From an optimization exercise on the open Yosys and OpenROAD flow, aimed at small area; shortcuts taken in it are not production practice.
The RTL was checked by simulation tests, not by an equivalence proof against the original design.
The series may have gaps, and a smaller design here may also do less where the tests do not look.
The clock port is modelled as an ideal driver; clocking choices that lean on that would not hold on a real chip.
Power is estimated from default activity; no workload was simulated.

==> design.v <==
`timescale 1ns / 1ps
module hexto7segment(
    input[3:0] x,
    output reg [6:0] r
    );
    always@(*)
        case (x)
            4'b0000 : r = 7'b0000001;
            4'b0001 : r = 7'b1001111;
            4'b0010 : r = 7'b0010010;
            4'b0011 : r = 7'b0000110;
            4'b0100 : r = 7'b1001100;
            4'b0101 : r = 7'b0100100;
            4'b0110 : r = 7'b0100000;
            4'b0111 : r = 7'b0001111;
            4'b1000 : r = 7'b0000000;
            4'b1001 : r = 7'b0000100;
            default : r = 7'b1111111;
        endcase
endmodule
`timescale 1ns / 1ps
module clk_div_disp #(
    parameter WIDTH = 4
    )(
    input clk,
    input sys_reset,
    output slow_clk,
    output tick
    );
    reg[WIDTH-1:0] COUNT;
    wire[WIDTH-1:0] next_count = COUNT + 1'b1;
    assign slow_clk=COUNT[WIDTH-1];
    assign tick = next_count[WIDTH-1] & ~COUNT[WIDTH-1];
    always @(posedge clk)
    begin
        if (sys_reset)
            COUNT <= 0;
        else
            COUNT <= next_count;
    end
endmodule
`timescale 1ns / 1ps
module clk_div_timer #(
    parameter WIDTH = 6
    )(
    input clk,
    input sys_reset,
    output slow_clk,
    output tick
    );
    reg[WIDTH-1:0] COUNT;
    wire[WIDTH-1:0] next_count = slow_clk ? {WIDTH{1'b0}} : COUNT + 1'b1;
    assign slow_clk= COUNT[WIDTH-1]&COUNT[WIDTH-2]&COUNT[WIDTH-3]&COUNT[WIDTH-4];
    assign tick = (&next_count[WIDTH-1:WIDTH-4]) & ~slow_clk;
    always @(posedge clk)
    begin
    if (sys_reset)
        COUNT <= 0;
    else
        COUNT <= next_count;
    end
endmodule
`timescale 1ns / 1ps
module HLSM(
    input clk,
    input sys_reset,
    input reset,
    input start,
    output [2:0] state
    );
    reg [2:0] current_state;
    reg[2:0] next_state;
    assign state = current_state;
    localparam STATE0 = 3'b000,
               STATE1 = 3'b001,
               STATE2 = 3'b010,
               STATE3 = 3'b011,
               STATE4 = 3'b100,
               STATE5 = 3'b101;
    always @(*) begin
        case (current_state)
            STATE0: begin
                if(start) next_state = STATE3;
                else next_state = STATE0;
                end
            STATE1: begin
                if (reset) next_state = STATE4;
                else if (start) next_state = STATE5;
                else next_state = STATE1;
                end
            STATE2 : begin
                if (reset) next_state = STATE4;
                else if (start) next_state = STATE3;
                else next_state = STATE2;
                end
            STATE3 : begin
                if (!start) next_state = STATE1;
                else next_state = STATE3;
                end
            STATE4: begin
                if (!reset) next_state = STATE0;
                else next_state = STATE4;
                end
            STATE5: begin
                if (!start) next_state = STATE2;
                else next_state = STATE5;
                end
            default : begin
                if(reset && !start) next_state = STATE4;
                else if (start && !reset) next_state = STATE3;
                else if (start && reset) next_state = STATE3;
                else if (!start && !reset) next_state = STATE0;
                else next_state = STATE0;
                end
       endcase
    end
    always @(posedge clk) begin
        if (sys_reset) current_state <= STATE0;
        else current_state <= next_state;
    end
endmodule
`timescale 1ns / 1ps
module time_count(
    input clk,
    input sys_reset,
    input en,
    input [2:0] state,
    input [1:0] m,
    input [3:0] load1,
    input [3:0] load2,
    output [3:0] time0,
    output [3:0] time1,
    output [3:0] time2,
    output [3:0] time3
    );
    reg [14:0] count;
    reg [1:0] current_mode;
    wire [14:0] initial_load;
    assign time0 = count % 10;
    assign time1 = (count/10) % 10;
    assign time2 = (count/100) % 10;
    assign time3 = (count/1000) % 10;
    assign initial_load = ((load2%10)*1000) + ((load1%10)*100);
    always@ (*) begin
        case(m)
            2'b00: current_mode = 2'b00;
            2'b01: current_mode = 2'b01;
            2'b10: current_mode = 2'b10;
            2'b11: current_mode = 2'b11;
            default : current_mode = 2'b00;
        endcase
    end
    always@ (posedge clk) begin
        if (sys_reset) count <= 0;
        else if (en)
        case (current_mode)
            2'b00: case(state)
                    3'b000 : count <= 0;
                    3'b001 : begin
                        if (count >= 9999) count <= 9999;
                        else count <= count +1;
                        end
                    default : count <= count;
                  endcase
            2'b01: case(state)
                     3'b000 : count <= initial_load;
                     3'b001 : begin
                        if (count >= 9999) count <= 9999;
                        else count <= count +1;
                        end
                     default : count <= count;
                   endcase
            2'b10: case(state)
                    3'b000 : count <= 9999;
                    3'b001 : begin
                        if (count == 0) count <= 0;
                        else count <= count -1;
                        end
                    default : count <= count;
                  endcase
             2'b11: case (state)
                      3'b000: count <= initial_load;
                      3'b001 : begin
                        if (count == 0) count <= 0;
                        else count <= count -1;
                        end
                      default : count <= count;
                    endcase
            default : count <= count;
        endcase
    end
endmodule
`timescale 1ns / 1ps
module time_mux_state_machine(
    input clk,
    input sys_reset,
    input en,
    input [6:0] in0,
    input [6:0] in1,
    input [6:0] in2,
    input [6:0] in3,
    output reg [3:0] an,
    output reg [6:0] sseg,
    output reg dp
    );
    reg [1:0] cs;
    reg [1:0] ns;
    always @(*) begin
        case(cs)
            2'b00 : ns = 2'b01;
            2'b01 : ns = 2'b10;
            2'b10 : ns = 2'b11;
            2'b11 : ns = 2'b00;
            default : ns = 2'b00;
         endcase
      end
      always @(*) begin
        case (cs)         
            2'b00 : sseg = in0;
            2'b01 : sseg = in1;
            2'b10 : sseg = in2;
            2'b11 : sseg = in3;
            default : sseg = in0;
         endcase
        case (cs)
            2'b00 : begin
                an = 4'b1110;
                dp = 1'b1;
                end
            2'b01 : begin
                an = 4'b1101;
                dp = 1'b1;
                end
            2'b10 : begin
                an = 4'b1011;
                dp = 1'b0;
                end
            2'b11 : begin
                an = 4'b0111;
                dp = 1'b1;
                end
            default : begin
                an = 4'b1110;
                dp = 1'b1;
                end
        endcase
      end
      always @(posedge clk) begin
            if (sys_reset) cs <= 2'b00;
            else if (en) cs <= ns;
       end
endmodule
`timescale 1ns / 1ps
module time_multiplexing_main(
    input clk,
    input sys_reset,
    input reset,
    input start,
    input [1:0] m,
    input [3:0] load1,
    input [3:0] load2,
    output [3:0] an,
    output [6:0] sseg,
    output dp
    );
    wire [6:0] in0, in1, in2, in3;
    wire [3:0] time0, time1, time2, time3;
    wire slow_clk_t, slow_clk_d;
    wire tick_t, tick_d;
    wire [2:0] state;
    hexto7segment c1(.x(time0), .r(in0));
    hexto7segment c2(.x(time1), .r(in1));
    hexto7segment c3(.x(time2), .r(in2));
    hexto7segment c4(.x(time3), .r(in3));
    clk_div_disp c5 (.clk(clk), .sys_reset(sys_reset), .slow_clk(slow_clk_d), .tick(tick_d));
    clk_div_timer c6 (.clk(clk), .sys_reset(sys_reset), .slow_clk(slow_clk_t), .tick(tick_t));
    HLSM c8 (.clk(clk), .sys_reset(sys_reset), .reset(reset), .start(start), .state(state)); 
    time_count timer(.clk(clk), .sys_reset(sys_reset), .en(tick_t), .state(state), .m(m), .load1(load1), .load2(load2), .time0(time0), .time1(time1), .time2(time2), .time3(time3));
    time_mux_state_machine c7 (
        .clk (clk),
        .sys_reset (sys_reset),
        .en (tick_d),
        .in0 (in0),
        .in1 (in1),
        .in2 (in2),
        .in3 (in3),
        .an (an),
        .sseg (sseg),
        .dp(dp));
endmodule
==> run.sh <==
#!/bin/bash
# synth_recipe.tcl (not shown) runs the flow's synth.tcl, then flattens the netlist and writes it again
# the make line also repeats each setting of config.mk as NAME=value (left out here)
make -C /OpenROAD-flow-scripts/flow DESIGN_CONFIG=/design/flow/config.mk WORK_HOME=/design/flow/orfs CLKGATE_MAP_FILE= SYNTH_SCRIPT=/design/flow/synth_recipe.tcl finish
==> config.mk <==
export PLATFORM = sky130hd
export DESIGN_NAME = time_multiplexing_main
export DESIGN_NICKNAME = time_multiplexing_main
export VERILOG_FILES = /design/flow/design.v
export SDC_FILE = /design/flow/constraint.sdc
export NUM_CORES = 4
export LEC_CHECK = 0
export CAP_MARGIN = 20
export CORE_MARGIN = 2
export CORE_UTILIZATION = 40
export SLEW_MARGIN = 20
==> constraint.sdc <==
create_clock -name core_clock -period 25.0 [get_ports {clk}]
set_input_delay 5.0000 -clock core_clock [delete_from_list [all_inputs] [get_ports {clk}]]
set_output_delay 5.0000 -clock core_clock [all_outputs]
set_load 0.01 [all_outputs]
==> reports/metrics.yaml, run 1 <==
outcome:
  status: "finished clean"
clock_tree:
  post_cts_buffers: 0
  cts.sinks: 30
  cts_resized: 0
  clockBufferDepth: 2
  postCtsHoldBufs: 0
  clockRootBuffer: "clkbuf_16"
  path_clk_slew_ps: 60
  cts_tree: "yes"
  ctsHtreeMaxLevel: 2
  cts_buffers: 5
setup_path:
  critPathBufInv: 4
  path_max_fanout: 38
  critPathKind: "register to primary output"
  startpoint_type: "register"
  worst_setup_path_end_kind: "primary output"
  max_stage_delay_ps: 750
  cpLargestDelayFamily: "compound AO/OA/AOI/OAI gates"
  required_ps: 20000
  cp.arrival_ps: 14200
  critical_path.slowest_cell: "nor3_2"
  crit_path_frequent_cell: "ha_1"
logic_synthesis:
  synthSimpleGateAreaFrac: 0.2619
  syn_area_per_cell_um2: 6.984
  ys.warnings.count: 6
  netlist_instances: 1976
  yosys.area_share.xor_xnor: 0.08396
  synth.area.mux_share: 0.03699
  synth_area_mm2: 0.01380
  ys_async_sr_fraction: 0
  post_synth_num_cell_types: 124
  synth_compound_area_frac: 0.3406
  synth_edf_count: 0
  synthAdderAreaFrac: 0.1603
  ys_ff_latch: 30
  synth_top_family_by_area: "compound AO/OA/AOI/OAI gates"
  synthFlopType: "dfxtp_1"
  synth_seq_area_share: 0.04352
final_layout:
  largest_reg_flops: 15
  final_area_mm2: 0.01456
  fillers: 3540
  layout_common_cells: "199 x nor2_1, 152 x nand2_1, 127 x inv_1, 126 x a21oi_1, 116 x ha_1"
  drive_above_1_share: 0.06966
  multiInputGateArea_mm2: 0.01228
  area_delta_synth_final_pct: 5.476
  final_nets: 2098
  antenna_cells: 0
  largestRegisters: "timer.count: 15 flops, c6.COUNT: 6 flops, c5.COUNT: 4 flops"
  max_flop_register: "timer.count"
  final_common_cell: "nor2_1"
power:
  comb_power_share: 0.710
  ir_drop_uv: 41.50
  cellLeakagePower_nw: 5.998
  p_seq_frac: 0.110
  power_leader: "combinational cells"
  p_per_area_mw_per_mm2: 31.90
  comb-power_w: 0.000329
  intPower_w: 0.0002598
  sw_frac_of_total: 0.4404
  switchingPower_w: 0.0002045
floorplanning:
  core-area_mm2: 0.03429
  rows: 68
  die_h_um: 189.7
  initial_core_util: 0.4025
  die_area_mm2: 0.03600
  die_w_um: 189.7
  ios: 26
sta:
  rsz0062_at_grt: "false"
  finalSetupViolations: 0
  drv_slew: 0
  fin_crit_sh: 0.7681
  hold_viol: 0
  max_freq_mhz: 52.08
  tns_ps: 0
  fin_crit_ps: 19200
  hold_slack_ps: 450.5
  max-slew-margin-rel: 0.3232
  worst_pin_slew_ps: 1007
global_routing:
  grt_pass1_wl_mm: 68.43
  antenna_found_initial: 0
  grt-ovfl-total: 0
  grt_max_degree: 45
  first_global_vias: 13760
  grt.total_usage: 0.2235
placement:
  place.gp.congestion: 0.9084
  placed_area_mm2: 0.01435
  port_buffers: 25
  post-dp-hpwl_mm: 31.33
route:
  antenna_left: 0
  route.vias.total: 14830
  via_per_inst: 6.197
  drt_iter0_drc: 1388
  drc: 0
  firstDrtPassIters: 5
  post_drt_wl_per_cell_um: 17.06
  drt_wl_total_mm: 40.81
run:
  cap_viol_max_count: 0
min_path:
  min_path_type: "register to register"
==> run 1: per-stage QoR <==
stage	worst slack (ps)	power, W	instances	util
3_5_place_dp	6313	0.0003852	2384	0.4185
6_report	5797	0.0004643	2393	0.4245
5_1_grt	4783	0.0005155	2393	0.4245
4_1_cts	5963	0.0004708	2392	0.4243
2_1_floorplan	9463	0.0003127	1992	-
3_3_place_gp	6829	0.0003753	2384	0.4185
==> run 1: final timing paths <==
kind                                start                          end  slack (ps)  cells past startpoint
min reg2reg        c6.COUNT[0]$_SDFF_PP0_       c6.COUNT[0]$_SDFF_PP0_         450                      1
min                c6.COUNT[0]$_SDFF_PP0_       c6.COUNT[0]$_SDFF_PP0_         450                      1
max          timer.count[12]$_SDFFE_PP0P_                      sseg[6]        5800                     39
max reg2reg   timer.count[8]$_SDFFE_PP0P_  timer.count[7]$_SDFFE_PP0P_       21210                     12
==> run 1: routing by layer <==
metal  up-vias  GRT usage  routed length [um]
met5         -          0                   0
met4         0    0.06261                 980
met3        68    0.01789                2387
met2       516     0.3718               18550
met1      6988     0.3096               18890
li1       7258          -                   -
==> run 1: cell type report <==
cell class                 instances  area share
multi-input combinational       1717      0.8434
sequential                        30     0.04126
tap                              455     0.03911
inverter                         138     0.03559
timing repair buffer              45     0.02699
clock buffer                       6    0.009542
clock inverter                     2    0.004126
==> run 1: cells in the mapped netlist (23+ instances only) <==
| library cell | n | share of area |
|---|---|---|
| nand3_1 | 57 | 0.021 |
| mux2i_1 | 33 | 0.024 |
| a21o_1 | 23 | 0.013 |
| xor2_1 | 25 | 0.016 |
| clkbuf_1 | 58 | 0.016 |
| nand4_1 | 23 | 0.010 |
| a211oi_1 | 29 | 0.016 |
| fa_1 | 31 | 0.045 |
| nor2_1 | 199 | 0.054 |
| o21a_1 | 27 | 0.015 |
| o211ai_1 | 24 | 0.013 |
| nor3_1 | 57 | 0.021 |
| inv_1 | 127 | 0.035 |
| ha_1 | 116 | 0.11 |
| a31oi_1 | 40 | 0.018 |
| nand2_1 | 152 | 0.041 |
| or3_1 | 28 | 0.013 |
| o21ai_0 | 101 | 0.037 |
| buf_2 | 31 | 0.011 |
| xnor2_1 | 101 | 0.064 |
| a21oi_1 | 126 | 0.046 |
| dfxtp_1 | 30 | 0.044 |
| nand2b_1 | 30 | 0.014 |
run_1/clock_wires.png
(2 px per um)
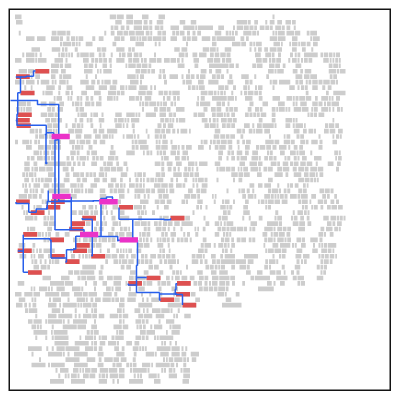
[flip-flops] red | count: 30
[clock-net drivers] magenta | count: 5
[clock wires] blue | length: 587 um
routed clock nets	6
Clk. pwr: 0.0000836 W
clock latency (worst-skew pair): 290 ps
Clk pwr share: 0.180
Clock Skew: 9.506 ps

run_1/ff_map.png
(3 px per um) Other cells in gray.
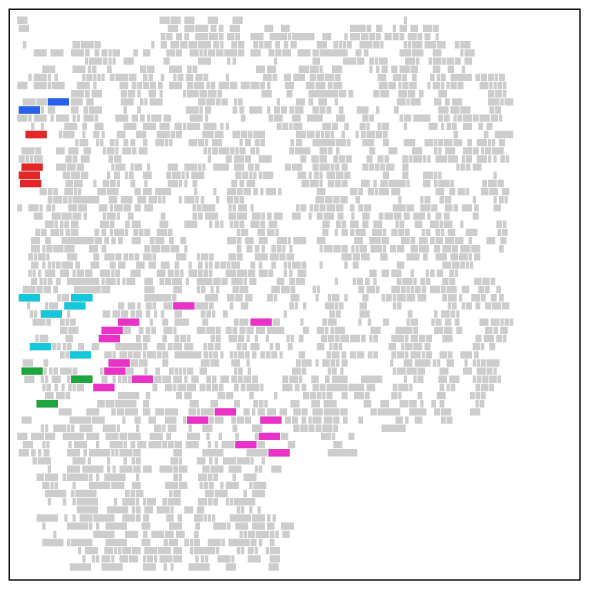
netlist name	color	placed flops
`c8.current_state`	green	3
`c5.COUNT`	red	4
`c7.cs`	blue	2
`c6.COUNT`	cyan	6
`timer.count`	magenta	15
sequential cell area share: 0.04126
Final Util: 0.4245
sequential cell power: 0.0000513 W
Reg area: 600.6 um2

run_1/congestion_map.png
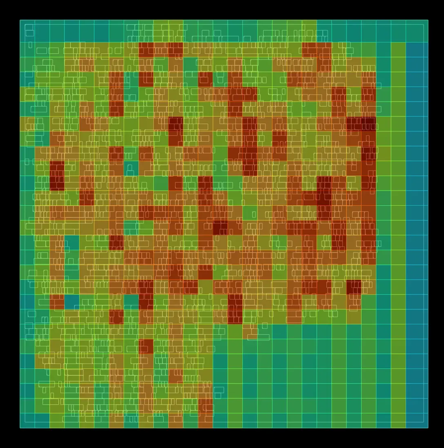
global-route met1 utilization: 0.3096
met3 usage: 0.01789

run_1/gates.png
(2 px per um)
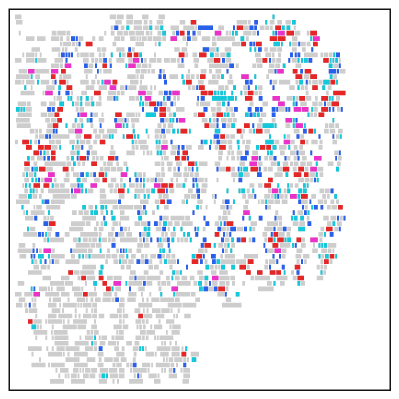

==> inputs of run 2 (changes only) <==
==> design.v (replaced) <==
`timescale 1ns / 1ps
module time_multiplexing_main(
    input clk,
    input sys_reset,
    input reset,
    input start,
    input [1:0] m,
    input [3:0] load1,
    input [3:0] load2,
    output [3:0] an,
    output [6:0] sseg,
    output dp
    );
    reg [5:0] dc;
    wire [5:0] dc_c = {&dc[4:0], &dc[3:0], &dc[2:0], &dc[1:0], dc[0], 1'b1};
    always @(posedge clk)
        if (sys_reset) dc <= 6'b001000;
        else dc <= dc ^ dc_c;
    wire [1:0] P = dc[5:4];
    reg [5:0] T;
    wire [5:0] T_c = {&T[4:0], &T[3:0], &T[2:0], &T[1:0], T[0], 1'b1};
    always @(posedge clk)
        if (sys_reset | (&T[5:2])) T <= 6'd0;
        else T <= T ^ T_c;
    wire tick_t = T[5] & T[4] & T[3] & ~T[2] & T[1] & T[0];    
    localparam IDLE = 3'd0, RUN = 3'd1, PAUSE = 3'd2, ARM = 3'd3, CLR = 3'd4, HOLD_R = 3'd5;
    reg [2:0] S, S_n;
    always @(*)
        case (S)
            IDLE:    S_n = start ? ARM : IDLE;
            RUN:     S_n = reset ? CLR : start ? HOLD_R : RUN;
            PAUSE:   S_n = reset ? CLR : start ? ARM : PAUSE;
            ARM:     S_n = start ? ARM : RUN;
            CLR:     S_n = reset ? CLR : IDLE;
            HOLD_R:  S_n = start ? HOLD_R : PAUSE;
            default: S_n = IDLE;
        endcase
    always @(posedge clk)
        if (sys_reset) S <= IDLE;
        else S <= S_n;
    reg [15:0] d;
    wire up = ~m[1];
    wire ld = tick_t & (S == IDLE);
    function [3:0] mod10;
        input [3:0] x;
        reg ge;
        begin
            ge = x[3] & (x[2] | x[1]);
            mod10 = {x[3] & ~ge, ge ? x[2] & x[1] : x[2], ge ? x[2] & ~x[1] : x[1], x[0]};
        end
    endfunction
    wire nine = m[1] & ~m[0];
    wire [3:0] l1 = mod10(load1), l2 = mod10(load2);
    wire [15:0] L = {m[0] ? l2 : {nine, 2'b00, nine},
                     m[0] ? l1 : {nine, 2'b00, nine},
                     nine, 2'b00, nine, nine, 2'b00, nine};
    function term;
        input [3:0] a;
        input u;
        term = u ? (a[3] & a[0]) : ~(a[3] | a[2] | a[1] | a[0]);
    endfunction
    function [3:0] step;
        input [3:0] a;
        input u;
        step = u ? {(a[3] & ~a[0]) | (a[2] & a[1] & a[0]),
                    a[2] ^ (a[1] & a[0]),
                    ~a[3] & (a[1] ^ a[0]),
                    ~a[0]}
                 : {~a[2] & ~a[1] & ~(a[3] ^ a[0]),
                    (a[2] & (a[1] | a[0])) | (a[3] & ~a[0]),
                    ~(a[1] ^ a[0]) & (a[3] | a[2] | a[1]),
                    ~a[0]};
    endfunction
    wire t0 = term(d[3:0], up), t1 = term(d[7:4], up), t2 = term(d[11:8], up), t3 = term(d[15:12], up);
    wire e0 = tick_t & (S == RUN) & ~(t0 & t1 & t2 & t3);
    wire e1 = e0 & t0, e2 = e1 & t1, e3 = e2 & t2;
    wire [15:0] St = {step(d[15:12], up), step(d[11:8], up), step(d[7:4], up), step(d[3:0], up)};
    always @(posedge clk)
        if (sys_reset) d <= 16'd0;
        else if (ld) d <= L;
        else begin
            if (e0) d[3:0] <= St[3:0];
            if (e1) d[7:4] <= St[7:4];
            if (e2) d[11:8] <= St[11:8];
            if (e3) d[15:12] <= St[15:12];
        end
    wire [3:0] x = P[1] ? (P[0] ? d[15:12] : d[11:8]) : (P[0] ? d[7:4] : d[3:0]);
    reg [6:0] seg;
    always @(*)
        case (x)
            4'd0: seg = 7'b0000001;
            4'd1: seg = 7'b1001111;
            4'd2: seg = 7'b0010010;
            4'd3: seg = 7'b0000110;
            4'd4: seg = 7'b1001100;
            4'd5: seg = 7'b0100100;
            4'd6: seg = 7'b0100000;
            4'd7: seg = 7'b0001111;
            4'd8: seg = 7'b0000000;
            4'd9: seg = 7'b0000100;
            default: seg = 7'b1111111;
        endcase
    assign sseg = seg;
    assign an = {~(P[1] & P[0]), ~(P[1] & ~P[0]), ~(~P[1] & P[0]), ~(~P[1] & ~P[0])};
    assign dp = ~(P[1] & ~P[0]);
endmodule
--- a/config.mk
+++ b/config.mk
@@ -5,6 +5,7 @@
 export SDC_FILE = /design/flow/constraint.sdc
 export NUM_CORES = 4
 export LEC_CHECK = 0
+export ABC_AREA = 1
 export CAP_MARGIN = 20
 export CORE_MARGIN = 2
 export CORE_UTILIZATION = 40
run_2/gates.png
(6 px per um)
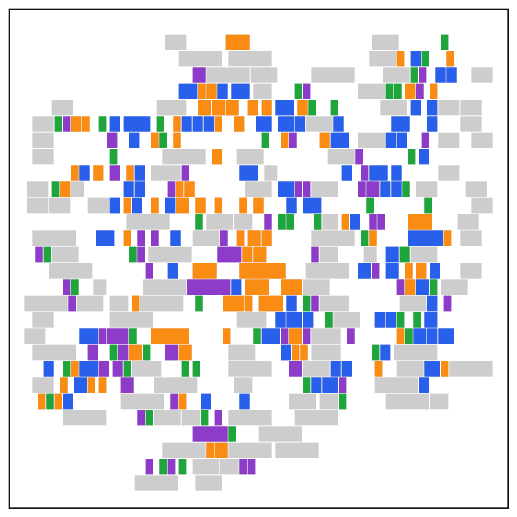
family	color	cells	most used
nor cells	purple	56	nor2_1
aoi and oai cells	blue	79	o21ai_0
inv cells	green	52	inv_1
nand cells	orange	76	nand2_1

run_2/port_trees.png
(6 px per um)
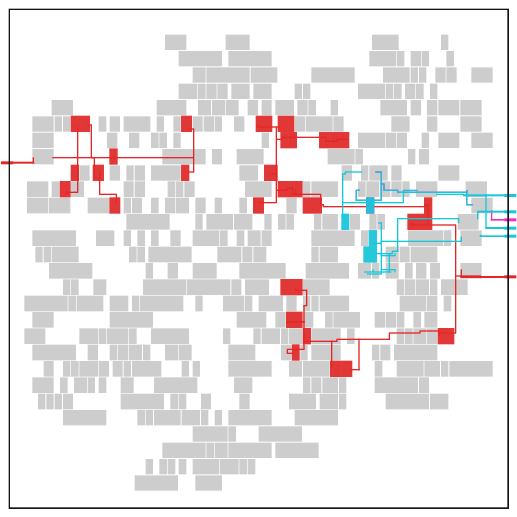
port	color	direction	end cells	buffers	wire
`an`	cyan	output	4	4	147 um
`dp`	magenta	output	1	1	34.8 um
`m`	red	input	29	2	233 um
io pins: 26
# port buffers: 25

run_2/congestion_map.png
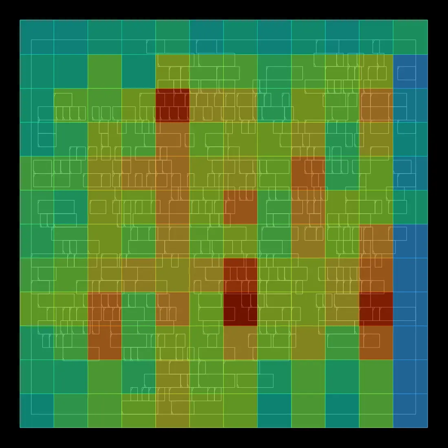
global-route met1 utilization: 0.2162
wire per inst: 11.88 um
met2 Use GR: 0.2551

run_2/clock_wires.png
(4 px per um)
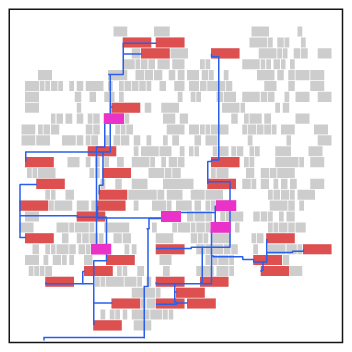
[clock wires] blue | length: 478 um
[flip-flops] red | count: 31
[clock-net drivers] magenta | count: 5
flops lie	widely spread
routed clock nets	6
clock latency (worst-skew pair): 280 ps
Clk. pwr: 0.0000444 W
Clk pwr share: 0.402
Clock Skew: 2.168 ps

==> run 2 against run 1 <==
  * Fmax up 140%
  * Critical endpoint unchanged
  * First-iteration DRC count down 83%
  * Critical path type unchanged
  * Final area down 80%
  * Cell count down 81%
  * Still clean on timing, DRC and antenna
  * Largest cell class unchanged
  * Power down 76%
  * Non-clock buffer count down 20
  * Wire length down 87%
==> reports/metrics.yaml, run 2 <==
clock_tree:
  path_clk_slew_ps: 70  # about the same
  postCtsHoldBufs: 0  # unchanged
  clockRootBuffer: "clkbuf_8"
  post_cts_buffers: 0  # unchanged
  clockBufferDepth: 2  # unchanged
  cts_buffers: 5  # unchanged
  ctsHtreeMaxLevel: 2  # unchanged
  cts_tree: "yes"
final_layout:
  final_common_cell: "inv_1"
  fin_util: 0.4855  # +0.06100
  drive_above_1_share: 0.1359  # +0.06621
  max_flop_register: "d"
  largest_reg_flops: 14  # -1
  antenna_cells: 0  # unchanged
  fillers: 598  # -83%
  layout_common_cells: "44 x inv_1, 41 x nor2_1, 39 x nand2_1, 31 x dfxtp_1, 30 x o21ai_0"
  final_nets: 409  # -81%
  largestRegisters: "d: 14 flops, T: 6 flops, dc: 6 flops"
  area_delta_synth_final_pct: 16.07
placement:
  pre_cts_ws_ps: 17410  # +11090 ps
  place.gp.congestion: 0.8325  # -8.4%
  dpl.cell_count: 435  # -82%
  post-dp-hpwl_mm: 4.169  # -87%
setup_path:
  cp.arrival_ps: 2860  # -11340 ps
  rr_startpoint: "S[1]$_SDFF_PP0_"
  required_ps: 20000  # about the same
  worst_setup_path_end_kind: "primary output"
  rrSetupSlack_ps: 23260  # +2050 ps
  startpoint_type: "register"
  path_max_fanout: 5  # -87%
  critPathKind: "register to primary output"
  r2r_end: "d[3]$_SDFFE_PP0P_"
sta:
  hold_slack_ps: 419.3  # -31.22 ps
  drv_slew: 0  # unchanged
  fin_crit_sh: 0.3143  # -0.4538
  fin_crit_ps: 7857  # -11350 ps
  max-slew-margin-rel: 0.4634  # +0.1402
  tns_ps: 0  # unchanged
  finalWorstSetupSlack_ps: 17140  # +11350 ps
  rsz0062_at_grt: "false"
  hold_viol: 0  # unchanged
logic_synthesis:
  synthSimpleGateAreaFrac: 0.2858  # +0.02384
  yosys.area_share.xor_xnor: 0.03164  # -0.05232
  synth_compound_area_frac: 0.1949  # -0.1457
  yosys-top-cells-count: "44 x inv_1, 41 x nor2_1, 39 x nand2_1"
  synth_top_family_by_area: "simple AND/OR/NAND/NOR gates"
  synthFlopType: "dfxtp_1"
  yosys.area.top_type_share: 0.2491  # +0.1439
  yosysMostFrequentCell: "inv_1"
  netlist_instances: 343  # -83%
  synth_area_mm2: 0.002491  # -82%
  synth_area_leaders: "dfxtp_1 25%, ha_1 14%, inv_1 6.6%"
  synth_edf_count: 0  # unchanged
  ys_async_sr_fraction: 0  # unchanged
  ys_ff_latch: 31  # +3.3%
  synth.area.mux_share: 0  # -0.03699
  ys.warnings.count: 1  # -5
  post_synth_num_cell_types: 49  # -60%
  synth_seq_area_share: 0.2491  # +0.2056
  syn_area_per_cell_um2: 7.263  # +4.0%
  yosys.area.top_type: "dfxtp_1"
min_path:
  min_path_type: "register to register"
  min-delay-start: "dc[0]$_SDFF_PP0_"
  hold_depth: 1  # unchanged
  hold_path_end: "dc[0]$_SDFF_PP0_"
route:
  firstDrtPassIters: 4  # -1
  antenna_left: 0  # unchanged
  via_per_inst: 5.005  # -19%
  route.vias.total: 2217  # -85%
  drt_wl_total_mm: 5.261  # -87%
  drt_iter0_drc: 239  # -83%
power:
  ir_drop_uv: 24.80  # -40%
  cellLeakagePower_nw: 1.273  # -79%
  p_per_area_mw_per_mm2: 38.20  # +20%
floorplanning:
  die_w_um: 82.92  # -56%
  die_h_um: 82.92  # -56%
  core-area_mm2: 0.005956  # -83%
  rows: 28  # -59%
  die_area_mm2: 0.006875  # -81%
global_routing:
  antenna_found_initial: 0  # unchanged
  grt.total_usage: 0.1621  # -0.06139
  grt-ovfl-total: 0  # unchanged
  first_global_vias: 2123  # -85%
  grt_pass1_wl_mm: 9.466  # -86%
  grt_max_degree: 21  # -53%
outcome:
  status: "finished clean"
run:
  cap_viol_max_count: 0  # unchanged
run 2: critical path, stage by stage, from the launching register on:
cell and delay [ps]:
dfxtp_1 380, inv_1 70, nand2_1 150, nor2_1 60, nor4_1 690, inv_1 190
ha_1 240, o21ai_0 200, o21ai_0 110, clkdlybuf4s50_1 490
run 2: cell type report:
cell class	count	area (um2)	area share
multi-input cells	252	1627	0.5625
repair buffers	25	250.2	0.08654
inverters	52	196.4	0.06794
well taps	75	93.84	0.03245
flip-flops and latches	31	620.6	0.2146
clock inverters	1	7.507	0.002596
clock buffers	7	96.34	0.03332
run 2: power breakdown:
| group | leakage [nW] | switching (W) | total, W | internal [W] |
|---|---|---|---|---|
| combinational | 0.971 | 0.00000805 | 0.0000138 | 0.00000577 |
| clock | 0.0505 | 0.0000193 | 0.0000444 | 0.0000250 |
| sequential | 0.252 | 0.00000137 | 0.0000523 | 0.0000509 |
| total | 1.27 | 0.0000288 | 0.000110 | 0.0000817 |
run 2: worst max-delay path by stage:
stage,startpoint,endpoint,slack [ps],cells after the start
finish,dc[5]$_SDFF_PP0_,sseg[6],17140,9
global placement,d[12]$_SDFFE_PP0P_,sseg[1],17430,8
CTS,dc[5]$_SDFF_PP0_,sseg[3],17100,9
detailed placement,dc[4]$_SDFF_PP0_,sseg[3],17410,8
global route,d[12]$_SDFFE_PP0P_,sseg[1],16820,8
floorplan,dc[4]$_SDFF_PP0_,sseg[3],18050,8
run 2: cells by family (layout without fill, tap and decap cells):
group,Yosys count,in the layout
simple gates,136,136
compound gates,79,79
buf+inv,60,85
flops,31,31
fa+ha+maj,28,28
xor+xnor,9,9
run 2: routing by layer:
| layer | wire length, um | track usage | part of all wire |
|---|---|---|---|
| met5 | 0 | 0 | 0 |
| met4 | 92 | 0.05812 | 0.017 |
| met3 | 244 | 0.03777 | 0.046 |
| met2 | 2269 | 0.2551 | 0.43 |
| met1 | 2655 | 0.2162 | 0.50 |
run 2: stage by stage:
| stage | cell area, um2 | total power, W |
|---|---|---|
| floorplan | 2491 | 0.00006312 |
| global placement | 2788 | 0.00006716 |
| detailed placement | 2788 | 0.00006725 |
| CTS | 2892 | 0.0001124 |
| global route | 2892 | 0.0001163 |
| finish | 2892 | 0.0001105 |
run_2/ff_map.png
(6 px per um) Other sequential cells in the stronger gray, the rest of the logic in the fainter gray.
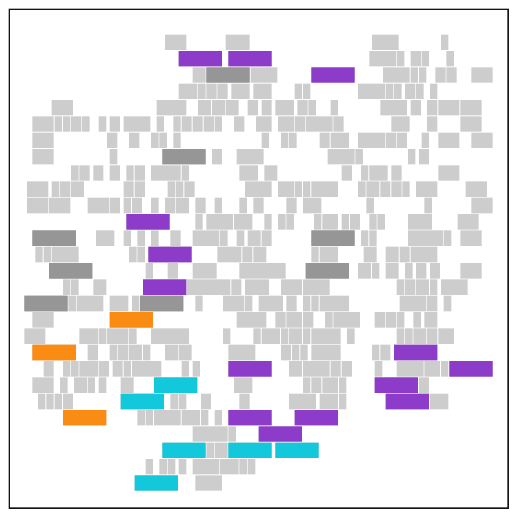

## Run 3: files that changed since run 2, shown whole
removed: run.sh
==> design.v <==
`timescale 1ns / 1ps
module time_multiplexing_main(
    input clk,
    input sys_reset,
    input reset,
    input start,
    input [1:0] m,
    input [3:0] load1,
    input [3:0] load2,
    output [3:0] an,
    output [6:0] sseg,
    output dp
    );
    reg [5:0] dc;
    wire [5:0] dc_c = {&dc[4:0], &dc[3:0], &dc[2:0], &dc[1:0], dc[0], 1'b1};
    always @(posedge clk)
        if (sys_reset) dc <= 6'b001000;
        else dc <= dc ^ dc_c;
    wire [1:0] P = dc[5:4];
    reg [5:0] T;
    wire [5:0] T_c = {&T[4:0], &T[3:0], &T[2:0], &T[1:0], T[0], 1'b1};
    always @(posedge clk)
        if (sys_reset | (&T[5:2])) T <= 6'd0;
        else T <= T ^ T_c;
    wire tick_t = T[5] & T[4] & T[3] & ~T[2] & T[1] & T[0];    
    localparam IDLE = 3'd0, RUN = 3'd1, PAUSE = 3'd2, ARM = 3'd3, CLR = 3'd4, HOLD_R = 3'd5;
    reg [2:0] S, S_n;
    always @(*)
        case (S)
            IDLE:    S_n = start ? ARM : IDLE;
            RUN:     S_n = reset ? CLR : start ? HOLD_R : RUN;
            PAUSE:   S_n = reset ? CLR : start ? ARM : PAUSE;
            ARM:     S_n = start ? ARM : RUN;
            CLR:     S_n = reset ? CLR : IDLE;
            HOLD_R:  S_n = start ? HOLD_R : PAUSE;
            default: S_n = IDLE;
        endcase
    always @(posedge clk)
        if (sys_reset) S <= IDLE;
        else S <= S_n;
    reg [15:0] d;
    wire up = ~m[1];
    wire ld = sys_reset | (tick_t & (S == IDLE));
    wire nine = ~sys_reset & m[1] & ~m[0];
    wire lsel = ~sys_reset & m[0];
    function [3:0] mod10;
        input [3:0] x;
        reg ge;
        begin
            ge = x[3] & (x[2] | x[1]);
            mod10 = {x[3] & ~ge, ge ? x[2] & x[1] : x[2], ge ? x[2] & ~x[1] : x[1], x[0]};
        end
    endfunction
    wire [3:0] l1 = mod10(load1), l2 = mod10(load2);
    wire [15:0] L = {lsel ? l2 : {nine, 2'b00, nine},
                     lsel ? l1 : {nine, 2'b00, nine},
                     nine, 2'b00, nine, nine, 2'b00, nine};
    function term;
        input [3:0] q;
        input u;
        term = u ? (q[3] & q[0]) : ~(q[3] | q[2] | q[1] | q[0]);
    endfunction
    function [3:0] delta;
        input [3:0] q;
        input u;
        delta = u ? {q[0] & (q[3] | (q[1] & q[2])), q[0] & q[1], q[0] & ~q[3], 1'b1}
                  : {~q[0] & ~q[1] & ~q[2], ~q[0] & ~q[1] & (q[2] | q[3]), ~q[0] & (q[1] | q[2] | q[3]), 1'b1};
    endfunction
    wire t0 = term(d[3:0], up), t1 = term(d[7:4], up), t2 = term(d[11:8], up), t3 = term(d[15:12], up);
    wire e0 = tick_t & (S == RUN) & ~(t0 & t1 & t2 & t3);
    wire e1 = e0 & t0, e2 = e1 & t1, e3 = e2 & t2;
    wire [15:0] tg = {{4{e3}} & delta(d[15:12], up), {4{e2}} & delta(d[11:8], up),
                      {4{e1}} & delta(d[7:4], up), {4{e0}} & delta(d[3:0], up)};
    always @(posedge clk)
        d <= ld ? L : d ^ tg;
    wire [3:0] x = P[1] ? (P[0] ? d[15:12] : d[11:8]) : (P[0] ? d[7:4] : d[3:0]);
    reg [6:0] seg;
    always @(*)
        case (x)
            4'd0: seg = 7'b0000001;
            4'd1: seg = 7'b1001111;
            4'd2: seg = 7'b0010010;
            4'd3: seg = 7'b0000110;
            4'd4: seg = 7'b1001100;
            4'd5: seg = 7'b0100100;
            4'd6: seg = 7'b0100000;
            4'd7: seg = 7'b0001111;
            4'd8: seg = 7'b0000000;
            4'd9: seg = 7'b0000100;
            default: seg = 7'b1111111;
        endcase
    assign sseg = seg;
    assign an = {~(P[1] & P[0]), ~(P[1] & ~P[0]), ~(~P[1] & P[0]), ~(~P[1] & ~P[0])};
    assign dp = ~(P[1] & ~P[0]);
endmodule
==> flow/run.sh <==
#!/bin/bash
# Own layout flow: the standard synthesis, then the combinational logic between the
# standard synthesis's registers is re-mapped for area (registers untouched), then the
# standard ORFS layout with small port buffers and a lean clock tree.
set -euo pipefail
W=$(pwd)
R=$W/orfs/results/${FLOW_PLATFORM:-sky130hd}/time_multiplexing_main/base
YOSYS=$(command -v yosys || echo $FLOW_HOME/../tools/install/yosys/bin/yosys)
LIB=$FLOW_HOME/platforms/sky130hd/lib/sky130_fd_sc_hd__tt_025C_1v80.lib

bash standard.sh synth > $W/flow_synth.log 2>&1

python3 flow/mkmap.py $LIB $W/cellmap.v > $W/flow_mkmap.log 2>&1
cp $R/1_2_yosys.v $W/std_netlist.v
sed -e "s|@LIB@|$LIB|g" -e "s|@IN@|$W/std_netlist.v|g" -e "s|@OUT@|$R/1_2_yosys.v|g" \
    -e "s|@MAP@|$W/cellmap.v|g" -e "s|@ABC@|$W/flow/area.abc|g" flow/resyn.ys > $W/resyn.ys
$YOSYS -s $W/resyn.ys > $W/flow_resyn.log 2>&1
rm -f $R/1_synth.odb $R/1_synth.sdc

bash standard.sh \
    "BUFFER_PORTS_ARGS=-buffer_cell sky130_fd_sc_hd__buf_1" \
    "CTS_ARGS=-sink_clustering_enable -repair_clock_nets -dont_use_dummy_load -buf_list sky130_fd_sc_hd__clkbuf_4" \
    finish > $W/flow_layout.log 2>&1
==> flow/area.abc <==
strash
&get -n
&deepsyn -T 10 -S 7
&put
dch -f
amap
==> flow/mkmap.py <==
# Writes a Yosys techmap file that turns each combinational liberty cell into its function.
import re, sys
txt = open(sys.argv[1]).read()
out = []
for m in re.finditer(r'\n\s*cell\s*\(\s*"?(\w+)"?\s*\)\s*\{', txt):
    name, i, depth = m.group(1), m.end(), 1
    start = i
    while depth:
        depth += {'{': 1, '}': -1}.get(txt[i], 0)
        i += 1
    body = txt[start:i]
    if re.search(r'\b(ff|latch|statetable)\s*\(', body):
        continue
    ins, outs = [], []
    for pn, pb in re.findall(r'\n\s*pin\s*\(\s*"?(\w+)"?\s*\)\s*\{(.*?)\n\s{8}\}', body, re.S):
        d = re.search(r'direction\s*:\s*"?(\w+)', pb)
        f = re.search(r'function\s*:\s*"([^"]*)"', pb)
        if d and d.group(1) == 'input':
            ins.append(pn)
        elif d and d.group(1) == 'output' and f:
            outs.append((pn, f.group(1)))
    if not outs:
        continue
    def conv(f):
        f = f.replace('!', '~')
        f = re.sub(r'(?<=[\w)])\s+(?=[\w(~])', ' & ', f)
        return f.replace('+', '|').replace('*', '&')
    s = "module %s(%s);\n" % (name, ", ".join(ins + [o for o, _ in outs]))
    s += "".join("  input %s;\n" % p for p in ins)
    s += "".join("  output %s;\n  assign %s = %s;\n" % (o, o, conv(f)) for o, f in outs)
    out.append(s + "endmodule\n")
open(sys.argv[2], 'w').write("".join(out))
==> flow/resyn.ys <==
# re-map the combinational logic of the standard synthesis netlist; the flip-flops
# (liberty blackboxes, not in the map) keep their cells and instance names
read_liberty -lib @LIB@
read_verilog @IN@
hierarchy -top time_multiplexing_main
techmap -map @MAP@
techmap
opt -fast
opt_clean
abc -script @ABC@ -liberty @LIB@ -dont_use *probe* -dont_use *lpflow*
opt_clean -purge
hilomap -singleton -hicell sky130_fd_sc_hd__conb_1 HI -locell sky130_fd_sc_hd__conb_1 LO
splitnets
opt_clean -purge
insbuf -buf sky130_fd_sc_hd__buf_1 A X
check -assert
tee -o resyn_stat.txt stat -liberty @LIB@
write_verilog -noattr -nohex -nodec @OUT@
==> standard.sh <==
#!/bin/bash
# synth_recipe.tcl (not shown) runs the flow's synth.tcl, then flattens the netlist and writes it again
# the make line also repeats each setting of config.mk as NAME=value (left out here)
make -C /OpenROAD-flow-scripts/flow DESIGN_CONFIG=/design/flow/config.mk WORK_HOME=/design/flow/orfs CLKGATE_MAP_FILE= SYNTH_SCRIPT=/design/flow/synth_recipe.tcl "${@:-finish}"
run_3/ff_map.png
(8 px per um) Other sequential cells in the stronger gray, the rest of the logic in the fainter gray.
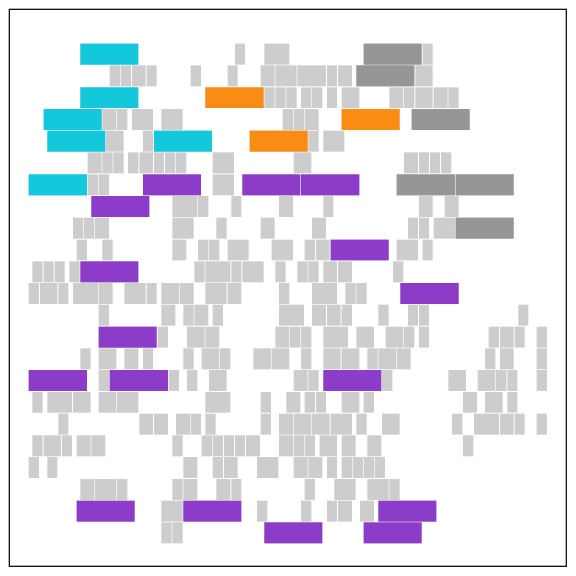
netlist name	color	placed flops
`S`	orange	3
`d`	purple	16
`T`	cyan	6
not colored	6

run_3/clock_wires.png
(6 px per um)
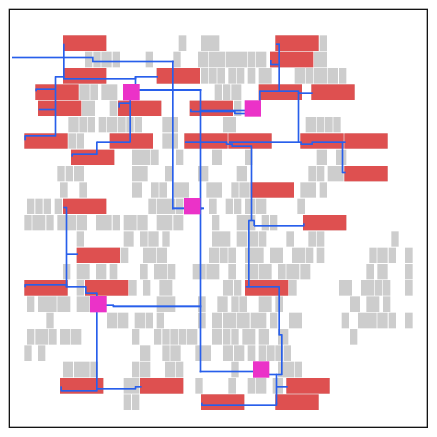
[flip-flops] red | count: 31
[clock-net drivers] magenta | count: 5
[clock wires] blue | length: 436 um
flops lie	widely spread

run_3/gates.png
(6 px per um)
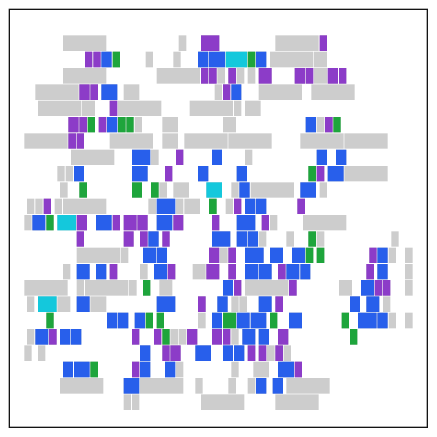
family	color	cells	most used
non-inverting ao/oa cells	cyan	4	a31o_1
aoi and oai cells	blue	78	o21ai_0
nor cells	purple	68	nor2_1
nand cells	green	25	nand2_1

run_3/congestion_map.png
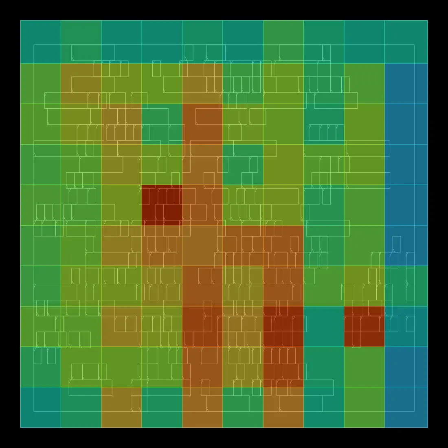
wire per inst: 12.20 um
met2 Use GR: 0.2874
global-route met1 utilization: 0.2489

==> run 3 against run 2 <==
  * Hold slack better by 19 ps
  * Fmax increased by 2.8%
  * Sequential power hardly changed
  * Still clean on timing, DRC and antenna
  * Combinational power decreased by 22%
  * Clock skew grew 15 ps
  * Global-route usage rose by 2.2 points
==> reports/metrics.yaml, run 3 <==
outcome:
  status: "finished clean"
final_layout:
  area_delta_synth_final_pct: 11.54
  final_cells: 334
  regArea_um2: 620.6  # unchanged
  fin_util: 0.4709  # -0.01464
  drive_above_1_share: 0.02113  # -0.1147
  multiInputGateArea_um2: 949.7  # -42%
  max_flop_register: "d"
  largestRegisters: "d: 16 flops, T: 6 flops, dc: 6 flops"
  final_nets: 300  # -27%
  final_common_cell: "nor2_1"
  fillers: 424  # -29%
  layout_common_cells: "51 x nor2_1, 37 x clkinv_1, 31 x dfxtp_1, 25 x o21ai_0, 25 x buf_1"
  antenna_cells: 0  # unchanged
  largest_reg_flops: 16  # +2
clock_tree:
  post_cts_buffers: 0  # unchanged
  path_clk_slew_ps: 90  # +20 ps
  cts_tree: "yes"
  ctsHtreeMaxLevel: 2  # unchanged
  clk_latency_ps: 330  # +50 ps
  clockRootBuffer: "clkbuf_4"
  cts.sinks: 31
  cts_buffers: 5  # unchanged
  clockBufferDepth: 2  # unchanged
  cts_resized: 0
  postCtsHoldBufs: 0  # unchanged
setup_path:
  critPathKind: "input port to register"
  path_max_fanout: 11  # +6
  max_stage_delay_ps: 370  # -320 ps
  path_cells: "buf_1, clkinv_1, a311oi_1, a21oi_1, clkinv_1, nor4_1, nor2_1, clkinv_1, nor2_1, clkinv_1, nor2_1, nand2_1, nor4_1, nor2_1, a211oi_1, a31o_1"
  startpoint_type: "input port"
  critical_path.slowest_cell: "clkinv_1"
  critPathBufInv: 5  # +2
  worst_setup_path_end_kind: "register"
  required_ps: 25270  # +5270 ps
  cp.arrival_ps: 7910  # +5050 ps
  cpLargestDelayFamily: "simple AND/OR/NAND/NOR gates"
placement:
  post-dp-hpwl_mm: 3.211  # -23%
  port_buffers: 25  # unchanged
  place.gp.congestion: 0.8457  # +1.6%
  dpl.cell_count: 329  # -24%
floorplanning:
  initial_core_util: 0.4221
  rows: 23  # -18%
  die_h_um: 69.44  # -16%
  die_area_mm2: 0.004822  # -30%
  ios: 26  # unchanged
  core-area_mm2: 0.004058  # -32%
  die_w_um: 69.44  # -16%
sta:
  max-slew-margin-rel: 0.5993  # +0.1359
  finalSetupViolations: 0
  fin_crit_ps: 7642  # -214.7 ps
  max_freq_mhz: 130.9
  rsz0062_at_grt: "false"
  worst_pin_slew_ps: 594.8
  fin_crit_sh: 0.3057  # -0.008588
  drv_slew: 0  # unchanged
  tns_ps: 0  # unchanged
  hold_viol: 0  # unchanged
  fin_skew_ps: 16.74  # +14.58 ps
route:
  firstDrtPassIters: 4  # unchanged
  route.vias.total: 1778  # -20%
  antenna_left: 0  # unchanged
  drt_iter0_drc: 66  # -72%
  drc: 0
  drt_wl_total_mm: 4.075  # -23%
  via_per_inst: 5.323  # +6.4%
min_path:
  min_path_type: "register to register"
global_routing:
  antenna_found_initial: 0  # unchanged
  grt-ovfl-total: 0  # unchanged
  grt_max_degree: 12  # -43%
  grt_pass1_wl_mm: 7.217  # -24%
  grt.total_usage: 0.1844  # +0.02231
  first_global_vias: 1601  # -25%
power:
  ir_drop_uv: 34.80  # +40%
  p_per_area_mw_per_mm2: 46.32  # +21%
  cellLeakagePower_nw: 0.6274  # -51%
logic_synthesis:
  ys.warnings.count: 1  # unchanged
  netlist_instances: 254  # -26%
  synth_area_mm2: 0.001713  # -31%
  syn_area_per_cell_um2: 6.744  # -7.1%
run:
  cap_viol_max_count: 0  # unchanged
==> run 3: where the power goes <==
| part | total, W | switching, W | leakage (nW) | internal, W |
|---|---|---|---|---|
| combinational | 0.0000107 | 0.00000662 | 0.352 | 0.00000412 |
| sequential | 0.0000525 | 0.00000130 | 0.252 | 0.0000512 |
| clock | 0.0000252 | 0.0000159 | 0.0230 | 0.00000937 |
| total | 0.0000885 | 0.0000238 | 0.627 | 0.0000647 |
==> run 3: layout make-up <==
type / instances / share of cell area
Clock buffer: 5 / 0.01965
Inverter: 37 / 0.07269
Multi-Input combinational cell: 185 / 0.4971
Sequential cell: 31 / 0.3248
Tap cell: 50 / 0.03274
Timing Repair Buffer: 26 / 0.05305
==> run 3: per-layer routing <==
| layer | vias to the layer above | share of wire | global-route usage |
|---|---|---|---|
| li1 | 960 | - | - |
| met1 | 768 | 0.50 | 0.2489 |
| met2 | 43 | 0.43 | 0.2874 |
| met3 | 7 | 0.050 | 0.04360 |
| met4 | 0 | 0.017 | 0.06536 |
| met5 | - | 0 | 0 |
==> run 3: per-stage QoR <==
step,setup WS [ps],total power (W),hold slack (ps),area (um2)
after global routing,16940,0.00009446,480.6,1911
after global placement,17180,0.00006442,424.1,1873
after floorplan,17860,0.00006100,409.4,1713
final,17360,0.00008850,438.5,1911
after detailed placement,17040,0.00006442,425.8,1873
after CTS,17390,0.00008994,439.3,1911
==> run 3: worst reg2reg max path, cell delays in order, from the launching register on <==
cell	delay, ps
dfxtp_1	410
clkinv_1	160
a311oi_1	350
a21oi_1	130
clkinv_1	80
nor4_1	50
nor2_1	170
clkinv_1	110
nor2_1	180
clkinv_1	140
nor2_1	170
nand2_1	120
nor4_1	350
nor2_1	70
a211oi_1	190
a31o_1	120
==> run 3: path summary, 6_finish.rpt <==
kind	slack, ps	end	cells after the start	from
worst min register to register	440	T[0]$_SDFF_PP0_	1	T[0]$_SDFF_PP0_
worst max-delay path	17360	d[10]$_DFF_P_	16	m[1]
worst max register to register	22110	d[10]$_DFF_P_	15	d[5]$_SDFF_PN0_
worst min-delay path	440	T[0]$_SDFF_PP0_	1	T[0]$_SDFF_PP0_
run_3/port_trees.png
(6 px per um)
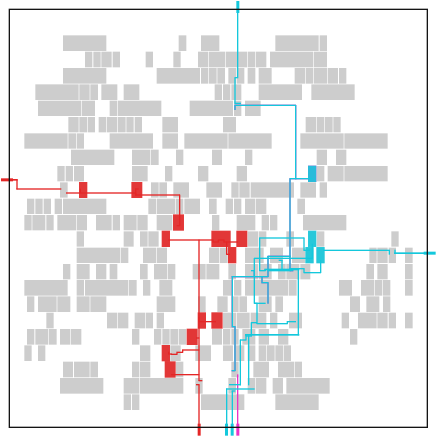

==> inputs of run 4 (changes only) <==
==> design.v (replaced) <==
`timescale 1ns / 1ps
module time_multiplexing_main(
    input clk,
    input sys_reset,
    input reset,
    input start,
    input [1:0] m,
    input [3:0] load1,
    input [3:0] load2,
    output [3:0] an,
    output [6:0] sseg,
    output dp
    );
    reg [5:0] dc;
    wire [5:0] dc_c = {&dc[4:0], &dc[3:0], &dc[2:0], &dc[1:0], dc[0], 1'b1};
    always @(posedge clk)
        if (sys_reset) dc <= 6'b001000;
        else dc <= dc ^ dc_c;
    wire [1:0] P = dc[5:4];
    reg [5:0] T;
    wire [5:0] T_c = {&T[4:0], &T[3:0], &T[2:0], &T[1:0], T[0], 1'b1};
    wire tick_t = &T;
    always @(posedge clk)
        if (sys_reset) T <= 6'd4;
        else T <= (T ^ T_c) | {4'b0, tick_t, tick_t};
    localparam IDLE = 3'd0, RUN = 3'd1, PAUSE = 3'd2, ARM = 3'd3, CLR = 3'd4, HOLD_R = 3'd5;
    reg [2:0] S, S_n;
    always @(*)
        case (S)
            IDLE:    S_n = start ? ARM : IDLE;
            RUN:     S_n = reset ? CLR : start ? HOLD_R : RUN;
            PAUSE:   S_n = reset ? CLR : start ? ARM : PAUSE;
            ARM:     S_n = start ? ARM : RUN;
            CLR:     S_n = reset ? CLR : IDLE;
            HOLD_R:  S_n = start ? HOLD_R : PAUSE;
            default: S_n = IDLE;
        endcase
    always @(posedge clk)
        if (sys_reset) S <= IDLE;
        else S <= S_n;
    reg [15:0] s;
    reg c;
    wire ld = sys_reset | (tick_t & (S == IDLE));
    wire flip = c ^ m[1];
    function [3:0] comp9;             
        input [3:0] q;
        input f;
        comp9 = {f ? ~(q[3] | q[2] | q[1]) : q[3], q[2] ^ (f & q[1]), q[1], q[0] ^ f};
    endfunction
    function [3:0] mod10;
        input [3:0] x;
        reg ge;
        begin
            ge = x[3] & (x[2] | x[1]);
            mod10 = {x[3] & ~ge, ge ? x[2] & x[1] : x[2], ge ? x[2] & ~x[1] : x[1], x[0]};
        end
    endfunction
    wire lsel = ~sys_reset & m[0];
    wire [15:0] L = {lsel ? mod10(load2) : 4'd0, lsel ? mod10(load1) : 4'd0, 8'd0};
    wire [15:0] si = {comp9(s[15:12], flip), comp9(s[11:8], flip), comp9(s[7:4], flip), comp9(s[3:0], flip)};
    wire n0 = si[3] & si[0], n1 = si[7] & si[4], n2 = si[11] & si[8], n3 = si[15] & si[12];
    wire e0 = tick_t & (S == RUN) & ~(n0 & n1 & n2 & n3);
    wire e1 = e0 & n0, e2 = e1 & n1, e3 = e2 & n2;
    function [3:0] incd;              
        input [3:0] q;
        incd = {q[0] & (q[3] | (q[1] & q[2])), q[0] & q[1], q[0] & ~q[3], 1'b1};
    endfunction
    wire [15:0] tg = {{4{e3}} & incd(si[15:12]), {4{e2}} & incd(si[11:8]),
                      {4{e1}} & incd(si[7:4]), {4{e0}} & incd(si[3:0])};
    always @(posedge clk) begin
        s <= ld ? L : si ^ tg;
        c <= ld ? ~sys_reset & m[1] & ~m[0] : m[1];
    end
    wire [3:0] xs = P[1] ? (P[0] ? s[15:12] : s[11:8]) : (P[0] ? s[7:4] : s[3:0]);
    wire [3:0] x = comp9(xs, c);
    wire [6:0] seg_on = {
        x[3] | x[1] | (x[2] & x[0]) | (~x[2] & ~x[0]),                                      
        ~x[2] | (~x[1] & ~x[0]) | (x[1] & x[0]),                                            
        x[2] | ~x[1] | x[0],                                                                
        x[3] | (~x[2] & ~x[0]) | (~x[2] & x[1]) | (x[1] & ~x[0]) | (x[2] & ~x[1] & x[0]),   
        (~x[2] & ~x[0]) | (x[1] & ~x[0]),                                                   
        x[3] | (~x[1] & ~x[0]) | (x[2] & ~x[1]) | (x[2] & ~x[0]),                           
        x[3] | (~x[2] & x[1]) | (x[2] & ~x[1]) | (x[1] & ~x[0])};                           
    wire [6:0] seg = ~seg_on;
    assign sseg = seg;
    assign an = {~(P[1] & P[0]), ~(P[1] & ~P[0]), ~(~P[1] & P[0]), ~(~P[1] & ~P[0])};
    assign dp = ~(P[1] & ~P[0]);
endmodule
--- a/flow/run.sh
+++ b/flow/run.sh
@@ -19,5 +19,5 @@
 
 bash standard.sh \
     "BUFFER_PORTS_ARGS=-buffer_cell sky130_fd_sc_hd__buf_1" \
-    "CTS_ARGS=-sink_clustering_enable -repair_clock_nets -dont_use_dummy_load -buf_list sky130_fd_sc_hd__clkbuf_4" \
+    "CTS_ARGS=${CTS_OVR:-$(cat flow/cts_args)}" \
     finish > $W/flow_layout.log 2>&1
==> flow/cts_args (new file) <==
-sink_clustering_enable -repair_clock_nets -dont_use_dummy_load -buf_list sky130_fd_sc_hd__clkbuf_4
run_4/port_trees.png
(6 px per um)
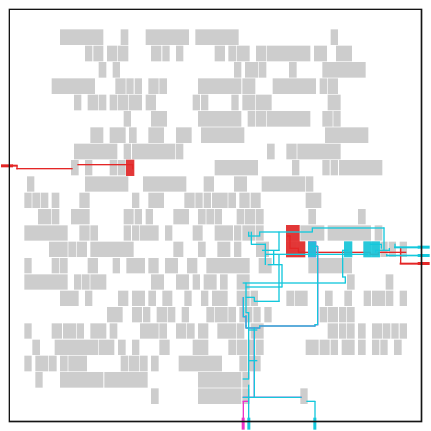
port	color	direction	end cells	buffers	wire
`m`	red	input	4	2	49.0 um
`an`	cyan	output	4	4	210 um
`dp`	magenta	output	1	1	57.2 um

run_4/clock_wires.png
(6 px per um)
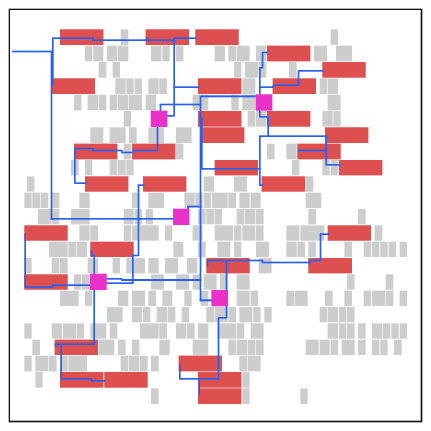
[clock wires] blue | length: 438 um
[clock-net drivers] magenta | count: 5
[flip-flops] red | count: 32
flops lie	widely spread
routed clock nets	6

run_4/ff_map.png
(8 px per um) Other sequential cells in the stronger gray, the rest of the logic in the fainter gray.
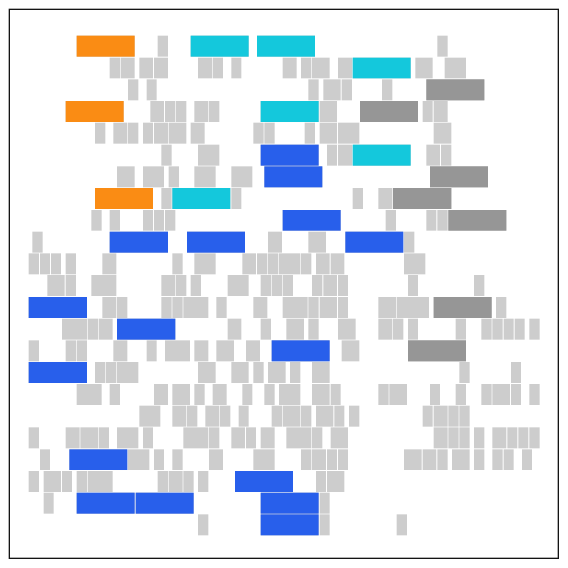
netlist name	color	placed flops
`T`	cyan	6
`s`	blue	16
`S`	orange	3
not colored	7

run_4/gates.png
(6 px per um)
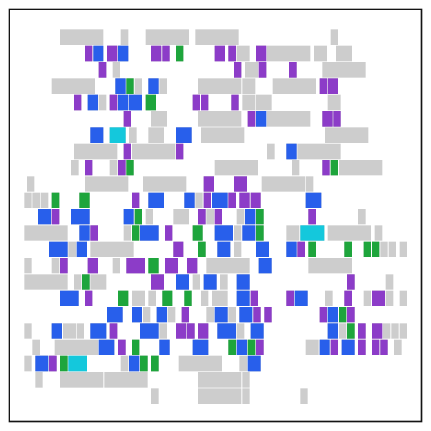
family	color	cells
nand cells	green	30
non-inverting ao/oa cells	cyan	3
aoi and oai cells	blue	56
nor cells	purple	72

==> run 4 against run 3 <==
  * Sequential share of layout area up 2.0 points
  * Fmax down 9.9%
  * Power up 13%
  * Count of clock-buffer cells in the layout unchanged
  * Still clean on timing, DRC and antenna
  * Cell count down 3.0%
  * Worst setup slack worse by 840 ps
==> reports/metrics.yaml, run 4 <==
clock_tree:
  post_cts_buffers: 0  # unchanged
  clk_latency_ps: 340  # about the same
  cts_tree: "yes"
  cts_resized: 0  # unchanged
  clockRootBuffer: "clkbuf_4"
  postCtsHoldBufs: 0  # unchanged
  ctsHtreeMaxLevel: 2  # unchanged
  path_clk_slew_ps: 110  # +20 ps
  cts.sinks: 32  # +3.2%
  clockBufferDepth: 2  # unchanged
  cts_buffers: 5  # unchanged
min_path:
  hold_path_end: "dc[0]$_SDFF_PP0_"
  min_path_type: "register to register"
  hold_depth: 1  # unchanged
  min-delay-start: "dc[0]$_SDFF_PP0_"
final_layout:
  regArea_um2: 640.6  # +3.2%
  antenna_cells: 0  # unchanged
  largestRegisters: "s: 16 flops, T: 6 flops, dc: 6 flops"
  fillers: 445  # +5.0%
  largest_reg_flops: 16  # unchanged
  final_nets: 290  # -3.3%
  area_delta_synth_final_pct: 11.90
  max_flop_register: "s"
  final_common_cell: "nor2_1"
  layout_common_cells: "52 x nor2_1, 39 x clkinv_1, 32 x dfxtp_1, 25 x buf_1, 24 x nand2_1"
  multiInputGateArea_um2: 870.8  # -8.3%
  final_cells: 324  # -3.0%
  drive_above_1_share: 0.02190  # +0.0007710
sta:
  rsz0062_at_grt: "false"
  hold_viol: 0  # unchanged
  tns_ps: 0  # unchanged
  worst_pin_slew_ps: 959.2  # +364.4 ps
  max_freq_mhz: 117.9  # -9.9%
  fin_skew_ps: 23.50  # +6.759 ps
  drv_slew: 0  # unchanged
  fin_crit_sh: 0.3391  # +0.03347
  max-slew-margin-rel: 0.3605  # -0.2387
  fin_crit_ps: 8479  # +836.7 ps
  finalSetupViolations: 0  # unchanged
  finalWorstSetupSlack_ps: 16520  # -836.7 ps
setup_path:
  worst_setup_path_end_kind: "register"
  required_ps: 25230  # -40 ps
  path_max_fanout: 13  # +2
  r2r_end: "s[12]$_DFF_P_"
  cp.arrival_ps: 8710  # +800 ps
  rr_startpoint: "c$_DFF_P_"
  rr_worst_depth: 13  # -2
  rrSetupSlack_ps: 20920  # -1190 ps
  critPathKind: "input port to register"
  startpoint_type: "input port"
placement:
  place.gp.congestion: 0.9255  # +9.4%
  pre_cts_ws_ps: 16260  # -782.6 ps
  post-dp-hpwl_mm: 2.965  # -7.7%
  dpl.cell_count: 319  # -3.0%
  port_buffers: 25  # unchanged
logic_synthesis:
  netlist_instances: 244  # -3.9%
  syn_area_per_cell_um2: 6.810  # +0.98%
  synth_area_mm2: 0.001662  # -3.0%
  ys.warnings.count: 1  # unchanged
floorplanning:
  core-area_mm2: 0.004000  # -1.4%
  die_w_um: 68.45  # -1.4%
  ios: 26  # unchanged
  die_area_mm2: 0.004685  # -2.8%
  initial_core_util: 0.4154  # -0.006750
  die_h_um: 68.45  # -1.4%
  rows: 23  # unchanged
global_routing:
  antenna_found_initial: 0  # unchanged
  grt_pass1_wl_mm: 6.182  # -14%
  grt-ovfl-total: 0  # unchanged
  first_global_vias: 1472  # -8.1%
  grt_max_degree: 16  # +4
  grt.total_usage: 0.1795  # -0.004967
route:
  drt_wl_total_mm: 3.811  # -6.5%
  antenna_left: 0  # unchanged
  drc: 0  # unchanged
  route.vias.total: 1692  # -4.8%
  post_drt_wl_per_cell_um: 11.76  # -3.6%
  drt_iter0_drc: 65  # -1.5%
  firstDrtPassIters: 4  # unchanged
  via_per_inst: 5.222  # -1.9%
outcome:
  status: "finished clean"
power:
  ir_drop_uv: 28.84  # -17%
  p_total_w: 0.0001001  # +13%
  p_per_area_mw_per_mm2: 53.84  # +16%
  cellLeakagePower_nw: 0.6423  # +2.4%
run:
  cap_viol_max_count: 0  # unchanged
-- run 4: worst max path at each step --
| stage | slack [ps] | end | cells past startpoint | startpoint |
|---|---|---|---|---|
| 3_3_place_gp | 16360 | s[12]$_DFF_P_ | 14 | m[1] |
| 2_1_floorplan | 17110 | s[12]$_DFF_P_ | 13 | m[1] |
| 3_5_place_dp | 16260 | s[12]$_DFF_P_ | 14 | m[1] |
| 4_1_cts | 16600 | s[12]$_DFF_P_ | 14 | m[1] |
| 5_1_grt | 16140 | s[12]$_DFF_P_ | 14 | m[1] |
| 6_report | 16520 | s[12]$_DFF_P_ | 14 | m[1] |
-- run 4: through the flow --
step	utilization	hold WS, ps	instance area (um2)
2_1_floorplan	-	416.3	1662
3_3_place_gp	0.4554	434.2	1822
3_5_place_dp	0.4554	442.4	1822
4_1_cts	0.4648	465.7	1859
5_1_grt	0.4648	488.5	1859
6_report	0.4648	460.1	1859
-- run 4: per-layer routing --
layer	GRT usage	vias up	wire, um
met2	0.2837	26	1700
met4	0.06750	0	60
met1	0.2340	750	1916
met5	0	-	0
met3	0.04441	6	133
li1	-	910	-
-- run 4: critical path: stages --
cell      delay (ps)
buf_1            130
nor2_1            50
a21oi_1          740
clkinv_1         490
o32ai_1          650
clkinv_1         200
nor4_1           400
nor2_1           160
nand3_1          150
nor2_1            90
and3_1           200
nand2_1          100
clkinv_1          90
o32ai_1          260
-- run 4: where the power goes --
part	switching [W]	total, W	internal [W]
Clock	0.0000160	0.0000254	0.00000938
Sequential	0.00000213	0.0000561	0.0000540
Combinational	0.0000118	0.0000186	0.00000681
Total	0.0000299	0.000100	0.0000702
-- run 4: layout make-up --
class,count,area share
multi-input combinational,172,0.4684
sequential,32,0.3445
inverter,39,0.07873
timing repair buffer,26,0.05451
clock buffer,5,0.02019
tap,50,0.03365
run_4/congestion_map.png
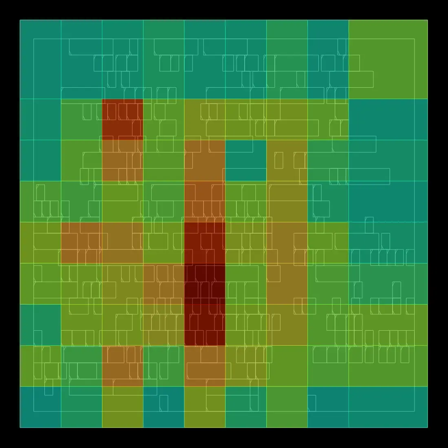

==> inputs of run 5 (changes only) <==
--- a/design.v
+++ b/design.v
@@ -18,12 +18,11 @@
         else dc <= dc ^ dc_c;
     wire [1:0] P = dc[5:4];
     reg [5:0] T;
-    wire [5:0] T_c = {&T[4:0], &T[3:0], &T[2:0], &T[1:0], T[0], 1'b1};
-    wire tick_t = &T;
+    wire tick_t = T[4] & ~T[3] & T[2] & ~T[1] & T[0];
     always @(posedge clk)
-        if (sys_reset) T <= 6'd4;
-        else T <= (T ^ T_c) | {4'b0, tick_t, tick_t};
-    localparam IDLE = 3'd0, RUN = 3'd1, PAUSE = 3'd2, ARM = 3'd3, CLR = 3'd4, HOLD_R = 3'd5;
+        if (sys_reset) T <= 6'b010111;
+        else T <= {T[4:0], (T[5] ^ T[4]) | tick_t};
+    localparam IDLE = 3'd1, RUN = 3'd3, PAUSE = 3'd7, ARM = 3'd2, CLR = 3'd5, HOLD_R = 3'd6;
     reg [2:0] S, S_n;
     always @(*)
         case (S)
--- a/flow/run.sh
+++ b/flow/run.sh
@@ -12,12 +12,27 @@
 
 python3 flow/mkmap.py $LIB $W/cellmap.v > $W/flow_mkmap.log 2>&1
 cp $R/1_2_yosys.v $W/std_netlist.v
-sed -e "s|@LIB@|$LIB|g" -e "s|@IN@|$W/std_netlist.v|g" -e "s|@OUT@|$R/1_2_yosys.v|g" \
-    -e "s|@MAP@|$W/cellmap.v|g" -e "s|@ABC@|$W/flow/area.abc|g" flow/resyn.ys > $W/resyn.ys
-$YOSYS -s $W/resyn.ys > $W/flow_resyn.log 2>&1
+# a few random seeds of the re-mapping, in parallel; the smallest netlist is kept
+SEEDS="1 2 3 4 5 6 7 8 9 10 11 12"
+for S in $SEEDS; do
+  sed "s|@SEED@|$S|" flow/area.abc > $W/area_$S.abc
+  sed -e "s|@LIB@|$LIB|g" -e "s|@IN@|$W/std_netlist.v|g" -e "s|@OUT@|$W/resyn_$S.v|g" \
+      -e "s|@MAP@|$W/cellmap.v|g" -e "s|@ABC@|$W/area_$S.abc|g" -e "s|@STAT@|$W/resyn_stat_$S.txt|g" \
+      flow/resyn.ys > $W/resyn_$S.ys
+  $YOSYS -s $W/resyn_$S.ys > $W/flow_resyn_$S.log 2>&1 &
+  if (( $(jobs -r | wc -l) >= ${NUM_CORES:-4} )); then wait -n; fi
+done
+wait
+BEST=$(for S in $SEEDS; do echo "$(awk '/Chip area/ {print $NF}' $W/resyn_stat_$S.txt) $S"; done | sort -n | head -1 | cut -d' ' -f2)
+echo "re-mapping seeds: $(grep -h 'Chip area' $W/resyn_stat_*.txt | tr -s ' ' | tr '\n' ';'); kept seed $BEST" > $W/flow_resyn.log
+cp $W/resyn_$BEST.v $R/1_2_yosys.v
 rm -f $R/1_synth.odb $R/1_synth.sdc
 
-bash standard.sh \
-    "BUFFER_PORTS_ARGS=-buffer_cell sky130_fd_sc_hd__buf_1" \
-    "CTS_ARGS=${CTS_OVR:-$(cat flow/cts_args)}" \
-    finish > $W/flow_layout.log 2>&1
+bash standard.sh "BUFFER_PORTS_ARGS=-buffer_cell sky130_fd_sc_hd__buf_1" place > $W/flow_place.log 2>&1
+# the fewest clock buffers whose estimated worst flip-flop clock slew stays under 100 ps
+for K in 3 4 5 6 7 8; do
+  RESULTS=$R LIB=$LIB CLK_K=$K CLK_BUF=clkbuf_4 openroad -no_init -exit flow/cts1.tcl > $W/flow_cts_$K.log 2>&1
+  SLEW=$(awk '/worst flip-flop clock slew/ {print $NF}' $W/flow_cts_$K.log)
+  if awk -v s="$SLEW" 'BEGIN {exit !(s < 0.100)}'; then break; fi
+done
+bash standard.sh "BUFFER_PORTS_ARGS=-buffer_cell sky130_fd_sc_hd__buf_1" finish > $W/flow_layout.log 2>&1
==> flow/area.abc (replaced) <==
strash
&get -n
&deepsyn -T 10 -S @SEED@
&put
dch -f
amap
==> flow/cts1.tcl (new file) <==
# Clock tree of one level: the flip-flops are split into CLK_K groups by position (k-means),
# and the clk port drives one CLK_BUF buffer per group, placed at the group's centre.
read_liberty $::env(LIB)
set R $::env(RESULTS)
read_db $R/3_place.odb
read_sdc $R/3_place.sdc
source $::env(FLOW_HOME)/platforms/sky130hd/setRC.tcl
set K $::env(CLK_K); set B $::env(CLK_BUF)
# flops with location
set ffs {}
foreach inst [[odb::get_block] getInsts] {
  if {[string match "*__df*" [[$inst getMaster] getName]]} {
    set bb [$inst getBBox]
    lappend ffs [list [$inst getName] [expr {([$bb xMin]+[$bb xMax])/2.0}] [expr {([$bb yMin]+[$bb yMax])/2.0}]]
  }
}
# k-means
set cents {}
set sorted [lsort -real -index 1 $ffs]
set n [llength $sorted]
for {set k 0} {$k < $K} {incr k} { set f [lindex $sorted [expr {int(($k+0.5)*$n/$K)}]]; lappend cents [list [lindex $f 1] [lindex $f 2]] }
for {set it 0} {$it < 20} {incr it} {
  set groups {}
  for {set k 0} {$k < $K} {incr k} { lappend groups {} }
  foreach f $ffs {
    set best 0; set bd 1e18
    for {set k 0} {$k < $K} {incr k} { set c [lindex $cents $k]; set d [expr {pow([lindex $f 1]-[lindex $c 0],2)+pow([lindex $f 2]-[lindex $c 1],2)}]; if {$d < $bd} {set bd $d; set best $k} }
    lset groups $best [concat [lindex $groups $best] [list $f]]
  }
  set cents {}
  foreach g $groups { set sx 0; set sy 0; foreach f $g { set sx [expr {$sx+[lindex $f 1]}]; set sy [expr {$sy+[lindex $f 2]}] }; set m [llength $g]; if {$m == 0} {set m 1}; lappend cents [list [expr {$sx/$m}] [expr {$sy/$m}]] }
}
set dbu [[odb::get_block] getDbUnitsPerMicron]
for {set k 0} {$k < $K} {incr k} {
  set pins {}
  foreach f [lindex $groups $k] { lappend pins [get_pins [lindex $f 0]/CLK] }
  set c [lindex $cents $k]
  puts "cluster $k: [llength $pins] flops"
  insert_buffer -buffer_cell sky130_fd_sc_hd__$B -net clk -load_pins $pins -location [list [expr {[lindex $c 0]/$dbu}] [expr {[lindex $c 1]/$dbu}]] -buffer_name clkleaf$k -net_name clk_ff$k
}
detailed_placement
set_propagated_clock [all_clocks]
estimate_parasitics -placement
set w 0
foreach p [get_pins -hierarchical */CLK] { set s [get_property $p slew_max]; if {$s > $w} {set w $s} }
puts "clusters: $K of $B, worst flip-flop clock slew $w"
foreach i [[odb::get_block] getInsts] {
  if {[string match "clkleaf*" [$i getName]]} {
    foreach it [$i getITerms] { set net [$it getNet]; if {$net ne "NULL"} { $net setSigType CLOCK } }
  }
}
check_placement
report_clock_skew
report_checks -path_delay min_max
write_db $R/4_1_cts.odb
write_sdc $R/4_cts.sdc
--- a/flow/resyn.ys
+++ b/flow/resyn.ys
@@ -14,5 +14,5 @@
 opt_clean -purge
 insbuf -buf sky130_fd_sc_hd__buf_1 A X
 check -assert
-tee -o resyn_stat.txt stat -liberty @LIB@
+tee -o @STAT@ stat -liberty @LIB@
 write_verilog -noattr -nohex -nodec @OUT@
removed: flow/cts_args
run_5/congestion_map.png
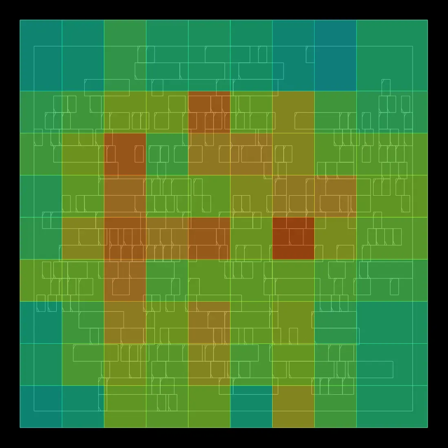
Final Util: 0.4737
met2 Use GR: 0.2688
GRT Util Overall: 0.1737
busiest grt layer: met1
global-route met1 utilization: 0.2694

run_5/port_trees.png
(8 px per um)
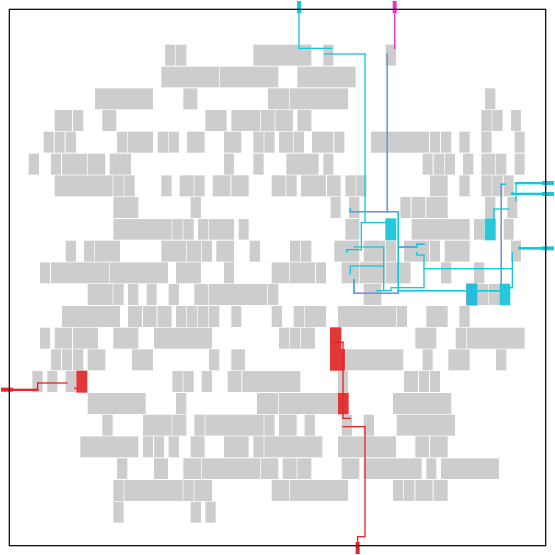
port	color	direction	end cells	buffers	wire
`an`	cyan	output	4	4	177 um
`m`	red	input	4	2	38.7 um
`dp`	magenta	output	1	1	78.5 um

==> run 5 against run 4 <==
  * Still clean
  * Register-to-register slack worse by 20 ps
  * Hold slack worse by 16 ps
  * First-iteration DRC count is 3.1% higher
  * Fmax is 1.2% lower
  * Largest cell class unchanged
  * Highest routed layer unchanged
==> reports/metrics.yaml, run 5 <==
placement:
  post-dp-hpwl_mm: 2.715  # -8.4%
  port_buffers: 25  # unchanged
  place.gp.congestion: 0.8760  # -5.3%
  dpl.cell_count: 293  # -8.2%
clock_tree:
  clk_latency_ps: 160  # -180 ps
  path_clk_slew_ps: 90  # -20 ps
floorplanning:
  rows: 22  # -4.3%
  die_h_um: 66.86  # -2.3%
  core-area_mm2: 0.003716  # -7.1%
  ios: 26  # unchanged
  initial_core_util: 0.4253  # +0.009863
  die_w_um: 66.86  # -2.3%
  die_area_mm2: 0.004470  # -4.6%
final_layout:
  largest_reg_flops: 16  # unchanged
  largestRegisters: "s: 16 flops, T: 6 flops, dc: 6 flops"
  final_nets: 265  # -8.6%
  layout_common_cells: "41 x nor2_1, 38 x clkinv_1, 32 x dfxtp_1, 30 x nand2_1, 25 x buf_1"
  antenna_cells: 0  # unchanged
  drive_above_1_share: 0.01606  # -0.005834
  max_flop_register: "s"
  area_delta_synth_final_pct: 11.40
sta:
  tns_ps: 0  # unchanged
  drv_slew: 0  # unchanged
  fin_crit_ps: 8581  # +102.7 ps
  finalSetupViolations: 0  # unchanged
  max-slew-margin-rel: 0.3898  # +0.02927
  max_freq_mhz: 116.5  # -1.2%
  rsz0062_at_grt: "false"
  hold_viol: 0  # unchanged
  worst_pin_slew_ps: 915.3  # -43.91 ps
  fin_crit_sh: 0.3433  # +0.004108
logic_synthesis:
  syn_area_per_cell_um2: 7.151  # +5.0%
  netlist_instances: 221  # -9.4%
  ys.warnings.count: 1  # unchanged
  synth_area_mm2: 0.001580  # -4.9%
route:
  post_drt_wl_per_cell_um: 11.47  # -2.5%
  drt_wl_total_mm: 3.406  # -11%
  drc: 0  # unchanged
  route.vias.total: 1521  # -10%
  via_per_inst: 5.121  # -1.9%
  drt_iter0_drc: 67  # +3.1%
  antenna_left: 0  # unchanged
  firstDrtPassIters: 4  # unchanged
power:
  ir_drop_uv: 23.78  # -18%
  cellLeakagePower_nw: 0.6212  # -3.3%
  p_total_w: 0.00009211  # -8.0%
  p_per_area_mw_per_mm2: 52.32  # -2.8%
setup_path:
  required_ps: 25110  # -120 ps
  r2r_end: "s[10]$_DFF_P_"
  cp.arrival_ps: 8690  # -20 ps
  critPathKind: "input port to register"
  path_max_fanout: 12  # -1
  worst_setup_path_end_kind: "register"
  startpoint_type: "input port"
  rr_startpoint: "c$_DFF_P_"
  rr_worst_depth: 14  # +1
  rrSetupSlack_ps: 20900  # -20 ps
run:
  cap_viol_max_count: 0  # unchanged
min_path:
  min_path_type: "register to register"
  hold_path_end: "T[1]$_SDFF_PP1_"
  hold_depth: 1  # unchanged
  min-delay-start: "T[0]$_SDFF_PP1_"
global_routing:
  grt_max_degree: 15  # -1
  first_global_vias: 1352  # -8.2%
  antenna_found_initial: 0  # unchanged
  grt-ovfl-total: 0  # unchanged
  grt_pass1_wl_mm: 6.237  # +0.89%
outcome:
  status: "finished clean"
run_5/clock_wires.png
(6 px per um)
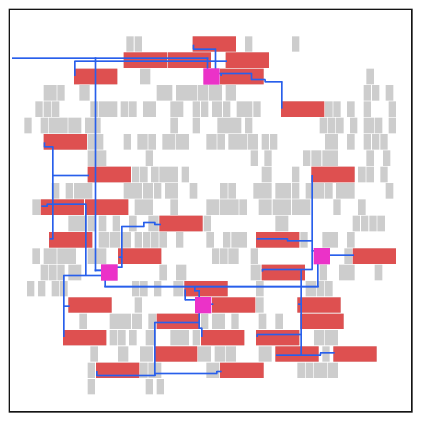
[flip-flops] red | count: 32
[clock wires] blue | length: 371 um
[clock-net drivers] magenta | count: 4
routed clock nets	5
Clk. pwr: 0.0000200 W
Clock Skew: 16.93 ps

run_5/gates.png
(8 px per um)
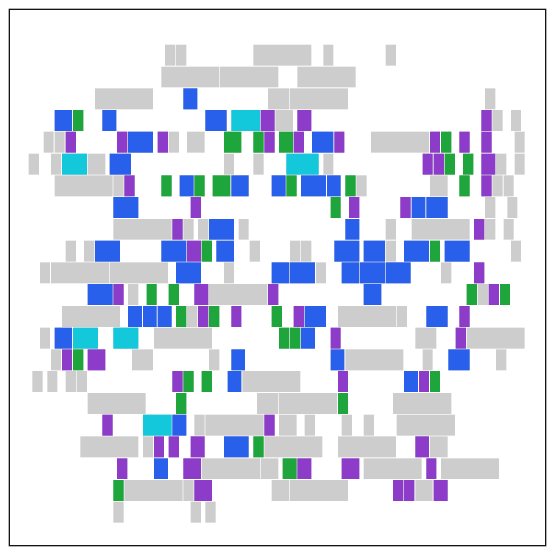
family	color	cells	most used
nor cells	purple	54	nor2_1
aoi and oai cells	blue	47	o21ai_0
nand cells	green	34	nand2_1
non-inverting ao/oa cells	cyan	6	a31o_1
commonest non-fill, non-tap cell in the layout: nor2_1
fin cells: 297

-- run 5: power by group --
group	internal, W	switching, W	leakage, nW
Combinational	0.00000599	0.0000102	0.340
Clock	0.00000765	0.0000123	0.0184
Sequential	0.0000539	0.00000201	0.263
Total	0.0000675	0.0000246	0.621
-- run 5: routing by layer --
metal  vias to the layer above  part of all wire  GRT usage
met3                         2             0.044    0.01520
met5                         -                 0          0
met2                        29              0.42     0.2688
met4                         0             0.010    0.01531
met1                       662              0.52     0.2694
li1                        828                 -          -
-- run 5: layout make-up --
| class | count | area (um2) |
|---|---|---|
| sequential | 32 | 640.6 |
| inverter | 38 | 142.6 |
| timing repair buffer | 25 | 93.84 |
| multi-input combinational | 150 | 793.3 |
| clock buffer | 4 | 30.03 |
| fill | 413 | 1956 |
| tap | 48 | 60.06 |
-- run 5: worst max-delay path by stage --
stage / start / end / cells after the start
floorplan: m[1] / s[10]$_DFF_P_ / 14
global placement: m[1] / s[10]$_DFF_P_ / 15
detailed placement: m[1] / s[10]$_DFF_P_ / 15
global route: m[1] / s[10]$_DFF_P_ / 15
finish: m[1] / s[10]$_DFF_P_ / 15
-- run 5: critical path, cell delays in order --
cell,delay (ps)
buf_1,120
nor2_1,50
a21oi_1,710
clkinv_1,470
o32ai_1,710
nand4_1,250
clkinv_1,90
a41oi_1,180
nand2_1,180
clkinv_1,160
nand4_1,160
or2_0,210
nor2_1,90
a211oi_1,190
a31o_1,120
-- run 5: stage by stage --
stage / area, um2 / hold slack (ps) / setup WS (ps)
2_1_floorplan: 1580 / 402.6 / 17150
3_3_place_gp: 1730 / 418.2 / 16490
3_5_place_dp: 1730 / 427.8 / 16330
5_1_grt: 1760 / 470.3 / 15940
6_report: 1760 / 444.3 / 16420
run_5/ff_map.png
(8 px per um) Other sequential cells in the stronger gray, the rest of the logic in the fainter gray.
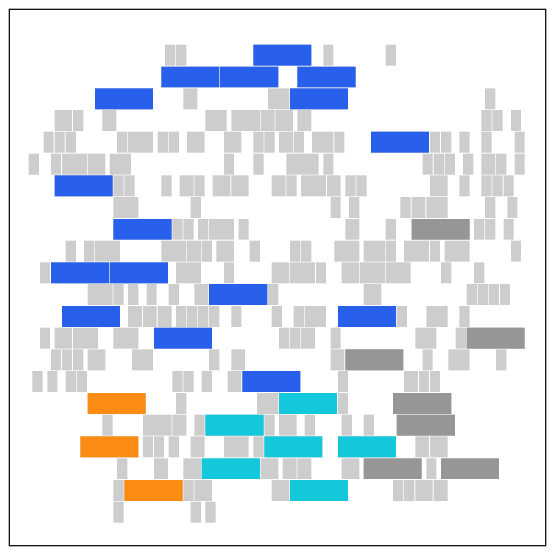

==> inputs of run 6 (changes only) <==
--- a/design.v
+++ b/design.v
@@ -11,19 +11,23 @@
     output [6:0] sseg,
     output dp
     );
-    reg [5:0] dc;
+    reg [5:0] dc_q;   
+    wire [5:0] dc = dc_q ^ 6'b010000;
     wire [5:0] dc_c = {&dc[4:0], &dc[3:0], &dc[2:0], &dc[1:0], dc[0], 1'b1};
     always @(posedge clk)
-        if (sys_reset) dc <= 6'b001000;
-        else dc <= dc ^ dc_c;
+        if (sys_reset) dc_q <= (6'b001000) ^ 6'b010000;
+        else dc_q <= (dc ^ dc_c) ^ 6'b010000;
     wire [1:0] P = dc[5:4];
-    reg [5:0] T;
+    reg [5:0] T_q;   
+    wire [5:0] T = T_q ^ 6'b010000;
     wire tick_t = T[4] & ~T[3] & T[2] & ~T[1] & T[0];
     always @(posedge clk)
-        if (sys_reset) T <= 6'b010111;
-        else T <= {T[4:0], (T[5] ^ T[4]) | tick_t};
+        if (sys_reset) T_q <= (6'b010111) ^ 6'b010000;
+        else T_q <= ({T[4:0], (T[5] ^ T[4]) | tick_t}) ^ 6'b010000;
     localparam IDLE = 3'd1, RUN = 3'd3, PAUSE = 3'd7, ARM = 3'd2, CLR = 3'd5, HOLD_R = 3'd6;
-    reg [2:0] S, S_n;
+    reg [2:0] S_n;
+    reg [2:0] S_q;   
+    wire [2:0] S = S_q ^ 3'b001;
     always @(*)
         case (S)
             IDLE:    S_n = start ? ARM : IDLE;
@@ -35,9 +39,10 @@
             default: S_n = IDLE;
         endcase
     always @(posedge clk)
-        if (sys_reset) S <= IDLE;
-        else S <= S_n;
-    reg [15:0] s;
+        if (sys_reset) S_q <= (IDLE) ^ 3'b001;
+        else S_q <= (S_n) ^ 3'b001;
+    reg [15:0] s_q;   
+    wire [15:0] s = s_q ^ 16'b0000010000000100;
     reg c;
     wire ld = sys_reset | (tick_t & (S == IDLE));
     wire flip = c ^ m[1];
@@ -67,7 +72,7 @@
     wire [15:0] tg = {{4{e3}} & incd(si[15:12]), {4{e2}} & incd(si[11:8]),
                       {4{e1}} & incd(si[7:4]), {4{e0}} & incd(si[3:0])};
     always @(posedge clk) begin
-        s <= ld ? L : si ^ tg;
+        s_q <= (ld ? L : si ^ tg) ^ 16'b0000010000000100;
         c <= ld ? ~sys_reset & m[1] & ~m[0] : m[1];
     end
     wire [3:0] xs = P[1] ? (P[0] ? s[15:12] : s[11:8]) : (P[0] ? s[7:4] : s[3:0]);
--- a/flow/run.sh
+++ b/flow/run.sh
@@ -29,10 +29,17 @@
 rm -f $R/1_synth.odb $R/1_synth.sdc
 
 bash standard.sh "BUFFER_PORTS_ARGS=-buffer_cell sky130_fd_sc_hd__buf_1" place > $W/flow_place.log 2>&1
-# the fewest clock buffers whose estimated worst flip-flop clock slew stays under 100 ps
-for K in 3 4 5 6 7 8; do
-  RESULTS=$R LIB=$LIB CLK_K=$K CLK_BUF=clkbuf_4 openroad -no_init -exit flow/cts1.tcl > $W/flow_cts_$K.log 2>&1
-  SLEW=$(awk '/worst flip-flop clock slew/ {print $NF}' $W/flow_cts_$K.log)
-  if awk -v s="$SLEW" 'BEGIN {exit !(s < 0.100)}'; then break; fi
+# four clock buffers; a group whose estimated clock slew is 100 ps or more gets a stronger one
+BUFS=(clkbuf_4 clkbuf_4 clkbuf_4 clkbuf_4)
+for TRY in 1 2 3 4 5; do
+  RESULTS=$R LIB=$LIB CLK_BUFS="${BUFS[*]}" openroad -no_init -exit flow/cts1.tcl > $W/flow_cts_$TRY.log 2>&1
+  UP=0
+  for G in 0 1 2 3; do
+    S=$(awk -v g="group $G:" 'index($0, g) == 1 {print $NF}' $W/flow_cts_$TRY.log)
+    if awk -v s="$S" 'BEGIN {exit !(s >= 0.100)}'; then
+      case ${BUFS[$G]} in clkbuf_4) BUFS[$G]=clkbuf_8; UP=1 ;; clkbuf_8) BUFS[$G]=clkbuf_16; UP=1 ;; esac
+    fi
+  done
+  [ $UP = 0 ] && break
 done
 bash standard.sh "BUFFER_PORTS_ARGS=-buffer_cell sky130_fd_sc_hd__buf_1" finish > $W/flow_layout.log 2>&1
==> flow/cts1.tcl (replaced) <==
# Clock tree of one level: the flip-flops are split into four groups of equal size by
# position (halved by x, then each half by y), and the clk port drives one clock buffer
# per group (cell types from CLK_BUFS), placed at the group's centre.
set R $::env(RESULTS)
read_liberty $::env(LIB)
read_db $R/3_place.odb
read_sdc $R/3_place.sdc
source $::env(FLOW_HOME)/platforms/sky130hd/setRC.tcl
set bufs $::env(CLK_BUFS)
# a buffer left between two output port buffers (two outputs with the same function) is
# not needed once each port has its own buffer
set extra {}
foreach inst [[odb::get_block] getInsts] {
  set m [[$inst getMaster] getName]
  if {[string match "sky130_fd_sc_hd__buf_*" $m] && ![string match "input*" [$inst getName]] && ![string match "output*" [$inst getName]]} {
    lappend extra [get_cells [$inst getName]]
  }
}
puts "removing [llength $extra] buffers"
if {[llength $extra] > 0} { remove_buffers $extra }
set ffs {}
foreach inst [[odb::get_block] getInsts] {
  if {[string match "*__df*" [[$inst getMaster] getName]]} {
    set bb [$inst getBBox]
    lappend ffs [list [$inst getName] [expr {([$bb xMin]+[$bb xMax])/2.0}] [expr {([$bb yMin]+[$bb yMax])/2.0}]]
  }
}
proc halves {l idx} {
  set s [lsort -real -index $idx $l]
  set h [expr {[llength $s] / 2}]
  return [list [lrange $s 0 [expr {$h - 1}]] [lrange $s $h end]]
}
set groups {}
foreach half [halves $ffs 1] { foreach q [halves $half 2] { lappend groups $q } }
set dbu [[odb::get_block] getDbUnitsPerMicron]
set k 0
foreach g $groups {
  set pins {}; set sx 0; set sy 0
  foreach f $g { lappend pins [get_pins [lindex $f 0]/CLK]; set sx [expr {$sx + [lindex $f 1]}]; set sy [expr {$sy + [lindex $f 2]}] }
  set n [llength $g]
  set x [expr {$sx / $n / $dbu}]; set y [expr {$sy / $n / $dbu}]
  insert_buffer -buffer_cell sky130_fd_sc_hd__[lindex $bufs $k] -net clk -load_pins $pins -location [list $x $y] -buffer_name clkleaf$k -net_name clk_ff$k
  incr k
}
foreach i [[odb::get_block] getInsts] {
  if {[string match "clkleaf*" [$i getName]]} {
    foreach it [$i getITerms] { set net [$it getNet]; if {$net ne "NULL"} { $net setSigType CLOCK } }
  }
}
detailed_placement
check_placement
set_propagated_clock [all_clocks]
estimate_parasitics -placement
set k 0
set worst 0
foreach g $groups {
  set w 0
  foreach f $g { set s [get_property [get_pins [lindex $f 0]/CLK] slew_max]; if {$s > $w} {set w $s} }
  puts "group $k: [llength $g] flip-flops, [lindex $bufs $k], worst clock slew $w"
  if {$w > $worst} {set worst $w}
  incr k
}
puts "worst flip-flop clock slew $worst"
report_clock_skew
report_checks -path_delay min_max
write_db $R/4_1_cts.odb
write_sdc $R/4_cts.sdc
--- a/config.mk
+++ b/config.mk
@@ -9,4 +9,5 @@
 export CAP_MARGIN = 20
 export CORE_MARGIN = 2
 export CORE_UTILIZATION = 40
+export GPL_TIMING_DRIVEN = 0
 export SLEW_MARGIN = 20
run_6/ff_map.png
(8 px per um) Other sequential cells in the stronger gray, the rest of the logic in the fainter gray.
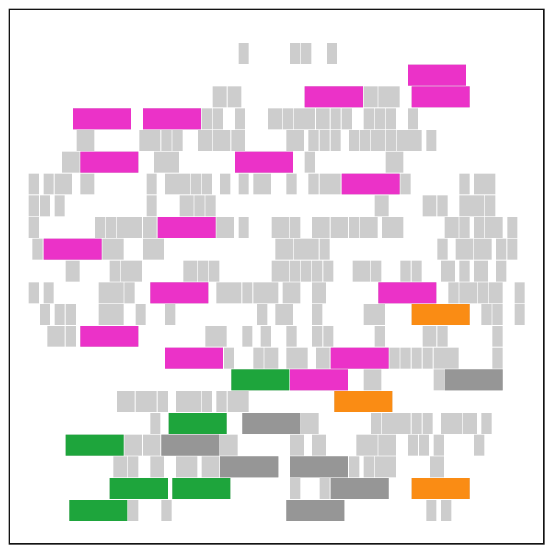
netlist name	color	placed flops
`S_q`	orange	3
`dc_q`	green	6
`s_q`	magenta	16
not colored	7
Final Util: 0.4707
Reg area: 640.6 um2
sequential cell area share: 0.3662
sequential cell power: 0.0000559 W

run_6/gates.png
(8 px per um)
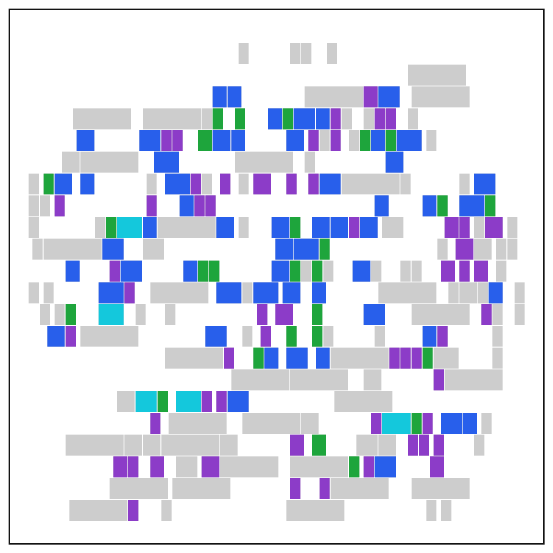
family	color	cells
aoi and oai cells	blue	55
nand cells	green	26
non-inverting ao/oa cells	cyan	5
nor cells	purple	56

run_6/clock_wires.png
(6 px per um)
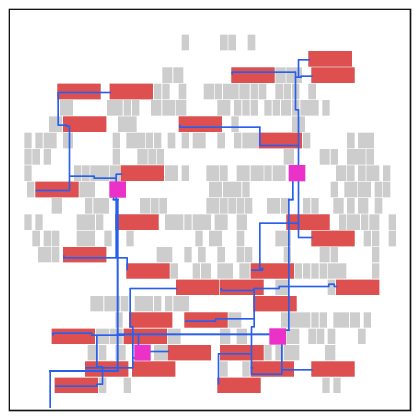
[clock-net drivers] magenta | count: 4
[clock wires] blue | length: 404 um
[flip-flops] red | count: 32
routed clock nets	5

run_6/congestion_map.png
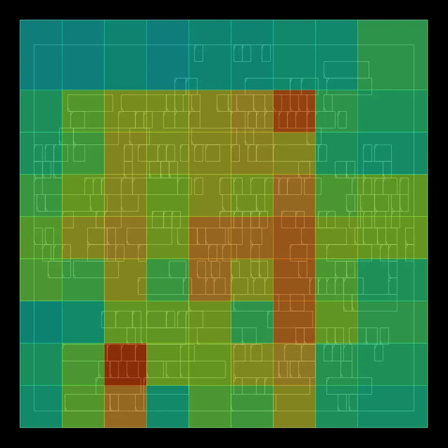
global-route met1 utilization: 0.2469
met2 Use GR: 0.2525
GRT Util Overall: 0.1621

==> run 6 against run 5 <==
  * Largest cell class unchanged
  * Final area fell by 0.64%
  * Critical endpoint is now s_q[14]$_DFF_P_
  * Critical path type unchanged
  * Fmax fell by 2.6%
  * Synthesized cell count fell by 1.4%
  * Register-to-register slack got worse by 230 ps
  * Sequential share of layout area rose by 0.23 points
  * Still clean
  * Flip-flop and latch count did not move
  * Die area fell by 0.67%
==> reports/metrics.yaml, run 6 <==
route:
  firstDrtPassIters: 4  # unchanged
  post_drt_wl_per_cell_um: 11.56  # +0.84%
  drc: 0  # unchanged
  route.vias.total: 1479  # -2.8%
  via_per_inst: 5.031  # -1.8%
  drt_wl_total_mm: 3.400  # -0.18%
  drt_iter0_drc: 94  # +40%
  antenna_left: 0  # unchanged
min_path:
  min_path_type: "register to register"
floorplanning:
  core-area_mm2: 0.003716  # unchanged
  die_h_um: 66.63  # -0.34%
  die_area_mm2: 0.004440  # -0.67%
  ios: 26  # unchanged
  initial_core_util: 0.4222  # -0.003030
  rows: 22  # unchanged
  die_w_um: 66.63  # -0.34%
final_layout:
  fillers: 386  # -6.5%
  drive_above_1_share: 0.01626  # +0.0001959
  layout_common_cells: "43 x nor2_1, 32 x dfxtp_1, 32 x clkinv_1, 25 x buf_1, 24 x nand2_1"
  final_nets: 262  # -1.1%
  largest_reg_flops: 16  # unchanged
  antenna_cells: 0  # unchanged
  max_flop_register: "s_q"
  largestRegisters: "s_q: 16 flops, T_q: 6 flops, dc_q: 6 flops"
  multiInputGateArea_um2: 804.5  # +1.4%
  area_delta_synth_final_pct: 11.48  # about the same
  final_common_cell: "nor2_1"
placement:
  post-dp-hpwl_mm: 2.648  # -2.5%
  pre_cts_ws_ps: 16050  # -276.5 ps
  place.gp.congestion: 0.8061  # -8.0%
  port_buffers: 25  # unchanged
setup_path:
  cp.arrival_ps: 8860  # +170 ps
  critPathKind: "input port to register"
  critical_path.slowest_cell: "a21oi_1"
  startpoint_type: "input port"
  required_ps: 25050  # -60 ps
  max_stage_delay_ps: 550  # -160 ps
  path_cells: "buf_1, nor2_1, a21oi_1, clkinv_1, a31oi_1, a21oi_1, clkinv_1, nor4_1, a41oi_1, nand2_1, nor2_1, clkinv_1, nor2_1, nand2_1, nor2_1, clkinv_1, nor2_1, nand2_1, nor2_1, a211oi_1, a31o_1"
  path_max_fanout: 13  # +1
  worst_setup_path_end_kind: "register"
  rrSetupSlack_ps: 20670  # -230 ps
  crit_path_frequent_cell: "nor2_1"
global_routing:
  grt_max_degree: 19  # +4
  antenna_found_initial: 0  # unchanged
  grt_pass1_wl_mm: 5.816  # -6.8%
  grt-ovfl-total: 0  # unchanged
  first_global_vias: 1289  # -4.7%
sta:
  worst_pin_slew_ps: 696.9  # -218.4 ps
  drv_slew: 0  # unchanged
  rsz0062_at_grt: "false"
  finalSetupViolations: 0  # unchanged
  max-slew-margin-rel: 0.5354  # +0.1456
  hold_viol: 0  # unchanged
  tns_ps: 0  # unchanged
  finalWorstSetupSlack_ps: 16190  # -225.1 ps
  fin_crit_sh: 0.3523  # +0.009004
  fin_skew_ps: 9.694  # -7.240 ps
  fin_crit_ps: 8806  # +225.1 ps
  max_freq_mhz: 113.6  # -2.6%
  hold_slack_ps: 410.1  # -34.15 ps
logic_synthesis:
  synth_area_mm2: 0.001569  # -0.71%
  ys.warnings.count: 1  # unchanged
  netlist_instances: 218  # -1.4%
  syn_area_per_cell_um2: 7.197  # +0.65%
power:
  p_per_area_mw_per_mm2: 53.34  # +1.9%
  cellLeakagePower_nw: 0.5811  # -6.5%
  ir_drop_uv: 31.40  # +32%
  p_total_w: 0.00009330  # +1.3%
outcome:
  status: "finished clean"
clock_tree:
  path_clk_slew_ps: 90  # about the same
  clk_latency_ps: 160  # about the same
run:
  cap_viol_max_count: 0  # unchanged
run 6: final timing paths:
check,cells after the start,end,startpoint
worst max-delay path,21,s_q[14]$_DFF_P_,m[1]
worst min-delay path,1,T_q[4]$_SDFF_PP0_,T_q[3]$_SDFF_PP0_
worst max register to register,20,s_q[14]$_DFF_P_,c$_DFF_P_
worst min register to register,1,T_q[4]$_SDFF_PP0_,T_q[3]$_SDFF_PP0_
run 6: metal layers:
layer  share of wire  vias up  GRT usage  wire length, um
li1                -      821          -                -
met1            0.53      621     0.2469             1804
met2            0.41       32     0.2525             1394
met3           0.044        5    0.01351              151
met4           0.015        0    0.02296               50
met5               0        -          0                0
run 6: through the flow:
step                      utilization  std cells  area [um2]
after floorplan                     -        218        1569
after global placement         0.4636        291        1723
after detailed placement       0.4636        291        1723
after global routing           0.4707        294        1749
final                          0.4707        294        1749
run 6: critical path, delay by kind of cell:
family,cells,cell delay (ps)
AO/OA/AOI/OAI,6,1470
AND/OR/NAND/NOR,10,1440
buffers and inverters,5,920
run 6: final cells by class:
class / instances / area share
Tap cell: 48 / 0.03433
Sequential cell: 32 / 0.3662
Multi-Input combinational cell: 153 / 0.4599
Clock buffer: 4 / 0.01717
Timing Repair Buffer: 25 / 0.05365
Inverter: 32 / 0.06867
run 6: power by group:
group	leakage (nW)	switching [W]	internal (W)
Clock	0.0184	0.0000133	0.00000765
Sequential	0.263	0.00000190	0.0000540
Combinational	0.299	0.0000104	0.00000617
Total	0.581	0.0000255	0.0000678
run_6/port_trees.png
(8 px per um)
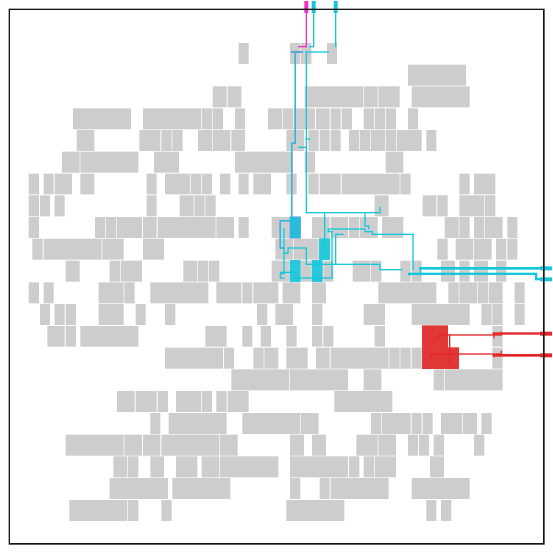

==> inputs of run 7 (changes only) <==
--- a/flow/run.sh
+++ b/flow/run.sh
@@ -13,18 +13,23 @@
 python3 flow/mkmap.py $LIB $W/cellmap.v > $W/flow_mkmap.log 2>&1
 cp $R/1_2_yosys.v $W/std_netlist.v
 # a few random seeds of the re-mapping, in parallel; the smallest netlist is kept
-SEEDS="1 2 3 4 5 6 7 8 9 10 11 12"
-for S in $SEEDS; do
-  sed "s|@SEED@|$S|" flow/area.abc > $W/area_$S.abc
-  sed -e "s|@LIB@|$LIB|g" -e "s|@IN@|$W/std_netlist.v|g" -e "s|@OUT@|$W/resyn_$S.v|g" \
-      -e "s|@MAP@|$W/cellmap.v|g" -e "s|@ABC@|$W/area_$S.abc|g" -e "s|@STAT@|$W/resyn_stat_$S.txt|g" \
-      flow/resyn.ys > $W/resyn_$S.ys
-  $YOSYS -s $W/resyn_$S.ys > $W/flow_resyn_$S.log 2>&1 &
-  if (( $(jobs -r | wc -l) >= ${NUM_CORES:-4} )); then wait -n; fi
+# two script variants (with and without dc2 before the choice computation) times 12 seeds
+RUNS=""
+for S in 1 2 3 4 5 6 7 8 9 10 11 12; do RUNS="$RUNS a$S b$S"; done
+for RN in $RUNS; do
+  S=${RN:1}
+  PRE=""; [ ${RN:0:1} = b ] && PRE="dc2\n"
+  sed -e "s|@SEED@|$S|" -e "s|@PRE@|$PRE|" flow/area.abc > $W/area_$RN.abc
+  sed -e "s|@LIB@|$LIB|g" -e "s|@IN@|$W/std_netlist.v|g" -e "s|@OUT@|$W/resyn_$RN.v|g" \
+      -e "s|@MAP@|$W/cellmap.v|g" -e "s|@ABC@|$W/area_$RN.abc|g" -e "s|@STAT@|$W/resyn_stat_$RN.txt|g" \
+      flow/resyn.ys > $W/resyn_$RN.ys
+  $YOSYS -s $W/resyn_$RN.ys > $W/flow_resyn_$RN.log 2>&1 &
+  if (( $(jobs -r | wc -l) >= ${NUM_CORES:-4} )); then wait -n || true; fi
 done
-wait
-BEST=$(for S in $SEEDS; do echo "$(awk '/Chip area/ {print $NF}' $W/resyn_stat_$S.txt) $S"; done | sort -n | head -1 | cut -d' ' -f2)
-echo "re-mapping seeds: $(grep -h 'Chip area' $W/resyn_stat_*.txt | tr -s ' ' | tr '\n' ';'); kept seed $BEST" > $W/flow_resyn.log
+wait || true
+BEST=$(for RN in $RUNS; do [ -f $W/resyn_stat_$RN.txt ] && echo "$(awk '/Chip area/ {print $NF}' $W/resyn_stat_$RN.txt) $RN"; done | sort -n | head -1 | cut -d' ' -f2)
+for RN in $RUNS; do echo "$RN $(awk '/Chip area/ {print $NF}' $W/resyn_stat_$RN.txt 2>/dev/null)"; done > $W/flow_resyn.log
+echo "kept $BEST" >> $W/flow_resyn.log
 cp $W/resyn_$BEST.v $R/1_2_yosys.v
 rm -f $R/1_synth.odb $R/1_synth.sdc
 
==> flow/area.abc (replaced) <==
strash
&get -n
&deepsyn -T 10 -S @SEED@
&put
@PRE@dch -f
amap
run_7/port_trees.png
(8 px per um)
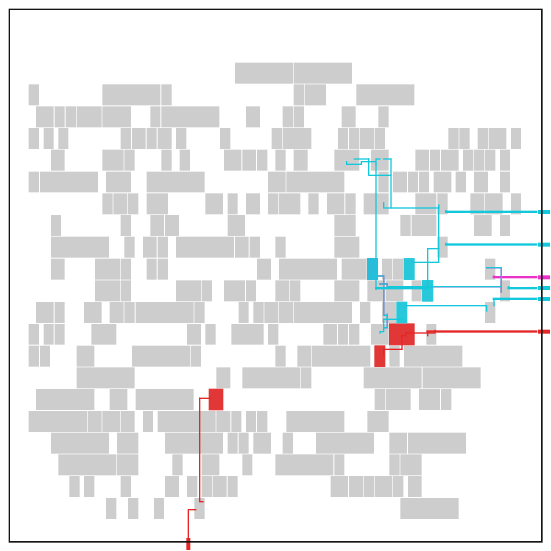
port	color	direction	end cells	buffers	wire
`m`	red	input	4	2	42.8 um
`dp`	magenta	output	1	1	34.6 um
`an`	cyan	output	4	4	144 um

run_7/clock_wires.png
(6 px per um)
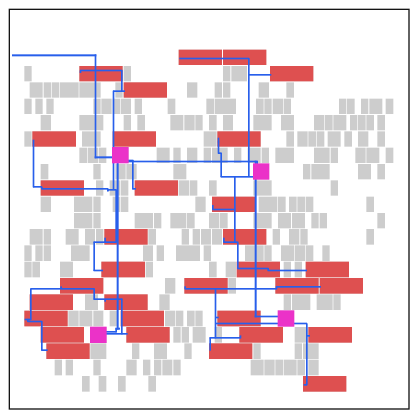
[clock wires] blue | length: 391 um
[flip-flops] red | count: 32
[clock-net drivers] magenta | count: 4
flops lie	widely spread
routed clock nets	5
Clock Skew: 14.71 ps
Clk pwr share: 0.219
clock latency (worst-skew pair): 150 ps
Clk. pwr: 0.0000203 W

==> run 7 against run 6 <==
  * Still clean on timing, DRC and antenna
  * Synthesized cell count down 0.92%
  * Critical path depth decreased by 4
  * Power fell by 0.69%
  * Cell count is 0.68% lower
  * Final area is 0.72% lower
  * Fmax increased by 0.49%
  * Worst setup slack improved by 43 ps
  * Clock skew grew 5.0 ps
  * Die area down 0.75%
  * Global-route usage shrank 0.22 points
  * Area after synthesis is 0.80% lower
  * Hold slack better by 3.4 ps
  * Critical path type unchanged
  * Largest cell class unchanged
==> reports/metrics.yaml, run 7 <==
final_layout:
  final_nets: 260  # -0.76%
  largestRegisters: "s_q: 16 flops, T_q: 6 flops, dc_q: 6 flops"
  max_flop_register: "s_q"
  final_cells: 292  # -0.68%
  area_delta_synth_final_pct: 11.58  # about the same
  fin_util: 0.4708  # about the same
  drive_above_1_share: 0.01639  # +0.0001333
  final_common_cell: "nor2_1"
  largest_reg_flops: 16  # unchanged
  layout_common_cells: "46 x nor2_1, 32 x dfxtp_1, 29 x clkinv_1, 25 x buf_1, 21 x nand2_1"
  antenna_cells: 0  # unchanged
run:
  cap_viol_max_count: 0  # unchanged
setup_path:
  rr_startpoint: "c$_DFF_P_"
  required_ps: 25060  # about the same
  rrSetupSlack_ps: 20730  # +60 ps
  path_max_fanout: 12  # -1
  worst_setup_path_end_kind: "register"
  startpoint_type: "input port"
  rr_worst_depth: 16  # -20%
  critPathKind: "input port to register"
  cp.arrival_ps: 8820  # -40 ps
  r2r_end: "s_q[14]$_DFF_P_"
sta:
  worst_pin_slew_ps: 878.5  # +181.6 ps
  fin_crit_sh: 0.3505  # -0.001728
  fin_crit_ps: 8763  # -43.20 ps
  finalSetupViolations: 0  # unchanged
  drv_slew: 0  # unchanged
  rsz0062_at_grt: "false"
  hold_viol: 0  # unchanged
  max_freq_mhz: 114.1  # +0.49%
  tns_ps: 0  # unchanged
  max-slew-margin-rel: 0.4143  # -0.1211
  finalWorstSetupSlack_ps: 16240  # +43.20 ps
power:
  intPower_w: 0.00006770  # -0.14%
  cellLeakagePower_nw: 0.6001  # +3.3%
  ir_drop_uv: 38.84  # +24%
  switchingPower_w: 0.00002496  # -2.1%
  sw_frac_of_total: 0.2694  # -0.004007
  p_per_area_mw_per_mm2: 53.36  # about the same
  comb_power_share: 0.177  # about the same
  p_seq_frac: 0.604  # +0.005
floorplanning:
  core-area_mm2: 0.003689  # -0.74%
  die_h_um: 66.38  # -0.38%
  initial_core_util: 0.4220  # about the same
  die_area_mm2: 0.004406  # -0.75%
  die_w_um: 66.38  # -0.38%
  rows: 22  # unchanged
  ios: 26  # unchanged
route:
  wl_met1_mm: 1.697  # -5.9%
  firstDrtPassIters: 4  # unchanged
  drt_wl_total_mm: 3.220  # -5.3%
  met2_length_mm: 1.234  # -11%
  drc: 0  # unchanged
  antenna_left: 0  # unchanged
  wl_met3_um: 200  # +32%
  route.vias.total: 1466  # -0.88%
  via_per_inst: 5.021  # -0.20%
  post_drt_wl_per_cell_um: 11.03  # -4.6%
  drt_iter0_drc: 84  # -11%
  top_layer: "met4"
logic_synthesis:
  syn_area_per_cell_um2: 7.206  # +0.12%
  netlist_instances: 216  # -0.92%
  synth_area_mm2: 0.001556  # -0.80%
  ys.warnings.count: 1  # unchanged
placement:
  dpl.cell_count: 289  # -0.69%
  post-dp-hpwl_mm: 2.524  # -4.7%
  place.gp.congestion: 0.7724  # -4.2%
  port_buffers: 25  # unchanged
  pre_cts_ws_ps: 16050  # -3.300 ps
global_routing:
  grt-ovfl-total: 0  # unchanged
  grt_pass1_wl_mm: 5.754  # -1.1%
  grt_max_degree: 19  # unchanged
  first_global_vias: 1318  # +2.2%
  grt.total_usage: 0.1598  # -0.002213
  antenna_found_initial: 0  # unchanged
min_path:
  hold_path_end: "T_q[4]$_SDFF_PP0_"
  min-delay-start: "T_q[3]$_SDFF_PP0_"
  min_path_type: "register to register"
  hold_depth: 1  # unchanged
clock_tree:
  path_clk_slew_ps: 90  # about the same
outcome:
  status: "finished clean"
run_7/ff_map.png
(8 px per um) Other sequential cells in the stronger gray, the rest of the logic in the fainter gray.
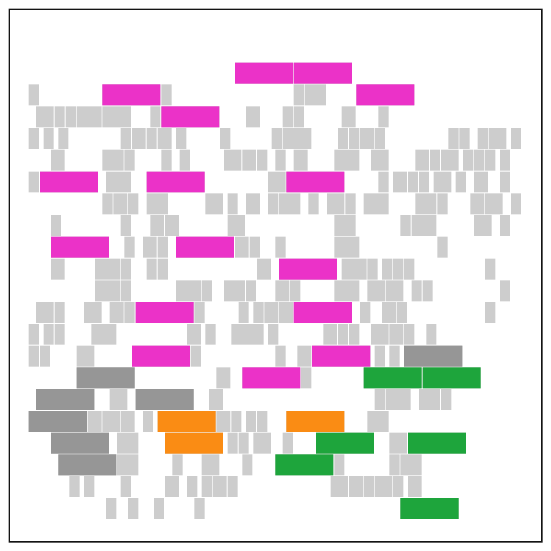
netlist name	color	placed flops
`s_q`	magenta	16
`dc_q`	green	6
`S_q`	orange	3

run_7/gates.png
(8 px per um)
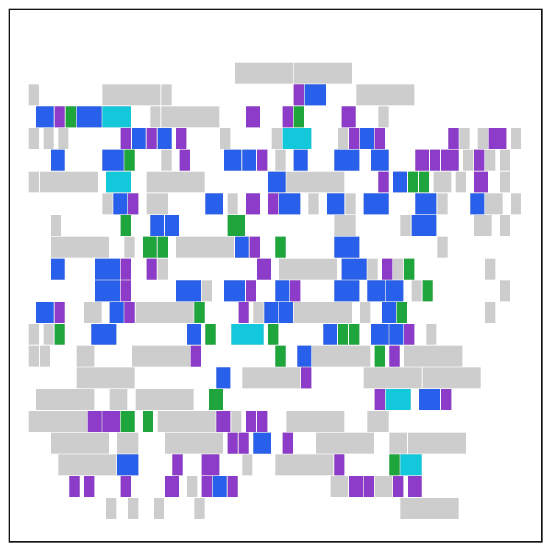
family	color	cells
nand cells	green	25
non-inverting ao/oa cells	cyan	6
aoi and oai cells	blue	53
nor cells	purple	61

-- run 7: layer usage --
| layer | vias up | global-route usage |
|---|---|---|
| met4 | 0 | 0.04082 |
| li1 | 820 | - |
| met2 | 39 | 0.2463 |
| met5 | - | 0 |
| met3 | 8 | 0.01704 |
| met1 | 599 | 0.2359 |
-- run 7: critical path, cell delays in order --
cell	delay, ps
buf_1	110
nor2_1	50
a21oi_1	680
clkinv_1	480
o32ai_1	720
nand2_1	150
nor2_1	220
clkinv_1	120
nor2_1	230
nand2_1	130
nor2_1	160
clkinv_1	100
nor2_1	170
nand2_1	110
nor2_1	130
a21oi_1	50
a32o_1	210
-- run 7: power by group through the flow --
stage	Sequential [W]	Combinational [W]	Clock, W
6_report	0.0000560	0.0000164	0.0000203
3_5_place_dp	0.0000572	0.0000164	0
5_1_grt	0.0000565	0.0000191	0.0000227
2_1_floorplan	0.0000567	0.0000120	0
3_3_place_gp	0.0000571	0.0000163	0
-- run 7: layout make-up --
cell class	count	area [um2]
clock buffer	4	30.03
fill	409	1952
inverter	29	108.9
multi-input combinational	154	803.3
sequential	32	640.6
tap	48	60.06
timing repair buffer	25	93.84
-- run 7: how the worst max path moves through the flow --
stage | slack (ps) | from | to
after floorplan | 16950 | m[1] | s_q[14]$_DFF_P_
after global placement | 16000 | m[1] | s_q[14]$_DFF_P_
after detailed placement | 16050 | m[1] | s_q[14]$_DFF_P_
after global routing | 15570 | m[1] | s_q[14]$_DFF_P_
final | 16240 | m[1] | s_q[14]$_DFF_P_
-- run 7: metrics by stage --
| step | power [W] | hold slack [ps] | cell area [um2] |
|---|---|---|---|
| after detailed placement | 0.00007360 | 409.5 | 1710 |
| after global routing | 0.00009838 | 451.4 | 1737 |
| after floorplan | 0.00006867 | 385.3 | 1556 |
| final | 0.00009266 | 413.6 | 1737 |
| after global placement | 0.00007344 | 392.3 | 1710 |

port drivers added, routing unchanged:
In the flow no input, the clock included, has a driving cell. The finished layouts below were timed again as built, in two steps.
Step 1 (the two cells are an assumption about what drives the block):
set clk [get_ports {clk}]
set_driving_cell -lib_cell sky130_fd_sc_hd__clkbuf_16 $clk
set_driving_cell -lib_cell sky130_fd_sc_hd__buf_2 [delete_from_list [all_inputs] $clk]
Step 2 moves the port delays by t, midway between the first and last clock arrival at a register: inputs arrive t later, outputs are due t later. That takes back most of the time a late clock gives input paths.
Three values: no drivers, after step 1, after step 2; two values: the first two.
| run | shift t [ns] | setup WS [ns] | worst setup path after step 2 | cell pins on the clock port's net |
|---|---|---|---|---|
| run 1 | 0.319 | 5.797 / 5.760 / 6.079 | register to output | 1 |
| run 2 | 0.304 | 17.143 / 17.118 / 17.422 | register to output | 1 |
| run 3 | 0.350 | 17.358 / 17.358 / 17.008 | input to register | 1 |
| run 4 | 0.350 | 16.521 / 16.522 / 16.172 | input to register | 1 |
| run 5 | 0.193 | 16.419 / 16.432 / 16.240 | input to register | 4 |
| run 6 | 0.197 | 16.194 / 16.214 / 16.017 | input to register | 4 |
| run 7 | 0.194 | 16.237 / 16.255 / 16.061 | input to register | 4 |
After both steps setup and hold are still met in every run listed. The setup slack of run 3, which loses most, moves by 0.000 ns with the drivers and by -0.350 ns with both steps.
